Source: an optimization exercise on an open RTL-to-GDS flow (aim: a short achievable clock period and few clock cycles). Production flows keep margins and buffers that such runs may drop. Only simulation tests tie the RTL to the original design; equivalence was not proved. The series may have gaps, and a smaller design here may also do less where the tests do not look.

**Run 1: worst path highlighted**

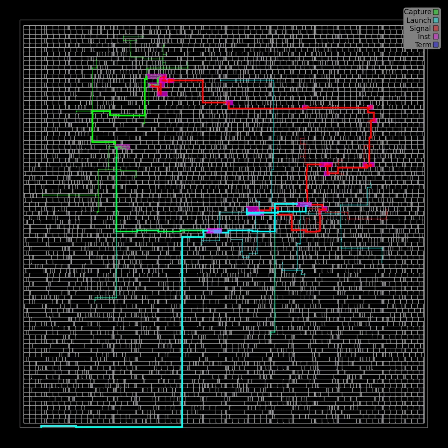
**Run 1: met2 routing**

Scale bar: 100 um.
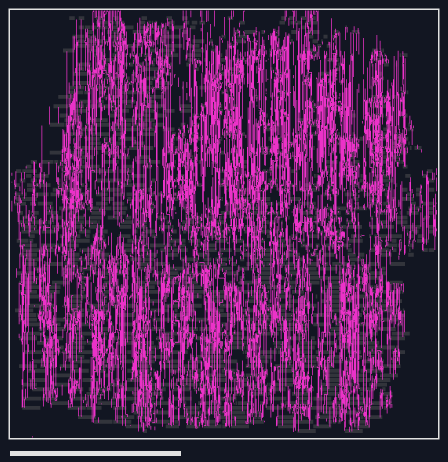
**Run 1: sequential cells colored by netlist name**

Scale bar: 100 um. Other sequential cells in the stronger gray, the rest of the logic in the fainter gray.
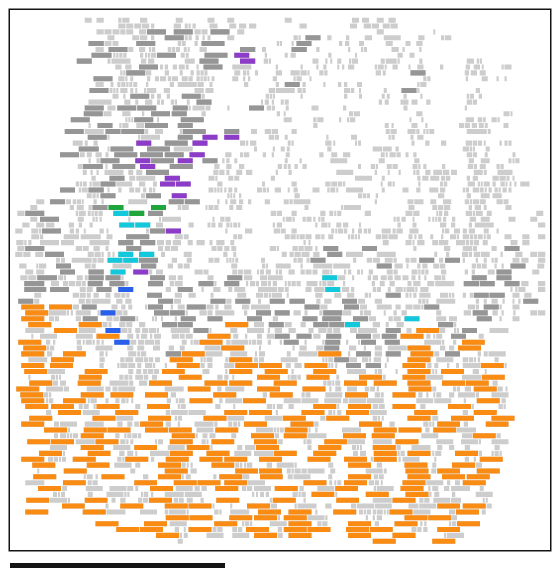
**Run 1: routing congestion map**

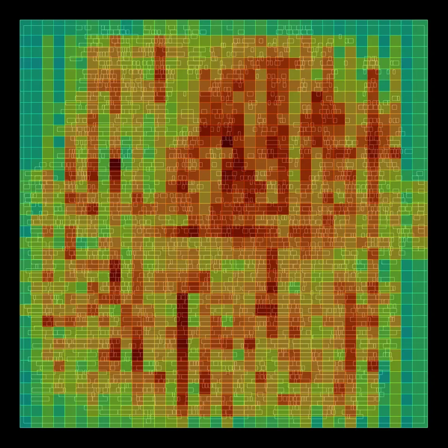
--- design.v ---
module alu(clk,src0,src1,shamt,func,dst,dst_EX_DM,ov,zr,neg);
localparam ADD	= 3'b000;
localparam SUB 	= 3'b001;
localparam AND	= 3'b010;
localparam NOR	= 3'b011; 
localparam SLL	= 3'b100;
localparam SRL	= 3'b101;
localparam SRA	= 3'b110;
localparam LHB  = 3'b111;
localparam ADDi 	= 4'b0000;
localparam ADDZi 	= 4'b0001;
localparam SUBi 	= 4'b0010;
localparam ANDi		= 4'b0011;
localparam NORi		= 4'b0100;
localparam SLLi		= 4'b0101;
localparam SRLi		= 4'b0110;
localparam SRAi		= 4'b0111;
localparam LWi		= 4'b1000;
localparam SWi		= 4'b1001;
localparam LHBi		= 4'b1010;
localparam LLBi		= 4'b1011;
localparam BRi		= 4'b1100;
localparam JALi		= 4'b1101;
localparam JRi		= 4'b1110;
localparam HLTi		= 4'b1111;
localparam RF2SRC0 	= 2'b00;
localparam IMM_BR2SRC0 = 2'b01;			 
localparam IMM_JMP2SRC0 = 2'b10;		 
localparam IMM2SRC0 = 2'b11;			 
localparam RF2SRC1	= 2'b00;
localparam IMM2SRC1 = 2'b01;			 
localparam NPC2SRC1 = 2'b10;			 
input clk;
input [15:0] src0,src1;
input [2:0] func;			 
input [3:0] shamt;			 
output [15:0] dst;			 
output reg [15:0] dst_EX_DM;
output ov,zr,neg;
wire [15:0] sum;		 
wire [15:0] sum_sat;	 
wire [15:0] src0_2s_cmp;
wire cin;
wire sat_neg,sat_pos;
wire shft_in;
wire [15:0] shft_l1,shft_l2,shft_l4,shft_l;		 
wire [15:0] shft_r1,shft_r2,shft_r4,shft_r;		 
assign src0_2s_cmp = (func==SUB) ? ~src0 : src0;	 
assign cin = (func==SUB) ? 1 : 0;					 
assign sum = src1 + src0_2s_cmp + cin;
assign sat_neg = (src1[15] && src0_2s_cmp[15] && ~sum[15]) ? 1 : 0;
assign sat_pos = (~src1[15] && !src0_2s_cmp[15] && sum[15]) ? 1 : 0;
assign sum_sat = (sat_pos) ? 16'h7fff :
                 (sat_neg) ? 16'h8000 :
				 sum;
assign ov = sat_pos | sat_neg;
assign shft_l1 = (shamt[0]) ? {src1[14:0],1'b0} : src1;
assign shft_l2 = (shamt[1]) ? {shft_l1[13:0],2'b00} : shft_l1;
assign shft_l4 = (shamt[2]) ? {shft_l2[11:0],4'h0} : shft_l2;
assign shft_l = (shamt[3]) ? {shft_l4[7:0],8'h00} : shft_l4;
assign shft_in = (func==SRA) ? src1[15] : 0;
assign shft_r1 = (shamt[0]) ? {shft_in,src1[15:1]} : src1;
assign shft_r2 = (shamt[1]) ? {{2{shft_in}},shft_r1[15:2]} : shft_r1;
assign shft_r4 = (shamt[2]) ? {{4{shft_in}},shft_r2[15:4]} : shft_r2;
assign shft_r = (shamt[3]) ? {{8{shft_in}},shft_r4[15:8]} : shft_r4;
assign dst = (func==AND) ? src1 & src0 :
			 (func==NOR) ? ~(src1 | src0) :
			 (func==SLL) ? shft_l :
			 ((func==SRL) || (func==SRA)) ? shft_r :
			 (func==LHB) ? {src1[7:0],src0[7:0]} : sum_sat;	 
assign zr = ~|dst;
assign neg = dst[15];
always @(posedge clk)
  dst_EX_DM <= dst;
endmodule
module br_bool(clk,rst_n,clk_z_ID_EX,clk_nv_ID_EX,br_instr_ID_EX,
               jmp_imm_ID_EX,jmp_reg_ID_EX,cc_ID_EX,zr,ov,neg,
			   zr_EX_DM,flow_change_ID_EX);
input clk,rst_n;
input clk_z_ID_EX;			 
input clk_nv_ID_EX;			 
input br_instr_ID_EX;		 
input jmp_imm_ID_EX;		 
input jmp_reg_ID_EX;		 
input [2:0] cc_ID_EX;		 
input zr,ov,neg;			 
output reg flow_change_ID_EX;		 
output reg zr_EX_DM;				 
reg neg_EX_DM,ov_EX_DM;
always @(posedge clk, negedge rst_n)
  if (!rst_n)
    zr_EX_DM  <= 0;
  else if (clk_z_ID_EX) 
    zr_EX_DM  <= zr;
always @(posedge clk, negedge rst_n)
  if (!rst_n)
    begin
      ov_EX_DM  <= 0;
	  neg_EX_DM <= 0;
	end
  else if (clk_nv_ID_EX)
    begin
      ov_EX_DM  <= ov;
	  neg_EX_DM <= neg;
	end
always @* begin
  flow_change_ID_EX = jmp_imm_ID_EX | jmp_reg_ID_EX;	 
  if (br_instr_ID_EX)
    case (cc_ID_EX)
	  3'b000 : flow_change_ID_EX = ~zr_EX_DM;
	  3'b001 : flow_change_ID_EX = zr_EX_DM;
	  3'b010 : flow_change_ID_EX = ~zr_EX_DM & ~neg_EX_DM;
	  3'b011 : flow_change_ID_EX = neg_EX_DM;
	  3'b100 : flow_change_ID_EX = zr_EX_DM | (~zr_EX_DM & ~neg_EX_DM);
	  3'b101 : flow_change_ID_EX = neg_EX_DM | zr_EX_DM;
	  3'b110 : flow_change_ID_EX = ov_EX_DM;
	  3'b111 : flow_change_ID_EX = 1;
	endcase
end
endmodule
module dst_mux(clk,dm_re_EX_DM,dm_rd_data_EX_DM,pc_EX_DM,dst_EX_DM,rf_w_data_DM_WB,jmp_imm_EX_DM);
input clk;
input dm_re_EX_DM;
input jmp_imm_EX_DM;
input [15:0] dm_rd_data_EX_DM;		 
input [15:0] pc_EX_DM;				 
input [15:0] dst_EX_DM;				 
output reg[15:0] rf_w_data_DM_WB;		 
always @(posedge clk)
  if (dm_re_EX_DM)
    rf_w_data_DM_WB <= dm_rd_data_EX_DM;
  else if (jmp_imm_EX_DM)
    rf_w_data_DM_WB <= pc_EX_DM;
  else
    rf_w_data_DM_WB <= dst_EX_DM;
endmodule
module src_mux(clk,stall_ID_EX,stall_EX_DM,src0sel_ID_EX,src1sel_ID_EX,p0,p1,
               imm_ID_EX,pc_ID_EX,p0_EX_DM,src0,src1,dst_EX_DM,dst_DM_WB,
			   byp0_EX,byp0_DM,byp1_EX,byp1_DM);
input clk;
input stall_ID_EX,stall_EX_DM;					 
input [1:0] src0sel_ID_EX,src1sel_ID_EX;		 
input [15:0] p0;					 
input [15:0] p1;					 
input [15:0] pc_ID_EX;				 
input [11:0] imm_ID_EX;				 
input [15:0] dst_EX_DM;				 
input [15:0] dst_DM_WB;				 
input byp0_EX,byp1_EX;				 
input byp0_DM,byp1_DM;				 
output reg [15:0] p0_EX_DM;			 
output [15:0] src0,src1;			 
reg [15:0] p0_ID_EX,p1_ID_EX;		 
wire[15:0] RF_p0,RF_p1;				 
localparam ADD	= 3'b000;
localparam SUB 	= 3'b001;
localparam AND	= 3'b010;
localparam NOR	= 3'b011; 
localparam SLL	= 3'b100;
localparam SRL	= 3'b101;
localparam SRA	= 3'b110;
localparam LHB  = 3'b111;
localparam ADDi 	= 4'b0000;
localparam ADDZi 	= 4'b0001;
localparam SUBi 	= 4'b0010;
localparam ANDi		= 4'b0011;
localparam NORi		= 4'b0100;
localparam SLLi		= 4'b0101;
localparam SRLi		= 4'b0110;
localparam SRAi		= 4'b0111;
localparam LWi		= 4'b1000;
localparam SWi		= 4'b1001;
localparam LHBi		= 4'b1010;
localparam LLBi		= 4'b1011;
localparam BRi		= 4'b1100;
localparam JALi		= 4'b1101;
localparam JRi		= 4'b1110;
localparam HLTi		= 4'b1111;
localparam RF2SRC0 	= 2'b00;
localparam IMM_BR2SRC0 = 2'b01;			 
localparam IMM_JMP2SRC0 = 2'b10;		 
localparam IMM2SRC0 = 2'b11;			 
localparam RF2SRC1	= 2'b00;
localparam IMM2SRC1 = 2'b01;			 
localparam NPC2SRC1 = 2'b10;			 
always @(posedge clk)
  if (!stall_ID_EX)
    begin
	  p0_ID_EX <= p0;
	  p1_ID_EX <= p1;
	end
assign RF_p0 = (byp0_EX) ? dst_EX_DM :		 
               (byp0_DM) ? dst_DM_WB :
			   p0_ID_EX;
assign RF_p1 = (byp1_EX) ? dst_EX_DM :		 
               (byp1_DM) ? dst_DM_WB :
			   p1_ID_EX;	
always @(posedge clk)
  if (!stall_EX_DM)
	p0_EX_DM <= RF_p0;
assign src0 = (src0sel_ID_EX == RF2SRC0) ? RF_p0 : 
              (src0sel_ID_EX == IMM_BR2SRC0) ? {{7{imm_ID_EX[8]}},imm_ID_EX[8:0]} :		 
			  (src0sel_ID_EX == IMM_JMP2SRC0) ? {{4{imm_ID_EX[11]}},imm_ID_EX[11:0]} :	 
              {{12{imm_ID_EX[3]}},imm_ID_EX[3:0]};		 
assign src1 = (src1sel_ID_EX == RF2SRC1) ? RF_p1 : 
              (src1sel_ID_EX == NPC2SRC1) ? pc_ID_EX :	 
			  {{8{imm_ID_EX[7]}},imm_ID_EX[7:0]};			 
endmodule
module pc(clk,rst_n,stall_IM_ID,dst_ID_EX,
          pc,pc_ID_EX,flow_change_ID_EX,pc_EX_DM);
input clk,rst_n;
input flow_change_ID_EX;			 
input stall_IM_ID;					 
input [15:0] dst_ID_EX;				 
output [15:0] pc;					 
output reg [15:0] pc_ID_EX;			 
output reg [15:0] pc_EX_DM;			 
reg [15:0] pc,pc_IM_ID;
wire [15:0] nxt_pc;
assign nxt_pc = pc + 1;
always @(posedge clk, negedge rst_n)
  if (!rst_n)
    pc <= 16'h0000;
  else if (!stall_IM_ID)	 
    if (flow_change_ID_EX)
      pc <= dst_ID_EX;
    else
	  pc <= nxt_pc;
always @(posedge clk)
  if (!stall_IM_ID)
    pc_IM_ID <= nxt_pc;		 
always @(posedge clk)
  pc_ID_EX <= pc_IM_ID;	 
always @(posedge clk)
  pc_EX_DM <= pc_ID_EX;	 
endmodule
module id(clk,rst_n,instr,zr_EX_DM,br_instr_ID_EX,jmp_imm_ID_EX,jmp_reg_ID_EX,
          jmp_imm_EX_DM,rf_re0,rf_re1,
          rf_we_DM_WB,rf_p0_addr,rf_p1_addr,rf_dst_addr_DM_WB,alu_func_ID_EX,src0sel_ID_EX,
		  src1sel_ID_EX,dm_re_EX_DM,dm_we_EX_DM,clk_z_ID_EX,clk_nv_ID_EX,instr_ID_EX,
		  cc_ID_EX, stall_IM_ID,stall_ID_EX,stall_EX_DM,hlt_DM_WB,byp0_EX,byp0_DM,
		  byp1_EX,byp1_DM,flow_change_ID_EX);
input clk,rst_n;
input [15:0] instr;					 
input zr_EX_DM;						 
input flow_change_ID_EX;
output reg jmp_imm_ID_EX;
output reg jmp_reg_ID_EX;
output reg br_instr_ID_EX;			 
output reg jmp_imm_EX_DM;			 
output reg rf_re0;					 
output reg rf_re1;					 
output reg rf_we_DM_WB;				 
output reg [3:0] rf_p0_addr;		 
output reg [3:0] rf_p1_addr;		 
output reg [3:0] rf_dst_addr_DM_WB;	 
output reg [2:0] alu_func_ID_EX;	 
output reg [1:0] src0sel_ID_EX;		 
output reg [1:0] src1sel_ID_EX;		 
output reg dm_re_EX_DM;				 
output reg dm_we_EX_DM;				 
output reg clk_z_ID_EX;				 
output reg clk_nv_ID_EX;			 
output [11:0] instr_ID_EX;			 
output [2:0] cc_ID_EX;				 
output stall_IM_ID;					 
output stall_ID_EX;					 
output stall_EX_DM;					 
output reg hlt_DM_WB;				 
output reg byp0_EX,byp0_DM;			 
output reg byp1_EX,byp1_DM;			 
reg br_instr;
reg jmp_imm;
reg jmp_reg;
reg rf_we;
reg hlt;
reg [3:0] rf_dst_addr;
reg [2:0] alu_func;
reg [1:0] src0sel,src1sel;
reg dm_re;
reg dm_we;
reg clk_z;
reg clk_nv;
reg cond_ex;
reg [15:0] instr_IM_ID;			 
reg	rf_we_ID_EX,rf_we_EX_DM;
reg [3:0] rf_dst_addr_ID_EX,rf_dst_addr_EX_DM;
reg	dm_re_ID_EX;
reg	dm_we_ID_EX;
reg hlt_ID_EX,hlt_EX_DM;
reg [11:0] instr_ID_EX;		 
reg flow_change_EX_DM;		 
reg cond_ex_ID_EX;			 
wire load_use_hazard,flush;
localparam ADD	= 3'b000;
localparam SUB 	= 3'b001;
localparam AND	= 3'b010;
localparam NOR	= 3'b011; 
localparam SLL	= 3'b100;
localparam SRL	= 3'b101;
localparam SRA	= 3'b110;
localparam LHB  = 3'b111;
localparam ADDi 	= 4'b0000;
localparam ADDZi 	= 4'b0001;
localparam SUBi 	= 4'b0010;
localparam ANDi		= 4'b0011;
localparam NORi		= 4'b0100;
localparam SLLi		= 4'b0101;
localparam SRLi		= 4'b0110;
localparam SRAi		= 4'b0111;
localparam LWi		= 4'b1000;
localparam SWi		= 4'b1001;
localparam LHBi		= 4'b1010;
localparam LLBi		= 4'b1011;
localparam BRi		= 4'b1100;
localparam JALi		= 4'b1101;
localparam JRi		= 4'b1110;
localparam HLTi		= 4'b1111;
localparam RF2SRC0 	= 2'b00;
localparam IMM_BR2SRC0 = 2'b01;			 
localparam IMM_JMP2SRC0 = 2'b10;		 
localparam IMM2SRC0 = 2'b11;			 
localparam RF2SRC1	= 2'b00;
localparam IMM2SRC1 = 2'b01;			 
localparam NPC2SRC1 = 2'b10;			 
always @(posedge clk, negedge rst_n)
  if (!rst_n)
    instr_IM_ID <= 16'hb000;			 
  else if (!stall_IM_ID)
    instr_IM_ID <= instr;				 
always @(posedge clk)
  if (!stall_ID_EX)
    begin
	  br_instr_ID_EX 	<= br_instr & !load_use_hazard & !flush;
	  jmp_imm_ID_EX   	<= jmp_imm & !load_use_hazard & !flush;
	  jmp_reg_ID_EX   	<= jmp_reg & !load_use_hazard & !flush;
	  rf_we_ID_EX     	<= rf_we & !load_use_hazard & !flush;
	  rf_dst_addr_ID_EX	<= rf_dst_addr;
	  alu_func_ID_EX    <= alu_func;
	  src0sel_ID_EX		<= src0sel;
	  src1sel_ID_EX		<= src1sel;
	  dm_re_ID_EX       <= dm_re & !load_use_hazard & !flush;
	  dm_we_ID_EX       <= dm_we & !load_use_hazard & !flush;
	  clk_z_ID_EX		<= clk_z & !load_use_hazard & !flush;
	  clk_nv_ID_EX		<= clk_nv & !load_use_hazard & !flush;
	  instr_ID_EX		<= instr_IM_ID[11:0];
	  cond_ex_ID_EX 	<= cond_ex;
	end
always @(posedge clk)
  if (!stall_EX_DM)
    begin
	  rf_we_EX_DM		<= rf_we_ID_EX & (!(cond_ex_ID_EX & !zr_EX_DM));	 
	  rf_dst_addr_EX_DM <= rf_dst_addr_ID_EX;
      dm_re_EX_DM		<= dm_re_ID_EX;
	  dm_we_EX_DM		<= dm_we_ID_EX;
	  jmp_imm_EX_DM 	<= jmp_imm_ID_EX;
	end
always @(posedge clk) begin
  rf_we_DM_WB 		<= rf_we_EX_DM;
  rf_dst_addr_DM_WB <= rf_dst_addr_EX_DM;
end
always @(posedge clk, negedge rst_n)
  if (!rst_n) 
    begin
	  byp0_EX <= 1'b0;
	  byp0_DM <= 1'b0;
	  byp1_EX <= 1'b0;
	  byp1_DM <= 1'b0;
	end
  else
    begin
	  byp0_EX <= (rf_dst_addr_ID_EX==rf_p0_addr) ? (rf_we_ID_EX & !(cond_ex_ID_EX & !zr_EX_DM) & |rf_p0_addr) : 1'b0;
	  byp0_DM <= (rf_dst_addr_EX_DM==rf_p0_addr) ? (rf_we_EX_DM & |rf_p0_addr) : 1'b0;
	  byp1_EX <= (rf_dst_addr_ID_EX==rf_p1_addr) ? (rf_we_ID_EX & !(cond_ex_ID_EX & !zr_EX_DM) & |rf_p1_addr) : 1'b0;
	  byp1_DM <= (rf_dst_addr_EX_DM==rf_p1_addr) ? (rf_we_EX_DM & |rf_p1_addr) : 1'b0;
	end
always @(posedge clk, negedge rst_n)
  if (!rst_n)
    begin
	  hlt_ID_EX <= 1'b0;
	  hlt_EX_DM <= 1'b0;
	  hlt_DM_WB <= 1'b0;
    end
  else
    begin
	  hlt_ID_EX <= hlt & !flush | hlt_ID_EX;	 
	  hlt_EX_DM <= hlt_ID_EX;
	  hlt_DM_WB <= hlt_EX_DM;
	end
always @(posedge clk, negedge rst_n)
  if (!rst_n)
    flow_change_EX_DM <= 1'b0;
  else if(!stall_EX_DM)
    flow_change_EX_DM <= flow_change_ID_EX;
assign flush = flow_change_ID_EX | flow_change_EX_DM | hlt_ID_EX | hlt_EX_DM;
assign load_use_hazard = (((rf_dst_addr_ID_EX==rf_p0_addr) && rf_re0) || 
                          ((rf_dst_addr_ID_EX==rf_p1_addr) && rf_re1)) ? dm_re_ID_EX : 1'b0;
assign stall_IM_ID = hlt_ID_EX | load_use_hazard;
assign stall_ID_EX = 1'b0;  
assign stall_EX_DM = 1'b0;  
assign cc_ID_EX = instr_ID_EX[11:9];
always @* begin
  br_instr = 0;
  jmp_imm = 0;
  jmp_reg = 0;
  rf_re0 = 0;
  rf_re1 = 0;
  rf_we = 0;
  rf_p0_addr = instr_IM_ID[3:0];
  rf_p1_addr = instr_IM_ID[7:4];
  rf_dst_addr = instr_IM_ID[11:8];
  alu_func = ADD;
  src0sel = RF2SRC0;
  src1sel = RF2SRC1;
  dm_re = 0;
  dm_we = 0;
  clk_z = 0;
  clk_nv = 0;
  hlt = 0;
  cond_ex = 0;
  case (instr_IM_ID[15:12])
    ADDi : begin
	  rf_re0 = 1;
	  rf_re1 = 1;
	  rf_we = 1;
      clk_z = 1;
      clk_nv = 1;
	end
	ADDZi : begin
	  rf_re0 = 1;
	  rf_re1 = 1;
	  rf_we = 1;	 
      clk_z = 1;
      clk_nv = 1;
	  cond_ex = 1;	 
	end
	SUBi : begin
	  rf_re0 = 1;
	  rf_re1 = 1;
	  rf_we = 1;
      alu_func = SUB;	
      clk_z = 1;
      clk_nv = 1;	  
	end
	ANDi : begin
	  rf_re0 = 1;
	  rf_re1 = 1;
	  rf_we = 1;
      alu_func = AND;
	  clk_z = 1;
	end
	NORi : begin
	  rf_re0 = 1;
	  rf_re1 = 1;
	  rf_we = 1;
      alu_func = NOR;
	  clk_z = 1;
	end	
	SLLi : begin
	  rf_re1 = 1;
	  rf_we = 1;
      alu_func = SLL;
	  clk_z = 1;
	end	
	SRLi : begin
	  rf_re1 = 1;
	  rf_we = 1;
      alu_func = SRL;
	  clk_z = 1;
	end	
	SRAi : begin
	  rf_re1 = 1;
	  rf_we = 1;
      alu_func = SRA;
	  clk_z = 1;
	end
	LWi : begin
	  src0sel = IMM2SRC0;		 
	  rf_re1 = 1;
	  rf_we = 1;
	  dm_re = 1;
	end
	SWi : begin
	  src0sel = IMM2SRC0;					 
	  rf_re1 = 1;							 
	  rf_re0 = 1;							 
	  rf_p0_addr = instr_IM_ID[11:8];		 
	  dm_we = 1;
	end
	LHBi : begin
	  rf_re0 = 1;
	  rf_p0_addr = instr_IM_ID[11:8];		 
	  src1sel = IMM2SRC1;					 
	  rf_we = 1;
	  alu_func = LHB;
	end
	LLBi : begin
	  rf_re0 = 1;					 
	  rf_p0_addr = 4'h0;			 
	  src1sel = IMM2SRC1;			 
	  rf_we = 1;
	end
    BRi : begin
	  src0sel = IMM_BR2SRC0;		 
	  src1sel = NPC2SRC1;			 
	  br_instr = 1;
	end
	JALi : begin
	  src0sel = IMM_JMP2SRC0;		 
	  src1sel = NPC2SRC1;			 
	  rf_we = 1;
	  rf_dst_addr = 4'hF;			 
	  jmp_imm = 1;
	end
	JRi : begin
	  rf_re0 = 1;					 
	  rf_p0_addr = 4'h0;
	  rf_re1 = 1;					 
	  jmp_reg = 1;
	end
	HLTi : begin
	  hlt = 1;
	end
  endcase
end
endmodule
module rf(clk,p0_addr,p1_addr,p0,p1,re0,re1,dst_addr,dst,we);
input clk;
input [3:0] p0_addr, p1_addr;			 
input re0,re1;							 
input [3:0] dst_addr;					 
input [15:0] dst;						 
input we;								 
output [15:0] p0,p1;  					 
reg [15:0] mem[0:15];					 
always @(posedge clk)
  if (we)
    mem[dst_addr] <= dst;
assign p0 = (p0_addr == 4'h0) ? 16'b0 : ((we && (p0_addr == dst_addr)) ? dst : mem[p0_addr]);
assign p1 = (p1_addr == 4'h0) ? 16'b0 : ((we && (p1_addr == dst_addr)) ? dst : mem[p1_addr]);
endmodule
module cpu(clk,rst_n, iaddr, instr, wdata, we, addr, re, rdata, hlt);
input clk,rst_n;
input [15:0] instr;				 
input [15:0] rdata; 			 
output we, re; 
output [15:0] iaddr;			 
output [15:0] addr; 
output [15:0] wdata; 
output hlt;						 
wire [11:0] instr_ID_EX;		 
wire [15:0] src0,src1;			 
wire [15:0] dst_EX_DM;			 
wire [15:0] dst_ID_EX;			 
wire [15:0] pc_ID_EX;			 
wire [15:0] pc_EX_DM;			 
wire [15:0] rf_w_data_DM_WB;	 
wire [15:0] p0,p1;				 
wire [3:0] rf_p0_addr;			 
wire [3:0] rf_p1_addr;			 
wire [3:0] rf_dst_addr_DM_WB;	 
wire [2:0] alu_func_ID_EX;		 
wire [1:0] src0sel_ID_EX;		 
wire [1:0] src1sel_ID_EX;		 
wire [2:0] cc_ID_EX;			 
wire [15:0] p0_EX_DM;			 
wire stall_IM_ID,stall_ID_EX,stall_EX_DM;
wire flow_change_ID_EX,zr_EX_DM,br_instr_ID_EX,jmp_imm_ID_EX,jmp_reg_ID_EX,jmp_imm_EX_DM;
wire rf_re0,rf_re1,rf_we_DM_WB,dm_re_EX_DM,dm_we_EX_DM,clk_z_ID_EX,clk_nv_ID_EX;
wire hlt_DM_WB,byp0_EX,byp0_DM,byp1_EX,byp1_DM;
wire ov,zr,neg;
pc iPC(.clk(clk), .rst_n(rst_n), .stall_IM_ID(stall_IM_ID), .pc(iaddr), .dst_ID_EX(dst_ID_EX),
       .pc_ID_EX(pc_ID_EX), .pc_EX_DM(pc_EX_DM), .flow_change_ID_EX(flow_change_ID_EX));
id	iID(.clk(clk), .rst_n(rst_n), .instr(instr), .zr_EX_DM(zr_EX_DM), .br_instr_ID_EX(br_instr_ID_EX),
        .jmp_imm_ID_EX(jmp_imm_ID_EX), .jmp_reg_ID_EX(jmp_reg_ID_EX), .jmp_imm_EX_DM(jmp_imm_EX_DM), .rf_re0(rf_re0),
		.rf_re1(rf_re1), .rf_we_DM_WB(rf_we_DM_WB), .rf_p0_addr(rf_p0_addr), .rf_p1_addr(rf_p1_addr),
		.rf_dst_addr_DM_WB(rf_dst_addr_DM_WB), .alu_func_ID_EX(alu_func_ID_EX),
		.src0sel_ID_EX(src0sel_ID_EX), .src1sel_ID_EX(src1sel_ID_EX), .dm_re_EX_DM(dm_re_EX_DM),
		.dm_we_EX_DM(dm_we_EX_DM), .clk_z_ID_EX(clk_z_ID_EX), .clk_nv_ID_EX(clk_nv_ID_EX),
		.instr_ID_EX(instr_ID_EX), .cc_ID_EX(cc_ID_EX), .stall_IM_ID(stall_IM_ID),
		.stall_ID_EX(stall_ID_EX), .stall_EX_DM(stall_EX_DM), .hlt_DM_WB(hlt_DM_WB),
		.byp0_EX(byp0_EX), .byp0_DM(byp0_DM), .byp1_EX(byp1_EX), .byp1_DM(byp1_DM),
		.flow_change_ID_EX(flow_change_ID_EX));
rf iRF(.clk(clk), .p0_addr(rf_p0_addr), .p1_addr(rf_p1_addr), .p0(p0), .p1(p1),
       .re0(rf_re0), .re1(rf_re1), .dst_addr(rf_dst_addr_DM_WB), .dst(rf_w_data_DM_WB),
 	   .we(rf_we_DM_WB));
src_mux ISRCMUX(.clk(clk), .stall_ID_EX(stall_ID_EX), .stall_EX_DM(stall_EX_DM),
                .src0sel_ID_EX(src0sel_ID_EX), .src1sel_ID_EX(src1sel_ID_EX), .p0(p0), .p1(p1),
                .imm_ID_EX(instr_ID_EX), .pc_ID_EX(pc_ID_EX), .p0_EX_DM(p0_EX_DM),
				.src0(src0), .src1(src1), .dst_EX_DM(dst_EX_DM), .dst_DM_WB(rf_w_data_DM_WB),
			    .byp0_EX(byp0_EX), .byp0_DM(byp0_DM), .byp1_EX(byp1_EX), .byp1_DM(byp1_DM));
alu iALU(.clk(clk), .src0(src0), .src1(src1), .shamt(instr_ID_EX[3:0]), .func(alu_func_ID_EX),
         .dst(dst_ID_EX), .dst_EX_DM(dst_EX_DM), .ov(ov), .zr(zr), .neg(neg));
dst_mux iDSTMUX(.clk(clk), .dm_re_EX_DM(dm_re_EX_DM), .dm_rd_data_EX_DM(rdata),
                .dst_EX_DM(dst_EX_DM), .pc_EX_DM(pc_EX_DM), .rf_w_data_DM_WB(rf_w_data_DM_WB),
				.jmp_imm_EX_DM(jmp_imm_EX_DM));
br_bool iBRL(.clk(clk), .rst_n(rst_n), .clk_z_ID_EX(clk_z_ID_EX), .clk_nv_ID_EX(clk_nv_ID_EX),
             .br_instr_ID_EX(br_instr_ID_EX), .jmp_imm_ID_EX(jmp_imm_ID_EX),
			 .jmp_reg_ID_EX(jmp_reg_ID_EX), .cc_ID_EX(cc_ID_EX), .zr(zr), .ov(ov),
			 .zr_EX_DM(zr_EX_DM), .neg(neg), .flow_change_ID_EX(flow_change_ID_EX));	
assign wdata = p0_EX_DM; 
assign addr = dst_EX_DM; 
assign re = dm_re_EX_DM;
assign we = dm_we_EX_DM; 
assign hlt = hlt_DM_WB;
endmodule
--- run.sh ---
#!/bin/bash
# synth_recipe.tcl (not shown) runs the flow's synth.tcl, then flattens the netlist and writes it again
# the make line also repeats each setting of config.mk as NAME=value (left out here)
make -C /OpenROAD-flow-scripts/flow DESIGN_CONFIG=/design/flow/config.mk WORK_HOME=/design/flow/orfs CLKGATE_MAP_FILE= SYNTH_SCRIPT=/design/flow/synth_recipe.tcl finish
--- config.mk ---
export PLATFORM = sky130hd
export DESIGN_NAME = cpu
export DESIGN_NICKNAME = cpu
export VERILOG_FILES = /design/flow/design.v
export SDC_FILE = /design/flow/constraint.sdc
export NUM_CORES = 4
export LEC_CHECK = 0
export CAP_MARGIN = 20
export CORE_MARGIN = 2
export CORE_UTILIZATION = 40
export SLEW_MARGIN = 20
--- constraint.sdc ---
create_clock -name core_clock -period 6.2 [get_ports {clk}]
set_input_delay 1.2400 -clock core_clock [delete_from_list [all_inputs] [get_ports {clk}]]
set_output_delay 1.2400 -clock core_clock [all_outputs]
set_load 0.01 [all_outputs]
==> flow_summary.yaml, run 1 <==
outcome:
  outcome: "timing/DRC/antenna clean"
synthesis:
  ys_ff_latch: 472
  async_flop_share_pct: 9.11
  synth_fa_ha_area_share_pct: 1.06
  synth-main-ff-cell: "edfxtp_1"
  yosysTopAreaCell: "edfxtp_1"
  synth_compound_area_share_pct: 16.3
  synth_edf_count: 272
  syn_avg_cell_area_um2: 11.1
  synthTopCellsByArea: "edfxtp_1 34%, dfxtp_1 13%, mux4_2 8.1%, dfrtp_1 4.1%, nand2_1 3.9%"
  yosysSeqAreaShare_pct: 50.8
  synth_top_cell_area_share_pct: 33.5
  synthSimpleGateAreaFrac_pct: 13.8
  synth_xor_xnor_area_share_pct: 2.41
  synthDistinctLibCells: 98
  synth_top_family_by_area: "compound AO/OA/AOI/OAI gates"
  yosys_warnings: 7
  syn_area_um2: 24400
  syn_inst: 2205
  syn-num-nets: 2259
  muxShareOfSynthArea_pct: 12.2
global_route:
  gr-usage-all-layers_pct: 29.5
  grt_start_max_net_pins: 130
  grt_overflow: 0
  antenna_found_initial: 3
  grt_pass1_vias: 19285
  grt_pass1_wl_mm: 136
clocking:
  cts_tree: "yes"
  cts_setup_buffers: 0
  hold_buffers: 0
  cts.path.max_buffers: 3
  cts_buffers: 51
  h-tree-depth: 2
  clk_pin_slew_worst_paths_ps: 60
  clock-root-buffer: "clkbuf_16"
  worstSkewPairLatency_ps: 630
  ctsResizeCount: 0
  cts_num_sinks: 472
detailed_routing:
  drtPass1Iterations: 5
  ant_nets: 0
  vias_per_cell: 6.37
  drc: 0
  drtIter0Drc: 2387
  drt-total-wl_mm: 93.6
timing:
  clock.fmax_ghz: 0.175
  tightest_slew_ps: 1100
  report.final.slew_viol_count: 0
  period_minus_slack_ps: 5700
  hold_viol_final: 0
  rsz0062_at_grt: "no"
  finalSetupViolCount: 0
  max-slew-margin-rel_pct: 26.7
  hold_ws_ps: 332
  setup_tns_ps: 0
  fin_crit_sh_pct: 92.0
  finClkSkew_ps: 43.2
critical_path:
  cp-start-kind: "flip-flop"
  crit_chain: "nor2_1 -> a221oi_1 -> xnor2_1 -> ha_1 -> and4_1 -> and2_1 -> a221oi_1 -> nand2b_1 -> o211ai_1 -> a31oi_1 -> a2111o_1 -> or4_4 -> nor3b_2 -> nand4b_1 -> o41ai_2"
  slowest_delay_ps: 780
  cpLargestDelayFamily: "compound AO/OA/AOI/OAI gates"
  cp_common_cell: "a221oi_1"
  path_class: "reg2reg"
  end_kind: "flip-flop"
  cp_slowest_cell: "a221oi_1"
  crit_arrival_ps: 6190
  crit_required_ps: 6690
  r2r_end: "iBRL.zr_EX_DM"
  cp-endpoint: "iBRL.zr_EX_DM"
  cp-startpoint: "iID.src0sel_ID_EX[0]"
  r2r_cells: 15
  reg2reg_from: "iID.src0sel_ID_EX[0]"
  cp_num_buf_inv: 0
  cp_max_fo: 18
  cp.depth: 15
  r2r_slack_ps: 500
floorplanning:
  core_um2: 60400
  die_w_um: 251
  rows: 90
  die_h_um: 251
  ios: 85
  start_util_pct: 40.4
  die_area_um2: 62900
min_path:
  hold-path-endpoint: "iID.dm_we_EX_DM"
  whs_path_depth: 0
  hp-start: "iID.dm_we_ID_EX"
  hold_path_class: "reg2reg"
layout:
  fillCellCount: 5519
  finalNetCount: 2322
  largest_reg_flops: 256
  syn2layout_area_growth_pct: 14.9
  layout_commonest_cell: "edfxtp_1"
  largest-register: "iRF.mem"
  layout_common_cells: "272 x edfxtp_1, 252 x nand2_1, 157 x dfxtp_1"
  drive_gt1_share_pct: 14.9
  antenna_cells: 0
  postLayoutCellArea_um2: 28000
placement:
  dp_cells: 2997
  io_buffer_count: 84
  hpwl_mm: 65.6
  dp_slack_ps: 722
  gp_congestion: 1.03
  place_area_um2: 26400
run:
  maxCapViolCount: 0
Testbench counts for the RTL of run 1, summed over its fixed seeds: cycles 91,947.
-- 'worst path highlighted' (at the start) --
Worst Setup Slack, final: 496 ps
Core Util, Final: 46.4%
Post-Layout Cell Count: 3092

-- 'met2 routing' (at the start) --
wire length on this layer	41.2 mm
share of all routed wire	44%
nets with wire on the layer	2002
main direction	vertical
vias after detailed routing: 19692
met2 usage: 44.4%

-- 'sequential cells colored by netlist name' (at the start) --
color	netlist name	flops
purple	iPC.pc_ID_EX	16
green	iID.alu_func_ID_EX	3
blue	iID.rf_dst_addr_DM_WB	4
cyan	iID.instr_ID_EX	12
orange	iRF.mem	256
Seq/total area: 44.2%
Storage cell area: 12400 um2

-- 'routing congestion map' (at the start) --
met3 Resource Use GR: 5.96%
drt wl/cell: 30.3 um

==> run 1: cell type report <==
type	instances	area [um2]	area share (%)
timing repair buffer	169	1490	5.30
inverter	44	170	0.607
multi-input combinational	1530	11400	40.6
tap	782	978	3.49
sequential	472	12400	44.2
clock buffer	74	1460	5.22
clock inverter	21	159	0.567
==> run 1: per-layer routing <==
layer	vias up	share of wire, %	global-route usage, %
met4	2	3.6	10.4
met2	1011	44	44.4
met1	9961	44	42.4
met5	-	0.019	0
li1	8545	-	-
met3	173	8.6	5.96
==> run 1: synth_stat cells, types with 47 or more instances <==
master and number:
a211oi_1 112, a21oi_1 114, a31oi_1 47, and2_1 70
clkbuf_1 124, dfxtp_1 157, edfxtp_1 272, mux2i_1 71
mux4_2 88, nand2_1 252, nor2_1 138, o21ai_0 95
**Run 1: wires at chosen ports, followed through buffers**

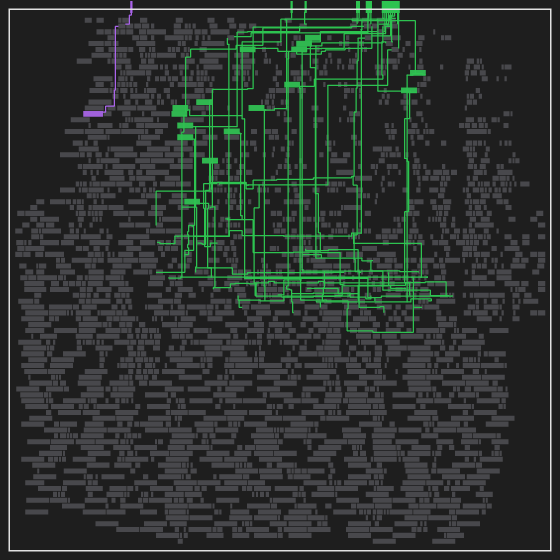

--- run 2 (changed files replaced; the others as in run 1) ---
==> design.v <==
module cpu(clk,rst_n, iaddr, instr, wdata, we, addr, re, rdata, hlt);
input clk,rst_n;
input [15:0] instr;
input [15:0] rdata;
output we, re;
output [15:0] iaddr;
output [15:0] addr;
output [15:0] wdata;
output hlt;
function [15:0] satadd;
  input [15:0] a, b;
  reg [15:0] s;
  begin
    s = a + b;
    if (a[15] == b[15] && s[15] != a[15])
      satadd = a[15] ? 16'h8000 : 16'h7fff;
    else
      satadd = s;
  end
endfunction
wire        redirect;         
wire [15:0] redirect_pc;
wire        stall_id;         
wire        halt_dec;         
reg         halted;
reg  [15:0] pc;
reg  [15:0] ras;              
wire [15:0] pc1 = pc + 16'd1;
wire [3:0]  if_op    = instr[15:12];
wire        if_jal   = (if_op == 4'hD);
wire        if_br    = (if_op == 4'hC) & (|instr[8:0]);
wire        if_jr    = (if_op == 4'hE);
wire        if_br_pt = if_br & ((&instr[11:9]) | instr[8]);    
wire [15:0] if_off   = if_jal ? {{4{instr[11]}}, instr[11:0]} : {{7{instr[8]}}, instr[8:0]};
wire [15:0] if_tgt   = satadd(pc1, if_off);
always @(posedge clk, negedge rst_n)
  if (!rst_n)
    pc <= 16'h0000;
  else if (redirect)
    pc <= redirect_pc;
  else if (!stall_id)
    pc <= (if_jal | if_br_pt) ? if_tgt : if_jr ? ras : pc1;
always @(posedge clk, negedge rst_n)
  if (!rst_n)
    ras <= 16'h0000;
  else if (!redirect && !stall_id && if_jal)
    ras <= pc1;
assign iaddr = pc;
reg         v_d;
reg  [15:0] instr_d;
reg  [15:0] pc1_d;
reg         pt_d;             
reg  [15:0] alt_d;            
always @(posedge clk, negedge rst_n)
  if (!rst_n)
    v_d <= 1'b0;
  else if (redirect || halt_dec || halted)
    v_d <= 1'b0;
  else if (!stall_id)
    v_d <= 1'b1;
always @(posedge clk)
  if (!stall_id) begin
    instr_d <= instr;
    pc1_d   <= pc1;
    pt_d    <= if_br_pt;
    alt_d   <= if_jr ? ras : if_br_pt ? pc1 : if_tgt;
  end
wire [3:0] op   = instr_d[15:12];
wire [3:0] f_rd = instr_d[11:8];
wire [3:0] f_rs = instr_d[7:4];
wire [3:0] f_rt = instr_d[3:0];
wire d_add  = (op == 4'h0);
wire d_addz = (op == 4'h1);
wire d_sub  = (op == 4'h2);
wire d_and  = (op == 4'h3);
wire d_nor  = (op == 4'h4);
wire d_sll  = (op == 4'h5);
wire d_srl  = (op == 4'h6);
wire d_sra  = (op == 4'h7);
wire d_lw   = (op == 4'h8);
wire d_sw   = (op == 4'h9);
wire d_lhb  = (op == 4'hA);
wire d_llb  = (op == 4'hB);
wire d_br   = (op == 4'hC) & (|instr_d[8:0]);
wire d_jal  = (op == 4'hD);
wire d_jr   = (op == 4'hE);
wire d_hlt  = (op == 4'hF);
wire d_rr    = d_add | d_addz | d_sub | d_and | d_nor;    
wire d_shift = d_sll | d_srl | d_sra;
wire d_sum   = d_add | d_addz | d_lw | d_sw | d_llb | d_jal;
wire d_wr    = d_rr | d_shift | d_lw | d_lhb | d_llb | d_jal;
wire d_setz  = d_rr | d_shift;
wire d_setnv = d_add | d_addz | d_sub;
wire [3:0] ra    = d_lhb ? f_rd : (d_llb | d_jal) ? 4'h0 : f_rs;
wire [3:0] rb    = d_sw ? f_rd : f_rt;
wire [3:0] d_dst = d_jal ? 4'hF : f_rd;
wire use_a_ex = d_rr | d_shift | d_lw | d_sw | d_jr;
wire use_b_ex = d_rr;
reg  [15:0] rf [1:15];
wire [15:0] rf_a = (ra == 4'h0) ? 16'h0000 : rf[ra];
wire [15:0] rf_b = (rb == 4'h0) ? 16'h0000 : rf[rb];
reg         v_m_wr;           
reg  [3:0]  dst_m;
reg  [15:0] res_m;
reg         re_m, we_m;
reg  [15:0] wdata_m;
wire [15:0] dm_res = re_m ? rdata : res_m;
wire a_dm = v_m_wr & (dst_m == ra) & (|ra);
wire b_dm = v_m_wr & (dst_m == rb) & (|rb);
wire [15:0] a_val = a_dm ? dm_res : rf_a;
wire [15:0] y_val = b_dm ? dm_res : rf_b;
wire [15:0] imm_val = (d_lw | d_sw) ? {{12{instr_d[3]}}, instr_d[3:0]} :
                      d_jal          ? pc1_d :
                                       {{8{instr_d[7]}}, instr_d[7:0]};
wire [15:0] b_val = d_rr ? y_val : imm_val;
reg         v_e;
reg  [15:0] a_e, b_e, c_e;
reg         bypA_e, bypB_e, bypC_e;
reg         f_sum_e, f_sub_e, f_and_e, f_nor_e, f_sll_e, f_shr_e, f_lhb_e;
reg         sra_e;
reg  [3:0]  shamt_e;
reg  [3:0]  dst_e;
reg         wr_e, addz_e, lw_e, sw_e, setz_e, setnv_e, br_e, jr_e, pt_e;
reg  [2:0]  cc_e;
reg  [15:0] alt_e;
reg         zf, nf, vf;
wire e_writes = v_e & wr_e & ~(addz_e & ~zf);
assign stall_id = v_d & v_e & lw_e & (|dst_e) &
                  ((use_a_ex & (dst_e == ra)) | (use_b_ex & (dst_e == rb)));
assign halt_dec = v_d & d_hlt & ~redirect;
always @(posedge clk, negedge rst_n)
  if (!rst_n)
    halted <= 1'b0;
  else if (halt_dec)
    halted <= 1'b1;
wire issue = v_d & ~stall_id & ~redirect & ~halted;
always @(posedge clk, negedge rst_n)
  if (!rst_n) begin
    v_e <= 1'b0;
  end else begin
    v_e <= issue & ~d_hlt;
  end
always @(posedge clk) begin
  a_e     <= a_val;
  b_e     <= b_val;
  c_e     <= y_val;
  bypA_e  <= e_writes & (dst_e == ra) & (|ra);
  bypB_e  <= e_writes & (dst_e == rb) & (|rb) & d_rr;
  bypC_e  <= e_writes & (dst_e == rb) & (|rb);
  f_sum_e <= d_sum;
  f_sub_e <= d_sub;
  f_and_e <= d_and;
  f_nor_e <= d_nor;
  f_sll_e <= d_sll;
  f_shr_e <= d_srl | d_sra;
  f_lhb_e <= d_lhb;
  sra_e   <= d_sra;
  shamt_e <= f_rt;
  dst_e   <= d_dst;
  wr_e    <= d_wr;
  addz_e  <= d_addz;
  lw_e    <= d_lw;
  sw_e    <= d_sw;
  setz_e  <= d_setz;
  setnv_e <= d_setnv;
  br_e    <= d_br;
  jr_e    <= d_jr;
  pt_e    <= pt_d;
  cc_e    <= instr_d[11:9];
  alt_e   <= alt_d;
end
wire [15:0] A = bypA_e ? res_m : a_e;
wire [15:0] B = bypB_e ? res_m : b_e;
wire [15:0] Bx  = f_sub_e ? ~B : B;
wire [15:0] sum = A + Bx + {15'd0, f_sub_e};
wire sat_pos = ~A[15] & ~Bx[15] &  sum[15];
wire sat_neg =  A[15] &  Bx[15] & ~sum[15];
wire ovf = sat_pos | sat_neg;
wire [15:0] sum_sat = sat_pos ? 16'h7fff : sat_neg ? 16'h8000 : sum;
wire [15:0] shl = A << shamt_e;
wire        shin = sra_e & A[15];
wire [15:0] shr1 = shamt_e[0] ? {shin, A[15:1]} : A;
wire [15:0] shr2 = shamt_e[1] ? {{2{shin}}, shr1[15:2]} : shr1;
wire [15:0] shr4 = shamt_e[2] ? {{4{shin}}, shr2[15:4]} : shr2;
wire [15:0] shr  = shamt_e[3] ? {{8{shin}}, shr4[15:8]} : shr4;
wire [7:0] lhb_lo = bypA_e ? dm_res[7:0] : a_e[7:0];
wire [15:0] res_e = ({16{f_sum_e | f_sub_e}} & sum_sat) |
                    ({16{f_and_e}} & (A & B)) |
                    ({16{f_nor_e}} & ~(A | B)) |
                    ({16{f_sll_e}} & shl) |
                    ({16{f_shr_e}} & shr) |
                    ({16{f_lhb_e}} & {b_e[7:0], lhb_lo});
wire [15:0] c_fwd = bypC_e ? dm_res : c_e;
always @(posedge clk, negedge rst_n)
  if (!rst_n) begin
    zf <= 1'b0; nf <= 1'b0; vf <= 1'b0;
  end else begin
    if (v_e & setz_e)  zf <= ~|res_e;
    if (v_e & setnv_e) begin nf <= res_e[15]; vf <= ovf; end
  end
reg taken;
always @* begin
  case (cc_e)
    3'b000: taken = ~zf;
    3'b001: taken = zf;
    3'b010: taken = ~zf & ~nf;
    3'b011: taken = nf;
    3'b100: taken = zf | ~nf;
    3'b101: taken = nf | zf;
    3'b110: taken = vf;
    default: taken = 1'b1;
  endcase
end
wire br_mis = v_e & br_e & (taken ^ pt_e);
wire jr_mis = v_e & jr_e & (A != alt_e);
assign redirect    = br_mis | jr_mis;
assign redirect_pc = jr_e ? A : alt_e;
always @(posedge clk, negedge rst_n)
  if (!rst_n) begin
    v_m_wr <= 1'b0;
    re_m   <= 1'b0;
    we_m   <= 1'b0;
  end else begin
    v_m_wr <= e_writes;
    re_m   <= v_e & lw_e;
    we_m   <= v_e & sw_e;
  end
always @(posedge clk) begin
  dst_m   <= dst_e;
  res_m   <= res_e;
  wdata_m <= c_fwd;
end
always @(posedge clk)
  if (v_m_wr && (|dst_m))
    rf[dst_m] <= dm_res;
assign addr  = res_m;
assign re    = re_m;
assign we    = we_m;
assign wdata = wdata_m;
assign hlt   = halted;
endmodule
==> config.mk <==
export PLATFORM = sky130hd
export DESIGN_NAME = cpu
export DESIGN_NICKNAME = cpu
export VERILOG_FILES = /design/flow/design.v
export SDC_FILE = /design/flow/constraint.sdc
export NUM_CORES = 4
export LEC_CHECK = 0
export ABC_CLOCK_PERIOD_IN_PS = 3000
export CAP_MARGIN = 20
export CORE_MARGIN = 2
export CORE_UTILIZATION = 40
export SETUP_SLACK_MARGIN = 3.0
export SLEW_MARGIN = 20
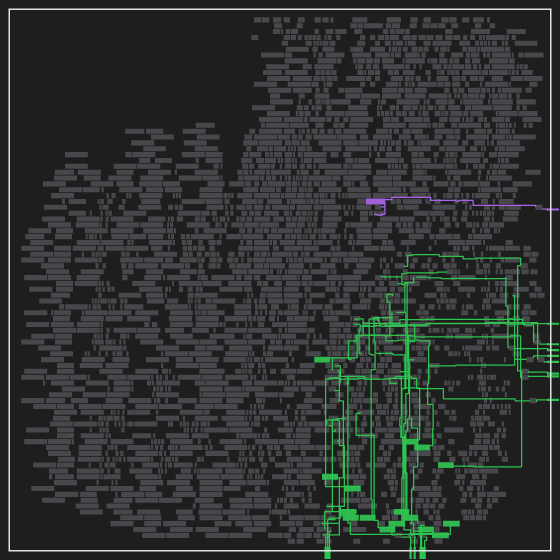
**Above:** run 2 (wires at chosen ports, followed through buffers).
color	port	bits	direction	edge	end cells	buffers	wire
purple	hlt	1	output	right	1	1	92.3 um
green	addr	16	output	8 right, 8 bottom	16	16	2520 um
Port Buffers: 84
I/O Pins: 85

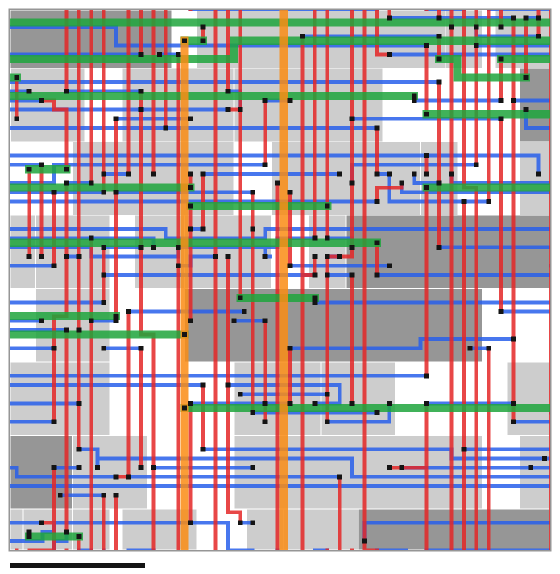
**Above:** run 2 (zoomed window).
Scale bar: 5 um. Window x 178 to 198, y 178 to 198 um. Cells in gray, sequential cells in the stronger gray; small squares are vias.
color	layer
green	metal 3
red	metal 2
blue	metal 1
orange	metal 4
cells with their middle in the window	30
sequential cells in the window	4
most frequent	nor2_1 (5), buf_4 (4), edfxtp_1 (3)
netlist names of flops here include	alt_d (3), pc (1)

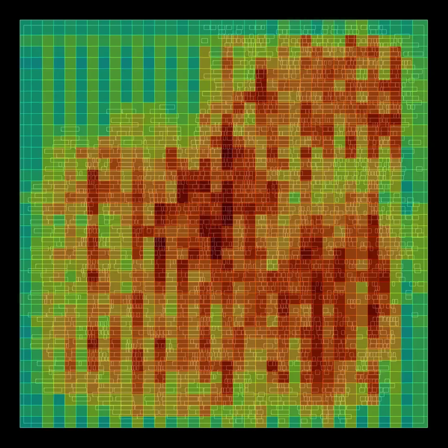
**Above:** run 2 (routing congestion map).
total track usage: 28.6%
drt wl/cell: 28.1 um

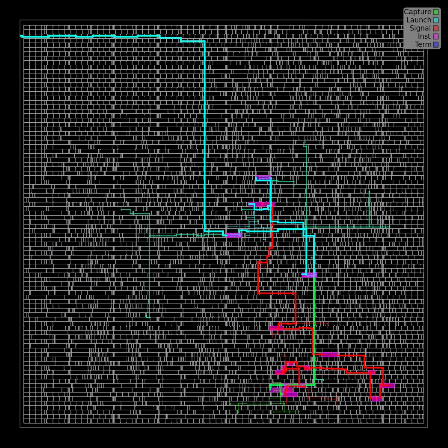
**Above:** run 2 (worst path highlighted).
Final min period: 3840 ps
Core Util, Final: 53.4%
setup TNS: 0 ps
Post-Layout Cell Count: 3350
Worst Setup Slack, final: 2360 ps

==> run 2 against run 1 <==
Highest routed layer is now met4. First-iteration DRC count decreased by 0.50%. Critical path depth decreased by 1. Utilization rose by 6.9 points. Largest cell class is now multi-input gates. Routed wire length rose by 0.50%. Global-route usage shrank 0.92 points. Critical endpoint is now zf. Setup slack better by 1900 ps. Sequential share of layout area shrank 5.8 points. Cell count is 8.3% higher. Cell area rose by 15%.
==> flow_summary.yaml, run 2 <==
outcome:
  outcome: "timing/DRC/antenna clean"
clocking:
  hold_buffers: 0
  h-tree-depth: 2
  cts_buffers: 50
  cts.path.max_buffers: 3
  clock-root-buffer: "clkbuf_16"
  cts_num_sinks: 461
  cts_tree: "yes"
synthesis:
  synthTopCellsByArea: "edfxtp_1 36%, dfxtp_1 11%, mux4_2 9.2%, nand2_1 5.1%, dfrtp_1 4.2%"
  synthDistinctLibCells: 89
  syn_inst: 2249
  syn-num-nets: 2317
  ys_ff_latch: 461
  synthTopCellsByCount: "328 x nand2_1, 289 x edfxtp_1, 179 x nor2_1"
  syn_avg_cell_area_um2: 10.8
  yosys_warnings: 1
  synth_xor_xnor_area_share_pct: 3.42
  synth_top_cell_area_share_pct: 35.6
  synth_top_family_by_area: "compound AO/OA/AOI/OAI gates"
  synth_compound_area_share_pct: 14.3
  yosysTopAreaCell: "edfxtp_1"
critical_path:
  crit_arrival_ps: 4350
  cp_common_cell: "a21o_1"
  cp-start-kind: "flip-flop"
  path_class: "reg2reg"
  end_kind: "flip-flop"
  crit_chain: "buf_12 -> mux2i_4 -> xnor2_4 -> ha_4 -> a21o_1 -> a21o_1 -> a221o_1 -> and2_4 -> a21o_1 -> o2111ai_2 -> nand2_2 -> a211o_1 -> or4_1 -> o31ai_2"
  slowest_delay_ps: 540
  cp_num_buf_inv: 1
layout:
  finalNetCount: 2593
  syn2layout_area_growth_pct: 32.0
  drive_gt1_share_pct: 31.5
  postLayoutCellArea_um2: 32200
  fillCellCount: 5049
  layout_commonest_cell: "nand2_1"
  largest-register: "rf"
  layout_common_cells: "305 x nand2_1, 289 x edfxtp_1, 185 x buf_4"
floorplanning:
  core_um2: 60200
  rows: 90
  die_h_um: 251
  start_util_pct: 40.4
  die_w_um: 251
global_route:
  use_met2_pct: 45.7
  antenna_found_initial: 2
  grtUsageMet1_pct: 37.4
  grt_start_max_net_pins: 43
  grt_pass1_wl_mm: 133
  grtUsageMet3_pct: 4.92
detailed_routing:
  drc: 0
  vias: 20751
  met3_wirelength_mm: 8.02
  ant_nets: 0
  dr_wl_met2_mm: 44.3
  drt-total-wl_mm: 94.1
timing:
  hold_ws_ps: 349
  hold_viol_final: 0
  fin_crit_sh_pct: 61.9
  finClkSkew_ps: 42.7
placement:
  hpwl_mm: 57.5
  dp_slack_ps: 1400
  place_area_um2: 26400
run:
  maxCapViolCount: 0
Testbench counts for the RTL of run 2, summed over its fixed seeds: cycles 71,233.
-- run 2: cells by family after synthesis --
| kind of cell | after synthesis |
|---|---|
| flip-flops | 461 |
| buffers and inverters | 203 |
| adder cells (fa/ha/maj) | 35 |
| XOR/XNOR | 95 |
| AO/OA/AOI/OAI | 538 |
| AND/OR/NAND/NOR | 719 |
| multiplexers | 198 |
-- run 2: cell type report --
cell class | count | area (um2) | share of cell area, %
Clock buffer | 66 | 1380 | 4.30
Timing Repair Buffer | 354 | 3590 | 11.2
Multi-Input combinational cell | 1598 | 13300 | 41.3
Antenna cell | 1 | 2.50 | 0.00778
Inverter | 60 | 236 | 0.735
Tap cell | 782 | 978 | 3.04
Sequential cell | 461 | 12400 | 38.4
Clock inverter | 28 | 342 | 1.06
-- run 2: path summary, 6_finish.rpt --
| check | cells past startpoint | startpoint | endpoint | slack (ps) |
|---|---|---|---|---|
| min in group asynchronous | 2 | rst_n | ras[12] | 720 |
| setup / recovery | 14 | bypB_e | zf | 2360 |
| setup reg to reg | 14 | bypB_e | zf | 2360 |
| hold / removal | 0 | alt_d[0] | alt_e[0] | 350 |
| max in group asynchronous | 2 | rst_n | re_m | 4910 |
| hold reg to reg | 0 | alt_d[0] | alt_e[0] | 350 |
**Run 2: sequential cells colored by netlist name**

Scale bar: 100 um. Other sequential cells in the stronger gray, the rest of the logic in the fainter gray.
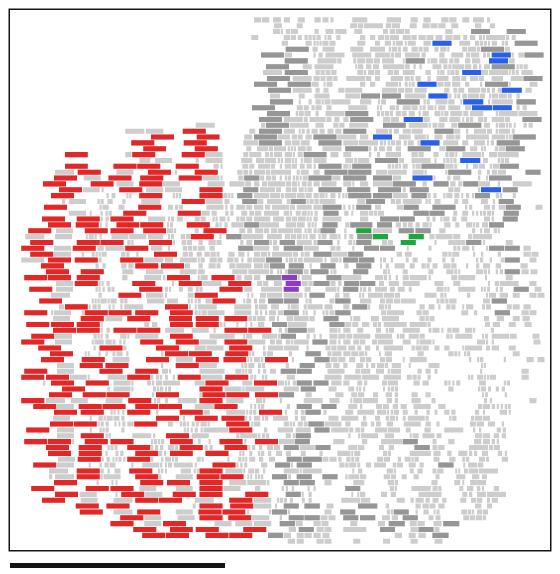

--- run 3 (changed files replaced; the others as in run 2) ---
==> design.v <==
module cpu(clk,rst_n, iaddr, instr, wdata, we, addr, re, rdata, hlt);
input clk,rst_n;
input [15:0] instr;
input [15:0] rdata;
output we, re;
output [15:0] iaddr;
output [15:0] addr;
output [15:0] wdata;
output hlt;
function [15:0] satadd;
  input [15:0] a, b;
  reg [15:0] s;
  begin
    s = a + b;
    if (a[15] == b[15] && s[15] != a[15])
      satadd = a[15] ? 16'h8000 : 16'h7fff;
    else
      satadd = s;
  end
endfunction
wire        redirect;         
wire [15:0] redirect_pc;
reg         stall_id;         
wire        halt_dec;         
reg         halted;
reg  [15:0] pc;
reg  [15:0] ras;              
wire [15:0] pc1 = pc + 16'd1;
wire [3:0]  if_op    = instr[15:12];
wire        if_jal   = (if_op == 4'hD);
wire        if_br    = (if_op == 4'hC) & (|instr[8:0]);
wire        if_jr    = (if_op == 4'hE);
wire        if_br_pt = if_br & ((&instr[11:9]) | instr[8]);    
wire [15:0] if_off   = if_jal ? {{4{instr[11]}}, instr[11:0]} : {{7{instr[8]}}, instr[8:0]};
wire [15:0] if_tgt   = satadd(pc1, if_off);
always @(posedge clk, negedge rst_n)
  if (!rst_n)
    pc <= 16'h0000;
  else if (redirect)
    pc <= redirect_pc;
  else if (!stall_id)
    pc <= (if_jal | if_br_pt) ? if_tgt : if_jr ? ras : pc1;
always @(posedge clk, negedge rst_n)
  if (!rst_n)
    ras <= 16'h0000;
  else if (!redirect && !stall_id && if_jal)
    ras <= pc1;
assign iaddr = pc;
wire p_add  = (if_op == 4'h0);
wire p_addz = (if_op == 4'h1);
wire p_sub  = (if_op == 4'h2);
wire p_and  = (if_op == 4'h3);
wire p_nor  = (if_op == 4'h4);
wire p_sll  = (if_op == 4'h5);
wire p_srl  = (if_op == 4'h6);
wire p_sra  = (if_op == 4'h7);
wire p_lw   = (if_op == 4'h8);
wire p_sw   = (if_op == 4'h9);
wire p_lhb  = (if_op == 4'hA);
wire p_llb  = (if_op == 4'hB);
wire p_hlt  = (if_op == 4'hF);
wire p_rr    = p_add | p_addz | p_sub | p_and | p_nor;    
wire p_shift = p_sll | p_srl | p_sra;
wire [3:0] p_ra  = p_lhb ? instr[11:8] : (p_llb | if_jal) ? 4'h0 : instr[7:4];
wire [3:0] p_rb  = p_sw ? instr[11:8] : instr[3:0];
wire [3:0] p_dst = if_jal ? 4'hF : instr[11:8];
wire p_use_a = p_rr | p_shift | p_lw | p_sw | if_jr;
wire p_use_b = p_rr;
reg         v_d;
reg  [15:0] instr_d;
reg  [15:0] pc1_d;
reg         pt_d;             
reg  [15:0] alt_d;            
reg  [3:0]  ra_d, rb_d, dst_d;
reg         d_rr, d_sum, d_sub, d_and, d_nor, d_sll, d_shr, d_sra, d_lhb, d_wr,
            d_addz, d_lw, d_sw, d_setz, d_setnv, d_br, d_jr, d_hlt, d_jal, d_immls;
always @(posedge clk, negedge rst_n)
  if (!rst_n)
    v_d <= 1'b0;
  else if (redirect || halt_dec || halted)
    v_d <= 1'b0;
  else if (!stall_id)
    v_d <= 1'b1;
always @(posedge clk)
  if (!stall_id) begin
    instr_d <= instr;
    pc1_d   <= pc1;
    pt_d    <= if_br_pt;
    alt_d   <= if_jr ? ras : if_br_pt ? pc1 : if_tgt;
    ra_d    <= p_ra;
    rb_d    <= p_rb;
    dst_d   <= p_dst;
    d_rr    <= p_rr;
    d_sum   <= p_add | p_addz | p_lw | p_sw | p_llb | if_jal;
    d_sub   <= p_sub;
    d_and   <= p_and;
    d_nor   <= p_nor;
    d_sll   <= p_sll;
    d_shr   <= p_srl | p_sra;
    d_sra   <= p_sra;
    d_lhb   <= p_lhb;
    d_wr    <= p_rr | p_shift | p_lw | p_lhb | p_llb | if_jal;
    d_addz  <= p_addz;
    d_lw    <= p_lw;
    d_sw    <= p_sw;
    d_setz  <= p_rr | p_shift;
    d_setnv <= p_add | p_addz | p_sub;
    d_br    <= if_br;
    d_jr    <= if_jr;
    d_hlt   <= p_hlt;
    d_jal   <= if_jal;
    d_immls <= p_lw | p_sw;
  end
reg  [15:0] rf [1:15];
wire [15:0] rf_a = (ra_d == 4'h0) ? 16'h0000 : rf[ra_d];
wire [15:0] rf_b = (rb_d == 4'h0) ? 16'h0000 : rf[rb_d];
reg         v_m_wr;           
reg  [3:0]  dst_m;
reg  [15:0] res_m;
reg         re_m, we_m;
reg  [15:0] wdata_m;
wire [15:0] dm_res = re_m ? rdata : res_m;
wire a_dm = v_m_wr & (dst_m == ra_d) & (|ra_d);
wire b_dm = v_m_wr & (dst_m == rb_d) & (|rb_d);
wire [15:0] a_val = a_dm ? dm_res : rf_a;
wire [15:0] y_val = b_dm ? dm_res : rf_b;
wire [15:0] imm_val = d_immls ? {{12{instr_d[3]}}, instr_d[3:0]} :
                      d_jal   ? pc1_d :
                                {{8{instr_d[7]}}, instr_d[7:0]};
wire [15:0] b_val = d_rr ? y_val : imm_val;
wire [15:0] shmask = d_sll ? (16'hffff >> instr_d[3:0]) : (16'hffff << instr_d[3:0]);
reg         v_e;
reg  [15:0] a_e, b_e, c_e, mask_e;
reg         bypA_e, bypB_e, bypC_e;
reg         f_sum_e, f_sub_e, f_and_e, f_nor_e, f_sll_e, f_shr_e, f_lhb_e, f_sh_e;
reg         sra_e;
reg  [3:0]  shamt_e;
reg  [3:0]  dst_e;
reg         wr_e, addz_e, lw_e, sw_e, setz_e, setnv_e, br_e, jr_e, pt_e;
reg  [2:0]  cc_e;
reg  [15:0] alt_e;
reg         zf, nf, vf;
wire e_writes = v_e & wr_e & ~(addz_e & ~zf);
assign halt_dec = v_d & d_hlt & ~redirect;
always @(posedge clk, negedge rst_n)
  if (!rst_n)
    halted <= 1'b0;
  else if (halt_dec)
    halted <= 1'b1;
wire issue = v_d & ~stall_id & ~redirect & ~halted;
always @(posedge clk, negedge rst_n)
  if (!rst_n)
    stall_id <= 1'b0;
  else
    stall_id <= issue & d_lw & (|dst_d) & ~halt_dec &
                ((p_use_a & (p_ra == dst_d)) | (p_use_b & (p_rb == dst_d)));
always @(posedge clk, negedge rst_n)
  if (!rst_n) begin
    v_e <= 1'b0;
  end else begin
    v_e <= issue & ~d_hlt;
  end
always @(posedge clk) begin
  a_e     <= a_val;
  b_e     <= b_val;
  c_e     <= y_val;
  mask_e  <= shmask;
  bypA_e  <= e_writes & (dst_e == ra_d) & (|ra_d);
  bypB_e  <= e_writes & (dst_e == rb_d) & (|rb_d) & d_rr;
  bypC_e  <= e_writes & (dst_e == rb_d) & (|rb_d);
  f_sum_e <= d_sum;
  f_sub_e <= d_sub;
  f_and_e <= d_and;
  f_nor_e <= d_nor;
  f_sll_e <= d_sll;
  f_shr_e <= d_shr;
  f_sh_e  <= d_sll | d_shr;
  f_lhb_e <= d_lhb;
  sra_e   <= d_sra;
  shamt_e <= instr_d[3:0];
  dst_e   <= dst_d;
  wr_e    <= d_wr;
  addz_e  <= d_addz;
  lw_e    <= d_lw;
  sw_e    <= d_sw;
  setz_e  <= d_setz;
  setnv_e <= d_setnv;
  br_e    <= d_br;
  jr_e    <= d_jr;
  pt_e    <= pt_d;
  cc_e    <= instr_d[11:9];
  alt_e   <= alt_d;
end
wire [15:0] A = bypA_e ? res_m : a_e;
wire [15:0] B = bypB_e ? res_m : b_e;
wire [15:0] Bx  = f_sub_e ? ~B : B;
wire [16:0] sum1 = {A, 1'b1} + {Bx, f_sub_e};
wire [15:0] sum = sum1[16:1];
wire sat_pos = ~A[15] & ~Bx[15] &  sum[15];
wire sat_neg =  A[15] &  Bx[15] & ~sum[15];
wire ovf = sat_pos | sat_neg;
wire [15:0] sum_sat = sat_pos ? 16'h7fff : sat_neg ? 16'h8000 : sum;
wire [15:0] shl = A << shamt_e;
wire        shin = sra_e & A[15];
wire [15:0] shr1 = shamt_e[0] ? {shin, A[15:1]} : A;
wire [15:0] shr2 = shamt_e[1] ? {{2{shin}}, shr1[15:2]} : shr1;
wire [15:0] shr4 = shamt_e[2] ? {{4{shin}}, shr2[15:4]} : shr2;
wire [15:0] shr  = shamt_e[3] ? {{8{shin}}, shr4[15:8]} : shr4;
wire [7:0] lhb_lo = bypA_e ? dm_res[7:0] : a_e[7:0];
wire [15:0] res_e = ({16{f_sum_e | f_sub_e}} & sum_sat) |
                    ({16{f_and_e}} & (A & B)) |
                    ({16{f_nor_e}} & ~(A | B)) |
                    ({16{f_sll_e}} & shl) |
                    ({16{f_shr_e}} & shr) |
                    ({16{f_lhb_e}} & {b_e[7:0], lhb_lo});
wire [15:0] c_fwd = bypC_e ? dm_res : c_e;
wire        f_ar_e = f_sum_e | f_sub_e;
wire [15:0] kin    = {A[14:0] | Bx[14:0], f_sub_e};
wire [15:0] zbits  = ({16{f_ar_e}}  & ~(A ^ Bx ^ kin)) |
                     ({16{f_and_e}} & ~(A & B)) |
                     ({16{f_nor_e}} &  (A | B)) |
                     ({16{f_sh_e}}  & ~(A & mask_e));
wire        z_e    = (&zbits) & ~(f_ar_e & A[15] & Bx[15]);
always @(posedge clk, negedge rst_n)
  if (!rst_n) begin
    zf <= 1'b0; nf <= 1'b0; vf <= 1'b0;
  end else begin
    if (v_e & setz_e)  zf <= z_e;
    if (v_e & setnv_e) begin nf <= ovf ? A[15] : sum[15]; vf <= ovf; end
  end
reg taken;
always @* begin
  case (cc_e)
    3'b000: taken = ~zf;
    3'b001: taken = zf;
    3'b010: taken = ~zf & ~nf;
    3'b011: taken = nf;
    3'b100: taken = zf | ~nf;
    3'b101: taken = nf | zf;
    3'b110: taken = vf;
    default: taken = 1'b1;
  endcase
end
wire jr_neq = bypA_e ? (res_m != alt_e) : (a_e != alt_e);
wire br_mis = v_e & br_e & (taken ^ pt_e);
wire jr_mis = v_e & jr_e & jr_neq;
assign redirect    = br_mis | jr_mis;
assign redirect_pc = jr_e ? A : alt_e;
always @(posedge clk, negedge rst_n)
  if (!rst_n) begin
    v_m_wr <= 1'b0;
    re_m   <= 1'b0;
    we_m   <= 1'b0;
  end else begin
    v_m_wr <= e_writes;
    re_m   <= v_e & lw_e;
    we_m   <= v_e & sw_e;
  end
always @(posedge clk) begin
  dst_m   <= dst_e;
  res_m   <= res_e;
  wdata_m <= c_fwd;
end
always @(posedge clk)
  if (v_m_wr && (|dst_m))
    rf[dst_m] <= dm_res;
assign addr  = res_m;
assign re    = re_m;
assign we    = we_m;
assign wdata = wdata_m;
assign hlt   = halted;
endmodule
==> config.mk <==
export PLATFORM = sky130hd
export DESIGN_NAME = cpu
export DESIGN_NICKNAME = cpu
export VERILOG_FILES = /design/flow/design.v
export SDC_FILE = /design/flow/constraint.sdc
export NUM_CORES = 4
export LEC_CHECK = 0
export ABC_CLOCK_PERIOD_IN_PS = 2500
export CAP_MARGIN = 20
export CORE_MARGIN = 2
export CORE_UTILIZATION = 40
export SETUP_SLACK_MARGIN = 3.6
export SLEW_MARGIN = 20
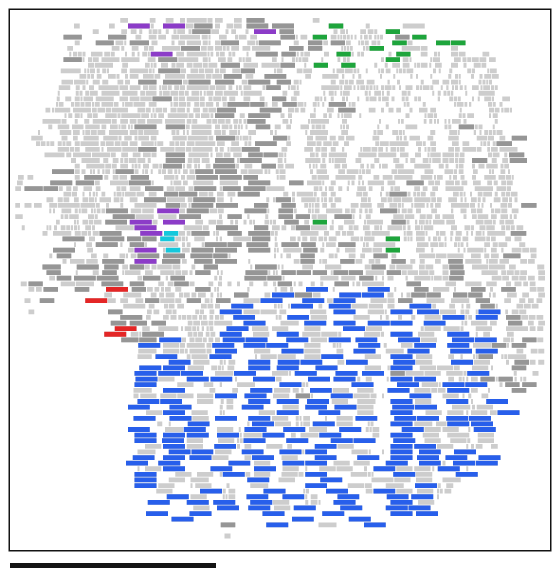
**Above:** run 3 (sequential cells colored by netlist name).
Scale bar: 100 um. Other sequential cells in the stronger gray, the rest of the logic in the fainter gray.
color	netlist name	flops
cyan	cc_e	3
blue	rf	240
red	ra_d	4
green	mask_e	16
purple	instr_d	11
Storage cell area: 13800 um2
Core Util, Final: 52.0%
Seq/total area: 40.1%

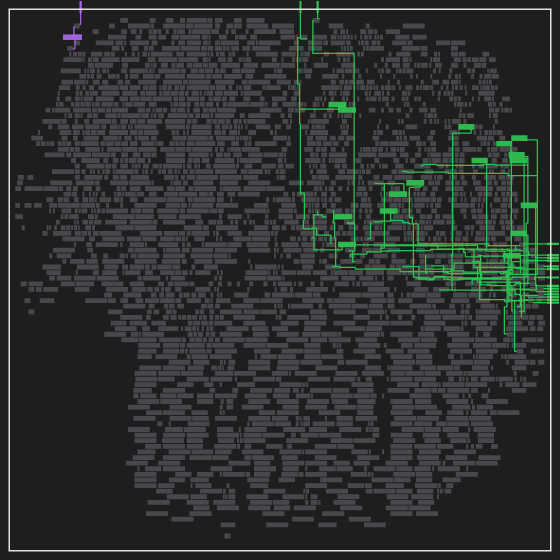
**Above:** run 3 (wires at chosen ports, followed through buffers).

==> run 3 against run 2 <==
Maximum frequency down 5.5%. Cell area rose by 6.6%. Synthesized cell count about the same. Utilization decreased by 1.3 points. Setup slack worse by 220 ps. Cell count grew 1.9%. Register-to-register slack got worse by 220 ps. Count of clock-buffer cells in the layout is 5 higher. Highest routed layer unchanged.
==> flow_summary.yaml, run 3 <==
outcome:
  outcome: "timing/DRC/antenna clean"
timing:
  hold_ws_ps: 337
  clock.fmax_ghz: 0.246
  report.final.slew_viol_count: 0
  finalSetupViolCount: 0
layout:
  finalNetCount: 2589
  clock_buffers: 71
  seq_cells: 514
  buffer_area_share_pct: 9.16
  syn2layout_area_growth_pct: 28.6
  layout_commonest_cell: "edfxtp_1"
  clk_share_pct: 5.59
  multi_input_cells: 1508
  largest_reg_flops: 240
placement:
  dp_slack_ps: 937
  gp_congestion: 0.968
  io_buffer_count: 84
  dp_cells: 3114
critical_path:
  r2r_slack_ps: 2140
  cp_num_buf_inv: 5
  cp-startpoint: "bypA_e"
  path_class: "reg2reg"
  reg2reg_from: "bypA_e"
  end_kind: "flip-flop"
  cp_slowest_cell: "fa_2"
  r2r_cells: 17
  r2r_end: "res_m[11]"
  cp.depth: 17
  crit_chain: "buf_12 -> buf_8 -> mux2i_4 -> inv_1 -> ha_1 -> and3_1 -> a21boi_4 -> o21ai_2 -> o21ai_2 -> fa_2 -> nor2b_4 -> buf_4 -> nor2b_4 -> buf_6 -> a221oi_2 -> nand3_1 -> a221o_1"
synthesis:
  syn-num-nets: 2334
  synth_top_cell_area_share_pct: 35.6
  syn_avg_cell_area_um2: 11.8
  yosysSeqAreaShare_pct: 51.3
  synthTopCellsByArea: "edfxtp_1 36%, dfxtp_1 12%, mux4_2 11%, dfrtp_1 3.9%, mux2i_1 3.9%"
  async_flop_share_pct: 8.17
  synth-main-ff-cell: "edfxtp_1"
  yosys_warnings: 1
floorplanning:
  die_area_um2: 68700
  start_util_pct: 40.5
  core_um2: 65900
  ios: 85
  rows: 94
clocking:
  clk_pin_slew_worst_paths_ps: 70
  worstSkewPairLatency_ps: 640
  ctsResizeCount: 441
  h-tree-depth: 2
  cts.path.max_buffers: 3
  clock-root-buffer: "clkbuf_16"
  cts_buffers: 55
  hold_buffers: 0
detailed_routing:
  highest_layer: "met4"
  dr_wl_met2_mm: 41.2
  vias_per_cell: 6.11
  ant_nets: 0
  drc: 0
global_route:
  grt_pass1_wl_mm: 133
  grt_pass1_vias: 20269
  grt_overflow: 0
  antenna_found_initial: 2
  top_usage_layer: "met2"
  gr-usage-all-layers_pct: 26.3
min_path:
  hold-path-endpoint: "f_and_e"
run:
  maxCapViolCount: 0
Testbench counts for the RTL of run 3, summed over its fixed seeds: cycles 71,233.
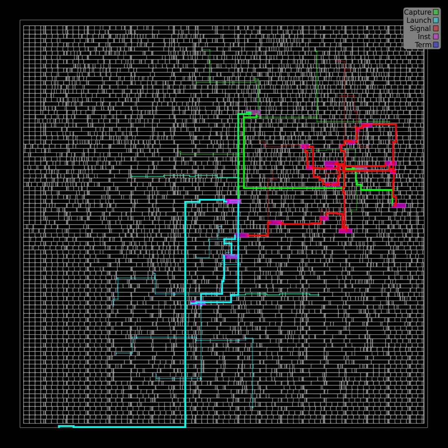
**Above:** run 3 (worst path highlighted).
Worst Setup Slack, final: 2140 ps
Post-Layout Cell Count: 3415
Final min period: 4060 ps

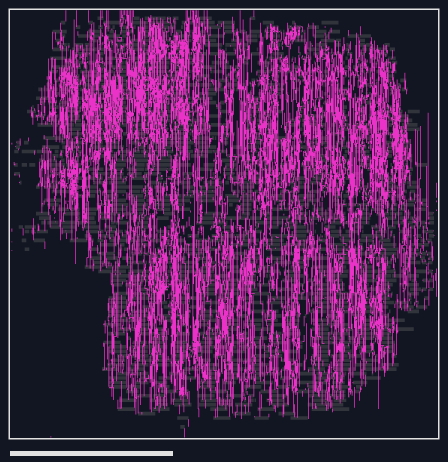
**Above:** run 3 (met2 routing).
Scale bar: 100 um.
vias after detailed routing: 20881
Routed WL: 92.3 mm
met2 usage: 39.5%

run 3: cell count changes in the layout (fill, tap and decap cells not counted), sizes merged, moves of 18 or more:
cell | previous run | this run
a21o | 30 | 9
nand2 | 331 | 157
nand3 | 69 | 44
edfxtp | 289 | 316
dfxtp | 131 | 156
mux2 | 18 | 48
a311oi | 28 | 4
mux4 | 100 | 130
a21oi | 164 | 146
dlygate4sd2 | 5 | 33
clkdlybuf4s50 | 72 | 22
mux2i | 83 | 114
run 3: cell families (layout without fill, tap and decap cells):
| family | after synthesis | after routing | synth area share (%) |
|---|---|---|---|
| flip-flops | 514 | 514 | 51.3 |
| multiplexers | 292 | 292 | 17.6 |
| AO/OA/AOI/OAI | 512 | 513 | 12.3 |
| adder cells (fa/ha/maj) | 51 | 51 | 2.44 |
| buffers and inverters | 231 | 529 | 3.41 |
| AND/OR/NAND/NOR | 546 | 548 | 9.49 |
| XOR/XNOR | 104 | 104 | 3.42 |
**Run 3: zoomed window**

Scale bar: 5 um. Window x 187 to 207, y 187 to 207 um. Cells in gray, sequential cells in the stronger gray; small squares are vias.
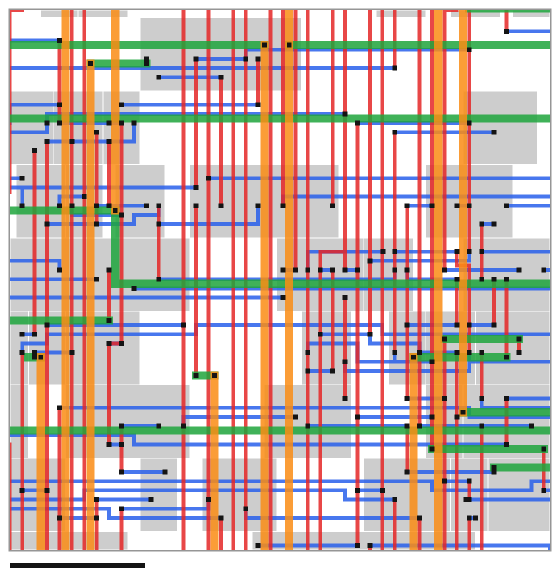

==> run 3 -> run 4 <==
--- a/design.v
+++ b/design.v
@@ -20,3 +20,6 @@
 endfunction
-wire        redirect;         
+wire        kill_e;           
+wire        redirect_ex;      
+wire        redirect_id;      
+wire        redirect = kill_e | redirect_ex | redirect_id;
 wire [15:0] redirect_pc;
@@ -32,5 +35,19 @@
 wire        if_jr    = (if_op == 4'hE);
-wire        if_br_pt = if_br & ((&instr[11:9]) | instr[8]);    
-wire [15:0] if_off   = if_jal ? {{4{instr[11]}}, instr[11:0]} : {{7{instr[8]}}, instr[8:0]};
-wire [15:0] if_tgt   = satadd(pc1, if_off);
+wire [2:0]  if_cc    = instr[11:9];
+wire        if_br_pt = if_br & ((&if_cc) | (if_cc == 3'b000) | (if_cc == 3'b100) | instr[8]);
+wire        pc1_neg  = pc[15] ^ (&pc[14:0]);           
+wire [6:0]  hi9_p1   = pc[15:9] + 7'd1;
+wire [6:0]  hi9_m1   = pc[15:9] - 7'd1;
+wire [3:0]  hi12_p1  = pc[15:12] + 4'd1;
+wire [3:0]  hi12_m1  = pc[15:12] - 4'd1;
+wire [9:0]  lo9      = {1'b0, pc[8:0]} + {1'b0, instr[8:0]} + 10'd1;
+wire [6:0]  hi9      = (instr[8] == lo9[9]) ? pc[15:9] : lo9[9] ? hi9_p1 : hi9_m1;
+wire [15:0] raw9     = {hi9, lo9[8:0]};
+wire        ovf9     = (pc1_neg == instr[8]) & (raw9[15] != pc1_neg);
+wire [15:0] tgt_br   = ovf9 ? (pc1_neg ? 16'h8000 : 16'h7fff) : raw9;
+wire [12:0] lo12     = {1'b0, pc[11:0]} + {1'b0, instr[11:0]} + 13'd1;
+wire [3:0]  hi12     = (instr[11] == lo12[12]) ? pc[15:12] : lo12[12] ? hi12_p1 : hi12_m1;
+wire [15:0] raw12    = {hi12, lo12[11:0]};
+wire        ovf12    = (pc1_neg == instr[11]) & (raw12[15] != pc1_neg);
+wire [15:0] tgt_jal  = ovf12 ? (pc1_neg ? 16'h8000 : 16'h7fff) : raw12;
 always @(posedge clk, negedge rst_n)
@@ -41,3 +58,3 @@
   else if (!stall_id)
-    pc <= (if_jal | if_br_pt) ? if_tgt : if_jr ? ras : pc1;
+    pc <= if_jal ? tgt_jal : if_br_pt ? tgt_br : if_jr ? ras : pc1;
 always @(posedge clk, negedge rst_n)
@@ -66,3 +83,3 @@
 wire [3:0] p_dst = if_jal ? 4'hF : instr[11:8];
-wire p_use_a = p_rr | p_shift | p_lw | p_sw | if_jr;
+wire p_use_a = p_rr | p_shift | p_lw | p_sw;
 wire p_use_b = p_rr;
@@ -88,3 +105,3 @@
     pt_d    <= if_br_pt;
-    alt_d   <= if_jr ? ras : if_br_pt ? pc1 : if_tgt;
+    alt_d   <= if_jr ? ras : if_br_pt ? pc1 : tgt_br;
     ra_d    <= p_ra;
@@ -113,5 +130,6 @@
   end
-reg  [15:0] rf [1:15];
-wire [15:0] rf_a = (ra_d == 4'h0) ? 16'h0000 : rf[ra_d];
-wire [15:0] rf_b = (rb_d == 4'h0) ? 16'h0000 : rf[rb_d];
+reg  [255:16] rf;
+wire [255:0]  rf_all = {rf, 16'h0000};
+wire [15:0]   rf_a = rf_all[ra_d*16 +: 16];
+wire [15:0]   rf_b = rf_all[rb_d*16 +: 16];
 reg         v_m_wr;           
@@ -121,2 +139,6 @@
 reg  [15:0] wdata_m;
+reg         jrl_m;            
+reg  [15:0] alt_m;            
+reg  [15:0] wb_res;           
+assign kill_e = jrl_m & (wb_res != alt_m);
 wire [15:0] dm_res = re_m ? rdata : res_m;
@@ -142,4 +164,6 @@
 reg         zf, nf, vf;
-wire e_writes = v_e & wr_e & ~(addz_e & ~zf);
-assign halt_dec = v_d & d_hlt & ~redirect;
+wire e_live   = v_e & ~kill_e;
+wire e_writes = e_live & wr_e & ~(addz_e & ~zf);
+wire jr_defer = bypA_e & re_m;
+assign halt_dec = v_d & d_hlt & ~stall_id & ~redirect_ex & ~kill_e;
 always @(posedge clk, negedge rst_n)
@@ -149,3 +173,18 @@
     halted <= 1'b1;
-wire issue = v_d & ~stall_id & ~redirect & ~halted;
+wire issue = v_d & ~stall_id & ~redirect_ex & ~kill_e & ~halted;
+wire ex_setsflags = v_e & (setz_e | setnv_e);
+reg  taken_id;
+always @* begin
+  case (instr_d[11:9])
+    3'b000: taken_id = ~zf;
+    3'b001: taken_id = zf;
+    3'b010: taken_id = ~zf & ~nf;
+    3'b011: taken_id = nf;
+    3'b100: taken_id = zf | ~nf;
+    3'b101: taken_id = nf | zf;
+    3'b110: taken_id = vf;
+    default: taken_id = 1'b1;
+  endcase
+end
+assign redirect_id = v_d & d_br & ~ex_setsflags & (taken_id ^ pt_d) & ~redirect_ex & ~kill_e;
 always @(posedge clk, negedge rst_n)
@@ -154,4 +193,5 @@
   else
-    stall_id <= issue & d_lw & (|dst_d) & ~halt_dec &
-                ((p_use_a & (p_ra == dst_d)) | (p_use_b & (p_rb == dst_d)));
+    stall_id <= (issue & d_lw & (|dst_d) &
+                 ((p_use_a & (p_ra == dst_d)) | (p_use_b & (p_rb == dst_d)))) |
+                (issue & d_jr & p_hlt & e_writes & lw_e & (dst_e == ra_d) & (|ra_d));
 always @(posedge clk, negedge rst_n)
@@ -187,3 +227,3 @@
   setnv_e <= d_setnv;
-  br_e    <= d_br;
+  br_e    <= d_br & ex_setsflags;       
   jr_e    <= d_jr;
@@ -227,4 +267,4 @@
   end else begin
-    if (v_e & setz_e)  zf <= z_e;
-    if (v_e & setnv_e) begin nf <= ovf ? A[15] : sum[15]; vf <= ovf; end
+    if (e_live & setz_e)  zf <= z_e;
+    if (e_live & setnv_e) begin nf <= ovf ? A[15] : sum[15]; vf <= ovf; end
   end
@@ -244,6 +284,6 @@
 wire jr_neq = bypA_e ? (res_m != alt_e) : (a_e != alt_e);
-wire br_mis = v_e & br_e & (taken ^ pt_e);
-wire jr_mis = v_e & jr_e & jr_neq;
-assign redirect    = br_mis | jr_mis;
-assign redirect_pc = jr_e ? A : alt_e;
+wire br_mis = e_live & br_e & (taken ^ pt_e);
+wire jr_mis = e_live & jr_e & ~jr_defer & jr_neq;
+assign redirect_ex = br_mis | jr_mis;
+assign redirect_pc = kill_e ? wb_res : redirect_ex ? (jr_e ? A : alt_e) : alt_d;
 always @(posedge clk, negedge rst_n)
@@ -253,8 +293,12 @@
     we_m   <= 1'b0;
+    jrl_m  <= 1'b0;
   end else begin
     v_m_wr <= e_writes;
-    re_m   <= v_e & lw_e;
-    we_m   <= v_e & sw_e;
+    re_m   <= e_live & lw_e;
+    we_m   <= e_live & sw_e;
+    jrl_m  <= e_live & jr_e & jr_defer;
   end
 always @(posedge clk) begin
+  alt_m   <= alt_e;
+  wb_res  <= dm_res;
   dst_m   <= dst_e;
@@ -263,5 +307,7 @@
 end
+integer k;
 always @(posedge clk)
-  if (v_m_wr && (|dst_m))
-    rf[dst_m] <= dm_res;
+  for (k = 1; k < 16; k = k + 1)
+    if (v_m_wr && (dst_m == k))
+      rf[k*16 +: 16] <= dm_res;
 assign addr  = res_m;
==> flow/run.sh (new file) <==
#!/bin/bash
# The standard layout (standard.sh), except that synthesis does not
# map adders onto the library's full/half-adder cells (ADDER_MAP_FILE left
# empty), so abc restructures the carry logic for speed.  Registers are
# unchanged.  make's full output goes to make.log in the work folder.
set -euo pipefail
bash standard.sh ADDER_MAP_FILE= finish > make.log 2>&1
==> standard.sh (new file) <==
#!/bin/bash
# synth_recipe.tcl (not shown) runs the flow's synth.tcl, then flattens the netlist and writes it again
# the make line also repeats each setting of config.mk as NAME=value (left out here)
make -C /OpenROAD-flow-scripts/flow DESIGN_CONFIG=/design/flow/config.mk WORK_HOME=/design/flow/orfs CLKGATE_MAP_FILE= SYNTH_SCRIPT=/design/flow/synth_recipe.tcl "${@:-finish}"
--- a/config.mk
+++ b/config.mk
@@ -7,3 +7,3 @@
 export LEC_CHECK = 0
-export ABC_CLOCK_PERIOD_IN_PS = 2500
+export ABC_CLOCK_PERIOD_IN_PS = 2200
 export CAP_MARGIN = 20
@@ -11,3 +11,3 @@
 export CORE_UTILIZATION = 40
-export SETUP_SLACK_MARGIN = 3.6
+export SETUP_SLACK_MARGIN = 3.8
 export SLEW_MARGIN = 20
removed: run.sh
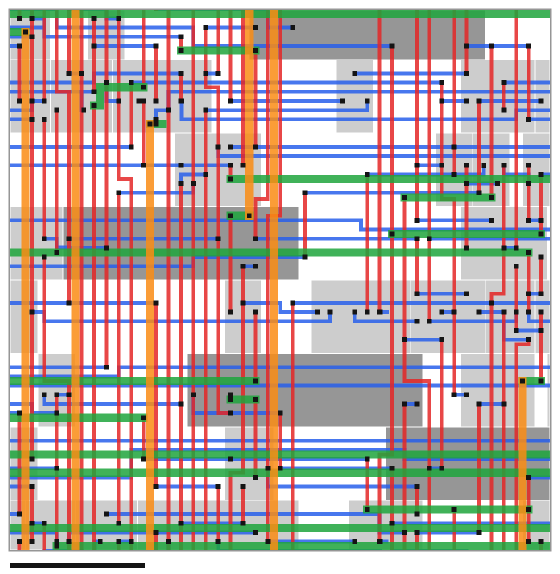
**Above:** run 4 (zoomed window).
Scale bar: 5 um. Window x 194 to 214, y 194 to 214 um. Cells in gray, sequential cells in the stronger gray; small squares are vias.
color	layer
blue	metal 1
green	metal 3
red	metal 2
orange	metal 4
most frequent	dfxtp_4 (4), nor2_1 (3), nand2_1 (3)
sequential cells in the window	4
cells with their middle in the window	28
netlist names of flops here include	res_m (4)

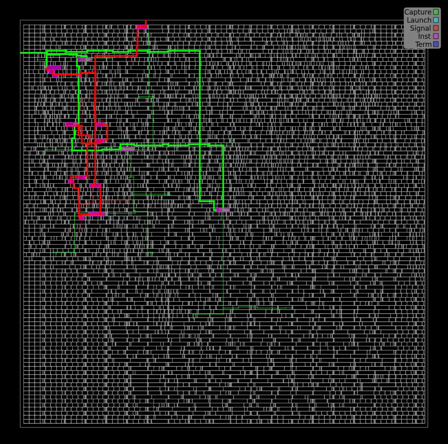
**Above:** run 4 (worst path highlighted).
Worst Setup Slack, final: 2770 ps
Core Util, Final: 53.8%
Final min period: 3430 ps

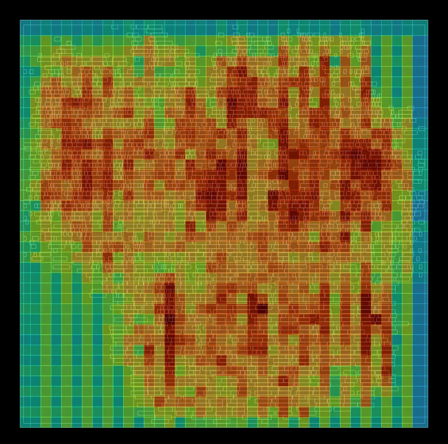
**Above:** run 4 (routing congestion map).
met2 usage: 44.6%
GR Util met1: 42.2%
drt wl/cell: 29.2 um
gr busiest metal: met2

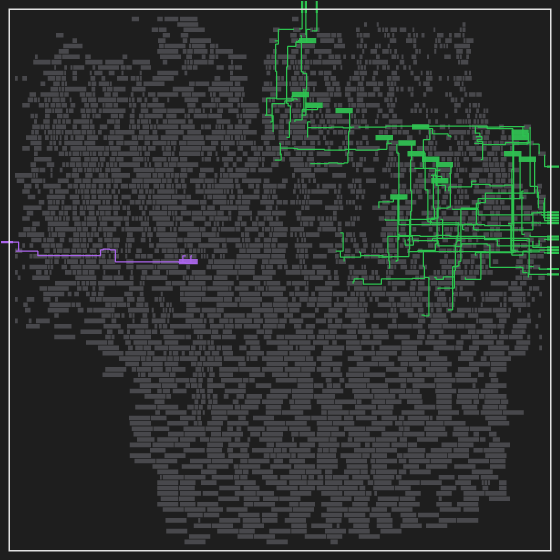
**Above:** run 4 (wires at chosen ports, followed through buffers).
color	port	bits	direction	edge	end cells	buffers	wire
green	addr	16	output	13 right, 3 top	16	30	2420 um
purple	hlt	1	output	left	1	1	121 um

==> run 4 against run 3 <==
Critical path depth shrank 5. Cell area up 12%. Sequential cell count is 25 higher. Utilization up 1.7 points. Routed wire length increased by 22%. Non-clock buffer count up 137.
==> flow_summary.yaml, run 4 <==
outcome:
  outcome: "timing/DRC/antenna clean"
layout:
  fillCellCount: 5841
  postLayoutCellArea_um2: 38400
  syn2layout_area_growth_pct: 33.3
  largest_reg_flops: 240
  clk_share_pct: 5.26
  buffer_area_share_pct: 12.9
  inverters: 52
  dominant_cells: "multi-input gates"
  largest-register: "rf"
  multi_input_area_um2: 15800
  multi_input_area_share_pct: 41.0
  multi_input_cells: 1742
  drive_gt1_share_pct: 40.9
  finalNetCount: 2905
  register_area_um2: 14300
critical_path:
  cp-endpoint: "pc[13]"
  slowest_delay_ps: 390
  cp-start-kind: "primary input"
  cp_num_buf_inv: 1
  crit_arrival_ps: 3960
  path_class: "in2reg"
  r2r_end: "res_m[10]"
  reg2reg_from: "bypA_e"
  r2r_cells: 14
  cp_max_fo: 7
  cp.depth: 12
  cpLargestDelayFamily: "compound AO/OA/AOI/OAI gates"
detailed_routing:
  vias_per_cell: 6.24
  drt-total-wl_mm: 113
  drc: 0
  drtPass1Iterations: 6
  vias: 24170
  ant_nets: 0
clocking:
  worstSkewPairLatency_ps: 660
  h-tree-depth: 2
  cts_setup_buffers: 232
  cts_num_sinks: 539
  cts_buffers: 60
  hold_buffers: 0
  clock-root-buffer: "clkbuf_16"
  clk_pin_slew_worst_paths_ps: 60
synthesis:
  synthDistinctLibCells: 93
  synthTopCellsByArea: "edfxtp_1 33%, dfxtp_1 12%, mux4_2 10%, mux2_2 4.5%, xnor2_1 3.9%"
  async_flop_share_pct: 7.98
  synth_compound_area_share_pct: 13.8
  muxShareOfSynthArea_pct: 18.1
  synth_fa_ha_area_share_pct: 0.360
  syn_avg_cell_area_um2: 11.4
  yosys_warnings: 1
  syn-num-nets: 2557
  synthSimpleGateAreaFrac_pct: 9.82
  synthTopCellsByCount: "316 x edfxtp_1, 190 x nor2_1, 180 x dfxtp_1"
  synth_top_family_by_area: "multiplexers"
  syn_area_um2: 28800
  yosysTopAreaCell: "edfxtp_1"
  synth_top_cell_area_share_pct: 32.9
  synth_xor_xnor_area_share_pct: 5.22
  synth-main-ff-cell: "edfxtp_1"
  synth_most_common_cell: "edfxtp_1"
timing:
  setup_tns_ps: 0
  tightest_slew_ps: 1190
  clock.fmax_ghz: 0.292
  report.final.slew_viol_count: 0
  finClkSkew_ps: 34.3
  hold_ws_ps: 324
  max-slew-margin-rel_pct: 20.6
  rsz0062_at_grt: "yes"
global_route:
  gr-usage-all-layers_pct: 29.6
  grt_start_max_net_pins: 61
  grt_pass1_wl_mm: 161
  grt_pass1_vias: 23226
floorplanning:
  die_h_um: 272
  die_area_um2: 74200
  core_um2: 71500
  die_w_um: 272
  start_util_pct: 40.3
min_path:
  hp-start: "d_wr"
placement:
  gp_congestion: 0.953
  io_buffer_count: 84
run:
  maxCapViolCount: 0
Testbench counts for the RTL of run 4, summed over its fixed seeds: cycles 68,708.
## run 4: cell count changes after synthesis, moves of 14 or more
cell / before / now
mux2_2: 44 / 115
xnor2_1: 73 / 127
ha_1: 48 / 0
inv_1: 78 / 47
o21ai_0: 132 / 160
clkbuf_1: 104 / 131
nor2b_1: 18 / 45
a21oi_1: 146 / 170
dfxtp_1: 156 / 180
mux2i_1: 105 / 81
nand2_1: 155 / 170
xor2_1: 31 / 45
## run 4: metal layers
metal	part of all wire, %	routed length (um)	global-route usage [%]	vias up
met3	10	11300	5.02	319
li1	-	-	-	10252
met2	44	49600	44.6	1519
met4	4.9	5560	12.4	0
met1	41	46500	42.2	12080
met5	0	0	0	-
## run 4: logic make-up after synthesis
logic type	count (synthesis)
AOI/OAI and AO/OA	615
muxes	339
DFF	539
buffers and inverters	244
xor gates and xnor gates	172
adders and majority gates	10
and+or+nand+nor	604
## run 4: worst register-to-register path, delay by kind of cell (launching register included)
family                 cells  cell delay, ps
multiplexers               1             400
AO/OA/AOI/OAI              6            1250
buffers and inverters      5             750
flip-flops                 1             450
AND/OR/NAND/NOR            2             410
**Run 4: sequential cells colored by netlist name**

Scale bar: 100 um. Other sequential cells in the stronger gray, the rest of the logic in the fainter gray.
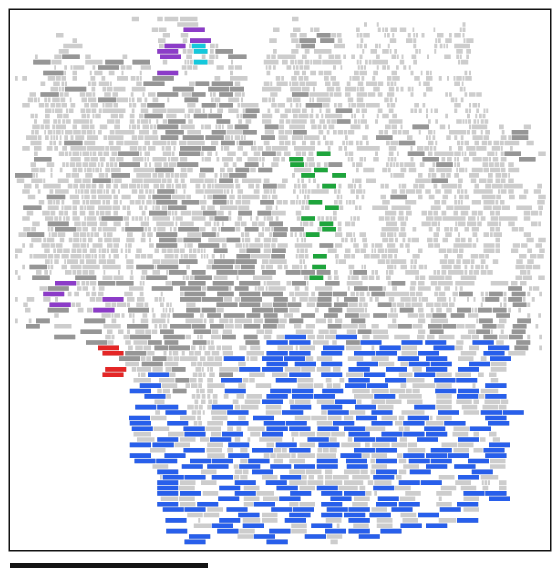

==> run 4 -> run 5 <==
--- a/config.mk
+++ b/config.mk
@@ -7,3 +7,3 @@
 export LEC_CHECK = 0
-export ABC_CLOCK_PERIOD_IN_PS = 2200
+export ABC_CLOCK_PERIOD_IN_PS = 2000
 export CAP_MARGIN = 20
@@ -11,3 +11,3 @@
 export CORE_UTILIZATION = 40
-export SETUP_SLACK_MARGIN = 3.8
+export SETUP_SLACK_MARGIN = 4.3
 export SLEW_MARGIN = 20
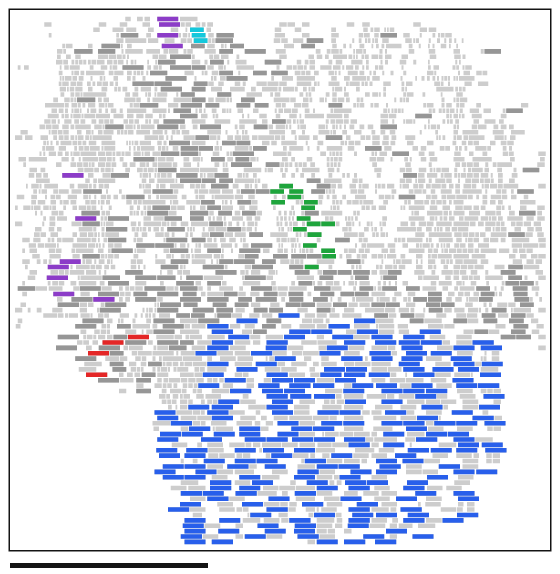
**Above:** run 5 (sequential cells colored by netlist name).
Scale bar: 100 um. Other sequential cells in the stronger gray, the rest of the logic in the fainter gray.
color	netlist name	flops
cyan	cc_e	3
red	ra_d	4
purple	instr_d	11
green	mask_e	16
blue	rf	240
not colored	265
Seq/total area: 36.4%
Storage cell area: 14300 um2

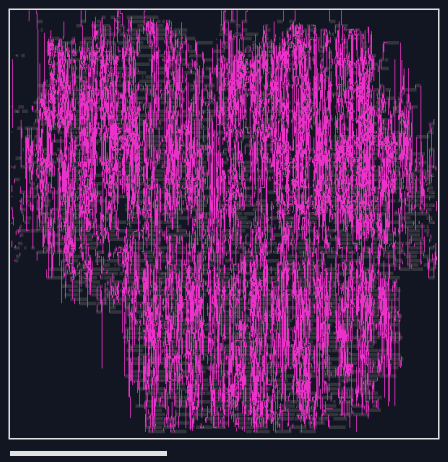
**Above:** run 5 (met2 routing).
Scale bar: 100 um.
share of all routed wire	45%
main direction	vertical
longest straight run	97.2 um
nets with wire on the layer	2565
met2 usage: 46.3%
Routed WL: 114 mm

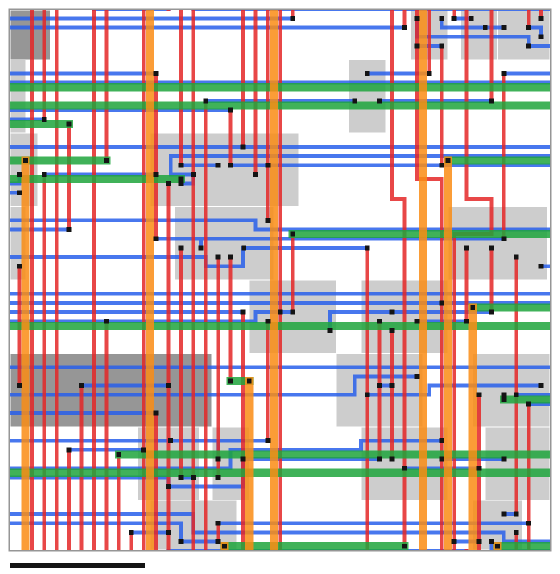
**Above:** run 5 (zoomed window).
Scale bar: 5 um. Window x 194 to 214, y 194 to 214 um. Cells in gray, sequential cells in the stronger gray; small squares are vias.
color	layer
green	metal 3
red	metal 2
orange	metal 4
blue	metal 1
most frequent	xnor2_1 (3), o21ai_2 (2), nor2_1 (2)
sequential cells in the window	1
netlist names of flops here include	res_m (1)
cells with their middle in the window	18

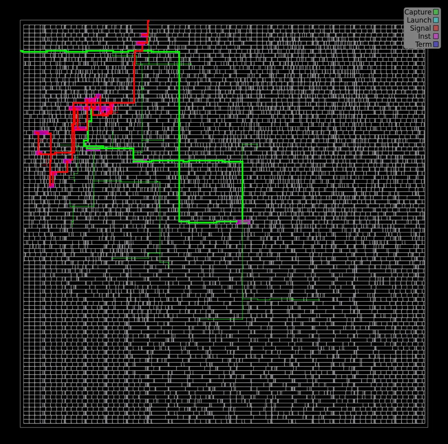
**Above:** run 5 (worst path highlighted).
Worst Setup Slack, final: 2790 ps
Post-Layout Cell Count: 3892

==> run 5 against run 4 <==
Still clean on timing, DRC and antenna. Maximum frequency increased by 0.60%. Critical path depth rose by 4. Count of clock-buffer cells in the layout decreased by 8. Utilization rose by 1.1 points. Die area is the same. Synthesized cell count is the same. Via count grew 0.98%. Critical endpoint is now pc[10].
==> flow_summary.yaml, run 5 <==
synthesis:
  yosysTopAreaCell: "edfxtp_1"
  synthTopCellsByCount: "316 x edfxtp_1, 190 x nor2_1, 180 x dfxtp_1"
  synth_most_common_cell: "edfxtp_1"
  syn_avg_cell_area_um2: 11.4
  syn_area_um2: 28800
  synth-main-ff-cell: "edfxtp_1"
  synth_top_cell_area_share_pct: 32.9
  async_flop_share_pct: 7.98
  ys_ff_latch: 539
  synth_edf_count: 316
  synthDistinctLibCells: 93
  syn-num-nets: 2557
  synthTopCellsByArea: "edfxtp_1 33%, dfxtp_1 12%, mux4_2 10%, mux2_2 4.5%, xnor2_1 3.9%"
critical_path:
  cp_max_fo: 4
  crit_required_ps: 6770
  cp-start-kind: "primary input"
  cp_num_buf_inv: 5
  slowest_delay_ps: 370
  crit_chain: "buf_6 -> buf_8 -> nor2_4 -> a311oi_4 -> o21ai_2 -> nand3_2 -> maj3_4 -> mux2i_4 -> mux2i_4 -> buf_6 -> buf_12 -> nand3_1 -> a32o_2 -> buf_4 -> a21oi_1 -> o22a_1"
  path_class: "in2reg"
  cp-startpoint: "instr[0]"
  cp_slowest_cell: "maj3_4"
  reg2reg_from: "bypA_e"
layout:
  utilization_pct: 54.9
  largest_reg_flops: 240
  multi_input_cells: 1744
  drive_gt1_share_pct: 41.1
  layout_commonest_cell: "edfxtp_1"
  inverters: 52
  clock_buffers: 75
  seq_cells: 539
  fillCellCount: 5841
  finalNetCount: 2925
  largest-register: "rf"
  antenna_cells: 2
  multi_input_area_share_pct: 40.5
  dominant_cells: "multi-input gates"
floorplanning:
  die_area_um2: 74200
  rows: 98
  tapCellCount: 950
  core_um2: 71500
global_route:
  grt_start_max_net_pins: 67
  top_usage_layer: "met2"
  antenna_found_initial: 2
  gr-usage-all-layers_pct: 30.2
  grtUsageMet3_pct: 6.30
  grt_pass1_vias: 23477
  grt_overflow: 0
  grt_pass1_wl_mm: 164
placement:
  hpwl_mm: 68.5
clocking:
  hold_buffers: 0
  cts_tree: "yes"
  cts_num_sinks: 539
  h-tree-depth: 2
  cts.path.max_buffers: 3
  clock-root-buffer: "clkbuf_16"
  worstSkewPairLatency_ps: 640
run:
  maxCapViolCount: 0
timing:
  max-slew-margin-rel_pct: 23.5
  fin_crit_sh_pct: 55.0
  tightest_slew_ps: 1150
  period_minus_slack_ps: 3410
  rsz0062_at_grt: "yes"
detailed_routing:
  drtIter0Drc: 3077
  met1_length_mm: 46.0
  highest_layer: "met5"
  dr_wl_met2_mm: 50.9
  drt-wirelength-per-cell_um: 29.4
  vias_per_cell: 6.27
outcome:
  outcome: "timing/DRC/antenna clean"
min_path:
  hold_path_class: "reg2reg"
[run 5: cell counts after synthesis]
No cell type changed its count.
[run 5: worst paths after layout]
kind	to	slack, ps	depth (start not counted)
worst min-delay path	setz_e	340	0
min in group asynchronous	pc[15]	730	2
max in group asynchronous	pc[0]	4940	2
worst max-delay path	pc[10]	2790	16
worst min register to register	setz_e	340	0
worst max register to register	pc[13]	2790	16
[run 5: cell families after synthesis]
group	count (synthesis)	synth area share (%)
mux	339	18.1
buf+inv	244	3.54
flops	539	49.1
simple gates	604	9.82
fa+ha+maj	10	0.360
xor+xnor	172	5.22
compound gates	615	13.8
[run 5: metrics by stage]
step	instance area [um2]	hold slack [ps]	setup slack, ps	std cells
2_1_floorplan	30000	323	2380	2523
3_3_place_gp	31200	327	1100	3435
3_5_place_dp	31200	329	1010	3435
4_1_cts	38000	339	2800	3839
5_1_grt	39200	352	2680	3890
6_report	39200	341	2790	3892
[run 5: timing repair]
action	CTS	global route
gates cloned	31	2
endpoints found under the setup margin	420	292
pin swaps	89	72
setup buffers	265	49
endpoints found under the hold margin	0	0
resized for setup	756	190
**Run 5: wires at chosen ports, followed through buffers**

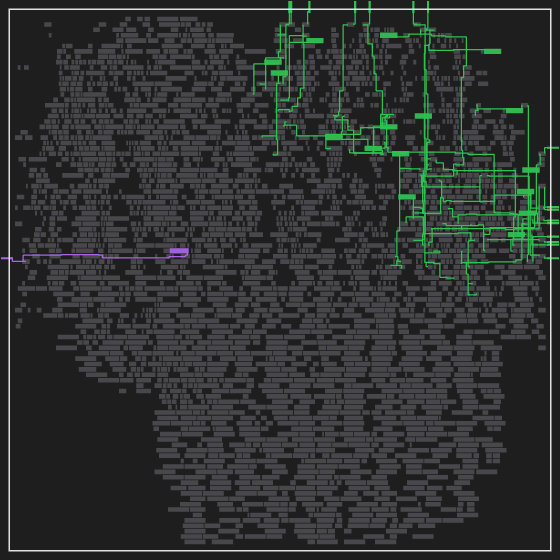

==> run 5 -> run 6 <==
--- a/design.v
+++ b/design.v
@@ -36,3 +36,4 @@
 wire [2:0]  if_cc    = instr[11:9];
-wire        if_br_pt = if_br & ((&if_cc) | (if_cc == 3'b000) | (if_cc == 3'b100) | instr[8]);
+wire        if_bra   = (if_op == 4'hC);
+wire        if_br_pt = if_bra & ((&if_cc) | (if_cc == 3'b000) | (if_cc == 3'b100) | instr[8]);
 wire        pc1_neg  = pc[15] ^ (&pc[14:0]);           
@@ -52,2 +53,5 @@
 wire [15:0] tgt_jal  = ovf12 ? (pc1_neg ? 16'h8000 : 16'h7fff) : raw12;
+wire [15:0] pred_pc  = if_jal ? tgt_jal : if_br_pt ? tgt_br : if_jr ? ras : pc1;
+wire        special  = redirect | stall_id;
+wire [15:0] spec_pc  = redirect ? redirect_pc : pc;
 always @(posedge clk, negedge rst_n)
@@ -55,6 +59,4 @@
     pc <= 16'h0000;
-  else if (redirect)
-    pc <= redirect_pc;
-  else if (!stall_id)
-    pc <= if_jal ? tgt_jal : if_br_pt ? tgt_br : if_jr ? ras : pc1;
+  else
+    pc <= special ? spec_pc : pred_pc;
 always @(posedge clk, negedge rst_n)
@@ -155,3 +157,4 @@
 reg  [15:0] a_e, b_e, c_e, mask_e;
-reg         bypA_e, bypB_e, bypC_e;
+reg         bypC_e;
+reg         aL_e;             
 reg         f_sum_e, f_sub_e, f_and_e, f_nor_e, f_sll_e, f_shr_e, f_lhb_e, f_sh_e;
@@ -166,3 +169,3 @@
 wire e_writes = e_live & wr_e & ~(addz_e & ~zf);
-wire jr_defer = bypA_e & re_m;
+wire jr_defer = aL_e;
 assign halt_dec = v_d & d_hlt & ~stall_id & ~redirect_ex & ~kill_e;
@@ -202,10 +205,12 @@
   end
+wire [15:0] res_e;            
+wire bypA_n = e_writes & (dst_e == ra_d) & (|ra_d);
+wire bypY_n = e_writes & (dst_e == rb_d) & (|rb_d);
 always @(posedge clk) begin
-  a_e     <= a_val;
-  b_e     <= b_val;
+  a_e     <= bypA_n ? res_e : a_val;
+  b_e     <= (bypY_n & d_rr) ? res_e : b_val;
   c_e     <= y_val;
   mask_e  <= shmask;
-  bypA_e  <= e_writes & (dst_e == ra_d) & (|ra_d);
-  bypB_e  <= e_writes & (dst_e == rb_d) & (|rb_d) & d_rr;
-  bypC_e  <= e_writes & (dst_e == rb_d) & (|rb_d);
+  bypC_e  <= bypY_n;
+  aL_e    <= bypA_n & lw_e;
   f_sum_e <= d_sum;
@@ -233,4 +238,4 @@
 end
-wire [15:0] A = bypA_e ? res_m : a_e;
-wire [15:0] B = bypB_e ? res_m : b_e;
+wire [15:0] A = a_e;
+wire [15:0] B = b_e;
 wire [15:0] Bx  = f_sub_e ? ~B : B;
@@ -248,4 +253,4 @@
 wire [15:0] shr  = shamt_e[3] ? {{8{shin}}, shr4[15:8]} : shr4;
-wire [7:0] lhb_lo = bypA_e ? dm_res[7:0] : a_e[7:0];
-wire [15:0] res_e = ({16{f_sum_e | f_sub_e}} & sum_sat) |
+wire [7:0] lhb_lo = aL_e ? rdata[7:0] : a_e[7:0];
+assign res_e = ({16{f_sum_e | f_sub_e}} & sum_sat) |
                     ({16{f_and_e}} & (A & B)) |
@@ -283,3 +288,3 @@
 end
-wire jr_neq = bypA_e ? (res_m != alt_e) : (a_e != alt_e);
+wire jr_neq = (a_e != alt_e);
 wire br_mis = e_live & br_e & (taken ^ pt_e);
@@ -287,3 +292,3 @@
 assign redirect_ex = br_mis | jr_mis;
-assign redirect_pc = kill_e ? wb_res : redirect_ex ? (jr_e ? A : alt_e) : alt_d;
+assign redirect_pc = kill_e ? wb_res : redirect_ex ? (jr_e ? a_e : alt_e) : alt_d;
 always @(posedge clk, negedge rst_n)
--- a/config.mk
+++ b/config.mk
@@ -7,3 +7,3 @@
 export LEC_CHECK = 0
-export ABC_CLOCK_PERIOD_IN_PS = 2000
+export ABC_CLOCK_PERIOD_IN_PS = 2200
 export CAP_MARGIN = 20
@@ -11,3 +11,3 @@
 export CORE_UTILIZATION = 40
-export SETUP_SLACK_MARGIN = 4.3
+export SETUP_SLACK_MARGIN = 3.8
 export SLEW_MARGIN = 20
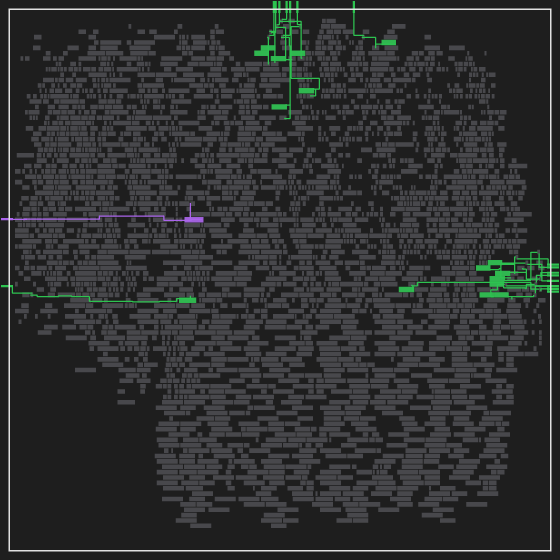
**Above:** run 6 (wires at chosen ports, followed through buffers).
color	port	bits	direction	edge	end cells	buffers	wire
green	addr	16	output	8 right, 7 top, 1 left	16	16	739 um
purple	hlt	1	output	left	1	1	112 um

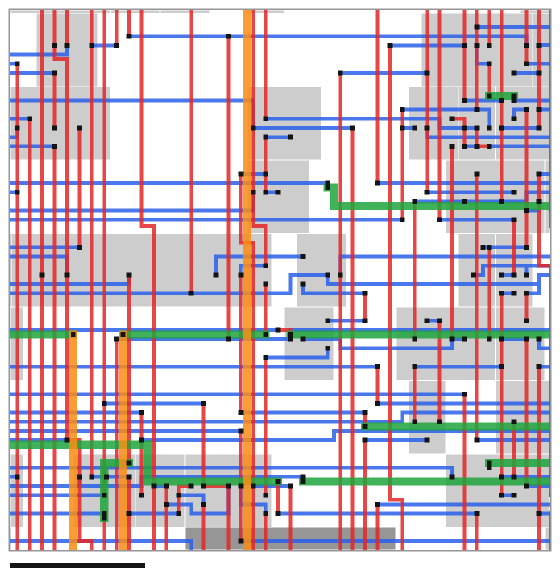
**Above:** run 6 (zoomed window).
Scale bar: 5 um. Window x 195 to 215, y 195 to 215 um. Cells in gray, sequential cells in the stronger gray; small squares are vias.

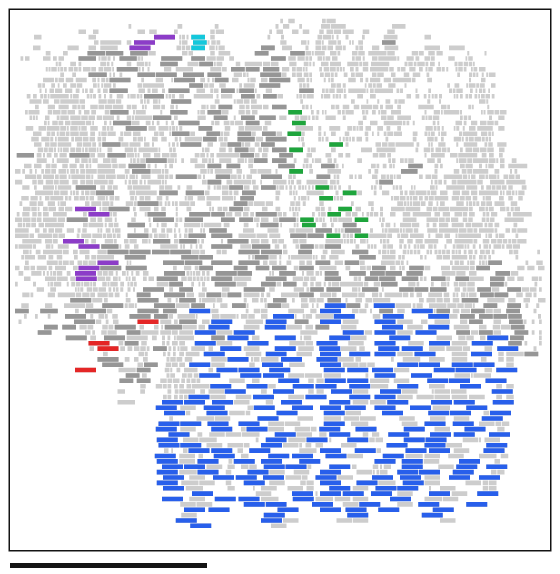
**Above:** run 6 (sequential cells colored by netlist name).
Scale bar: 100 um. Other sequential cells in the stronger gray, the rest of the logic in the fainter gray.
color	netlist name	flops
cyan	cc_e	3
green	mask_e	16
red	ra_d	4
purple	instr_d	11
blue	rf	240
Seq/total area: 37.7%
Storage cell area: 14300 um2

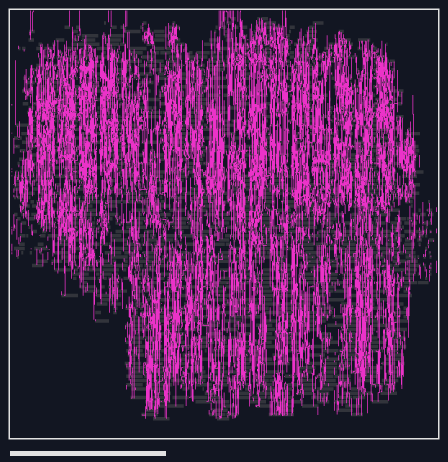
**Above:** run 6 (met2 routing).
Scale bar: 100 um.
wire length on this layer	48.5 mm
main direction	vertical
share of all routed wire	45%
nets with wire on the layer	2562
vias after detailed routing: 24261
Routed WL: 109 mm
met2 usage: 43.2%

==> run 6 against run 5 <==
Still clean on timing, DRC and antenna. Area after synthesis rose by 0.75%. Utilization is 2.0 points lower. Sequential cell count fell by 1. Global-route usage is 1.9 points lower. First-iteration DRC count fell by 3.5%. Routed wire length decreased by 5.1%. Synthesized cell count up 4.0%. Critical path type unchanged. Largest cell class unchanged.
==> flow_summary.yaml, run 6 <==
outcome:
  outcome: "timing/DRC/antenna clean"
synthesis:
  synth_top_family_by_area: "multiplexers"
  yosysSeqAreaShare_pct: 48.7
  synthDistinctLibCells: 94
  syn-num-nets: 2658
  syn_avg_cell_area_um2: 11.1
  synth_top_cell_area_share_pct: 32.7
  muxShareOfSynthArea_pct: 16.8
  ys_ff_latch: 538
  synth_xor_xnor_area_share_pct: 4.43
  synth-main-ff-cell: "edfxtp_1"
  synth_fa_ha_area_share_pct: 0.215
critical_path:
  cpLargestDelayFamily: "compound AO/OA/AOI/OAI gates"
  r2r_slack_ps: 2920
  cp-startpoint: "instr[1]"
  cp-endpoint: "alt_d[9]"
  path_class: "in2reg"
  r2r_end: "b_e[6]"
  cp-start-kind: "primary input"
  r2r_cells: 15
floorplanning:
  rows: 98
  ios: 85
  die_h_um: 273
detailed_routing:
  met1_length_mm: 45.3
  vias_per_cell: 6.20
  drtPass1Iterations: 6
  drc: 0
  drt-wirelength-per-cell_um: 27.7
  ant_nets: 0
  dr_wl_met2_mm: 48.5
  highest_layer: "met5"
timing:
  clock.fmax_ghz: 0.293
  report.final.slew_viol_count: 0
  hold_ws_ps: 344
  rsz0062_at_grt: "yes"
  finalSetupViolCount: 0
  max-slew-margin-rel_pct: 27.5
  tightest_slew_ps: 1090
layout:
  utilization_pct: 52.9
  stdcell_count: 3911
  drive_gt1_share_pct: 38.1
  largest_reg_flops: 240
placement:
  io_buffer_count: 84
  dp_cells: 3516
  gp_congestion: 0.953
  dp_slack_ps: 1260
global_route:
  grtUsageMet3_pct: 4.71
  top_usage_layer: "met2"
clocking:
  clk_pin_slew_worst_paths_ps: 60
  worstSkewPairLatency_ps: 640
  cts.path.max_buffers: 3
  cts_tree: "yes"
  cts_buffers: 57
Testbench counts for the RTL of run 6, summed over its fixed seeds: cycles 68,708.
==> run 6: cell type report <==
type / instances / area, um2
timing repair buffer: 444 / 4350
tap: 950 / 1190
clock inverter: 32 / 384
inverter: 89 / 364
fill: 6014 / 33800
clock buffer: 74 / 1600
sequential: 538 / 14300
timing repair inverter: 1 / 5.00
multi-input combinational: 1783 / 15700
==> run 6: worst min path at each step <==
stage / from / endpoint / slack, ps / cells past startpoint
6_report: d_wr / wr_e / 340 / 0
5_1_grt: d_addz / addz_e / 360 / 0
4_1_cts: d_wr / wr_e / 340 / 0
3_5_place_dp: d_lhb / f_lhb_e / 330 / 0
3_3_place_gp: d_addz / addz_e / 330 / 0
2_1_floorplan: d_addz / addz_e / 320 / 0
==> run 6: timing repair <==
action,CTS,global route
buffers inserted,211,63
pin swaps,103,94
gates resized for setup,667,197
setup endpoints to repair,186,134
gates cloned,11,4
**Run 6: routing congestion map**

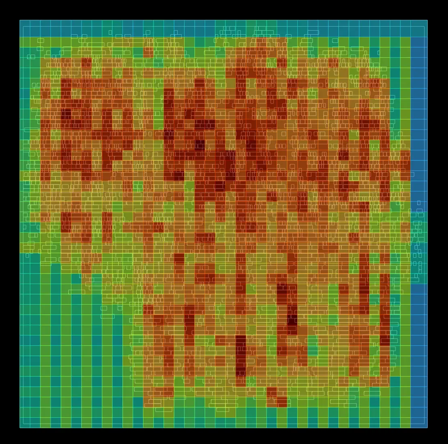

==> run 6 -> run 7 <==
==> flow/run.sh (replaced) <==
#!/bin/bash
# The standard layout (standard.sh) with two changes:
#  - synthesis does not map adders onto the library's full/half-adder cells
#    (ADDER_MAP_FILE left empty), so abc restructures the carry logic for
#    speed; registers are unchanged;
#  - every input and output port is still buffered, but with buf_4 instead
#    of the delay-cell buffer buffer_ports picks by itself.
# make's full output goes to make.log in the work folder.
set -euo pipefail
bash standard.sh ADDER_MAP_FILE= "BUFFER_PORTS_ARGS=-buffer_cell sky130_fd_sc_hd__buf_4" finish > make.log 2>&1
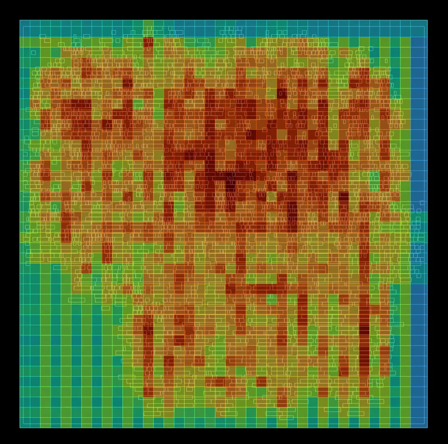
**Above:** run 7 (routing congestion map).
drt wl/cell: 28.4 um
met3 Resource Use GR: 5.49%
GR Util met1: 39.8%
Core Util, Final: 51.4%

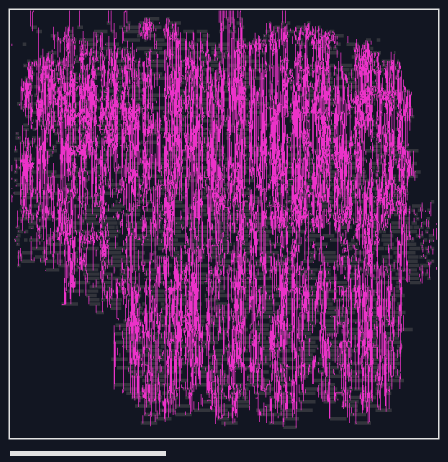
**Above:** run 7 (met2 routing).
Scale bar: 100 um.
longest straight run	93.5 um
nets with wire on the layer	2465
wire length on this layer	48.3 mm
share of all routed wire	45%
met2 usage: 43.2%
Routed WL: 108 mm
vias after detailed routing: 23719

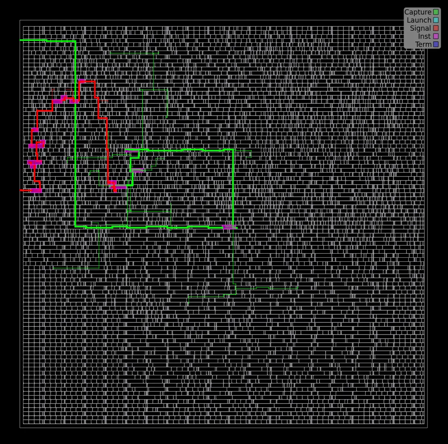
**Above:** run 7 (worst path highlighted).
Worst Setup Slack, final: 2890 ps
Post-Layout Cell Count: 3819
Final min period: 3310 ps

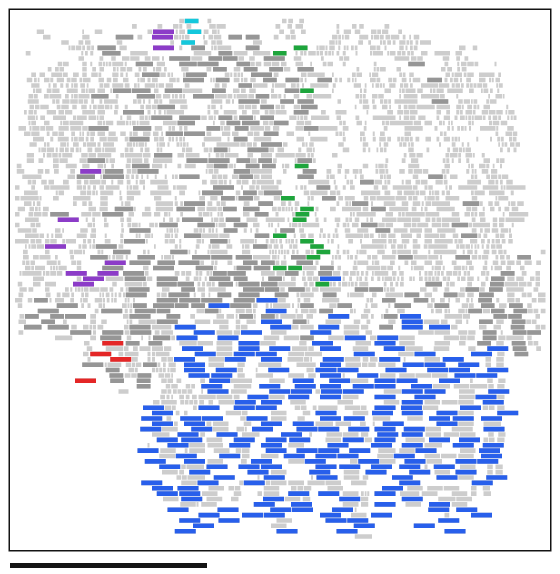
**Above:** run 7 (sequential cells colored by netlist name).
Scale bar: 100 um. Other sequential cells in the stronger gray, the rest of the logic in the fainter gray.
Storage cell area: 14300 um2
Seq/total area: 38.8%

==> run 7 against run 6 <==
Maximum frequency up 3.0%. Register-to-register slack about the same. Global-route usage up 0.23 points. Utilization down 1.4 points. Via count down 2.2%. First-iteration DRC count down 6.6%. Hold slack worse by 2.2 ps. Critical path depth down 3. Clock skew up 26 ps. Critical endpoint is now alt_d[7].
==> flow_summary.yaml, run 7 <==
outcome:
  outcome: "timing/DRC/antenna clean"
critical_path:
  crit_required_ps: 6590
  r2r_slack_ps: 2930
  cpLargestDelayFamily: "compound AO/OA/AOI/OAI gates"
  crit_chain: "buf_12 -> nor2_4 -> o311ai_4 -> a21oi_2 -> o41ai_4 -> buf_6 -> nor3b_4 -> nor2_4 -> mux2_4 -> and2b_4 -> nor2_2 -> o311ai_1 -> nand2_1"
  slowest_delay_ps: 360
synthesis:
  synthDistinctLibCells: 94
  yosysSeqAreaShare_pct: 48.7
  synth_fa_ha_area_share_pct: 0.215
  yosys_warnings: 1
  yosysTopAreaCell: "edfxtp_1"
  synthTopCellsByArea: "edfxtp_1 33%, dfxtp_1 12%, mux4_2 10%, dfrtp_1 3.7%, mux2_2 3.5%"
  synthTopCellsByCount: "316 x edfxtp_1, 193 x o21ai_0, 189 x nor2_1"
  syn_inst: 2624
global_route:
  grt_pass1_vias: 22944
  grt_overflow: 0
  grt_start_max_net_pins: 58
min_path:
  whs_path_depth: 0
  hp-start: "d_sub"
  hold-path-endpoint: "f_sub_e"
timing:
  hold_viol_final: 0
  setup_tns_ps: 0
  report.final.slew_viol_count: 0
layout:
  largest_reg_flops: 240
  drive_gt1_share_pct: 35.4
  fillCellCount: 6239
clocking:
  clock-root-buffer: "clkbuf_16"
  hold_buffers: 0
  clk_pin_slew_worst_paths_ps: 60
  worstSkewPairLatency_ps: 660
  cts_setup_buffers: 135
  h-tree-depth: 2
detailed_routing:
  vias_per_cell: 6.21
  ant_nets: 0
floorplanning:
  ios: 85
  core_um2: 71700
placement:
  gp_congestion: 0.975
  dp_slack_ps: 1850
==> run 7: cell counts after synthesis <==
No cell type changed its count.
==> run 7: how the worst max path moves through the flow <==
stage | start | end | depth (start not counted)
2_1_floorplan | instr[8] | alt_d[3] | 11
3_3_place_gp | wb_res[14] | b_e[1] | 11
3_5_place_dp | f_sub_e | b_e[7] | 11
4_1_cts | instr[1] | alt_d[7] | 13
5_1_grt | instr[1] | alt_d[1] | 14
6_report | instr[1] | alt_d[7] | 13
==> run 7: final cells by class <==
type | instances | area [um2] | share of cell area, %
clock buffers | 77 | 1570 | 4.27
clock inverters | 31 | 334 | 0.905
inverters | 89 | 367 | 0.994
multi-input cells | 1782 | 15500 | 42.1
flip-flops and latches | 538 | 14300 | 38.8
well taps | 950 | 1190 | 3.22
repair buffers | 352 | 3620 | 9.80
==> run 7: metal layers <==
metal,share of wire (%),vias up,GRT usage [%],routed length (um)
li1,-,10282,-,-
met1,41,11871,39.8,44700
met2,45,1298,43.2,48300
met3,9.4,264,5.49,10200
met4,4.8,4,12.2,5230
met5,0.025,-,0,27

[static timing again, ports no longer ideal]
How much do the figures lean on ideal ports? The routed layouts below were timed once more, with nothing changed but the port constraints.
Step 1 (the two cells are an assumption about what drives the block):
set clk [get_ports {clk}]
set_driving_cell -lib_cell sky130_fd_sc_hd__clkbuf_16 $clk
set_driving_cell -lib_cell sky130_fd_sc_hd__buf_2 [delete_from_list [all_inputs] $clk]
Step 2 adds t to the input delays and takes it off the output delays; t is the mean of the earliest and latest rising clock arrival at the registers after step 1. Input paths then give back, and output paths get back, about the clock's delay inside the block.
Three values: ideal ports, drivers, drivers and shift; two values: the first two.
| run | t (ns) | slack for setup (ns) | worst register clock-pin slew, ns | worst data-port slew with drivers (ns) |
|---|---|---|---|---|
| run 1 | 0.663 | 0.496 / 0.496 / 0.496 | 0.07 / 0.07 | 0.05 |
| run 2 | 0.668 | 2.360 / 2.360 / 1.793 | 0.07 / 0.07 | 0.05 |
| run 3 | 0.679 | 2.138 / 2.138 / 2.082 | 0.07 / 0.07 | 0.04 |
| run 4 | 0.701 | 2.771 / 2.784 / 2.083 | 0.08 / 0.08 | 0.06 |
| run 5 | 0.694 | 2.791 / 2.793 / 2.134 | 0.07 / 0.07 | 0.05 |
| run 6 | 0.688 | 2.788 / 2.790 / 2.102 | 0.07 / 0.07 | 0.06 |
| run 7 | 0.704 | 2.886 / 2.895 / 2.192 | 0.07 / 0.07 | 0.06 |
After both steps every run listed still meets setup and hold. For run 7, which loses most, drivers alone change the setup slack by +0.009 ns; drivers and shift together by -0.694 ns.
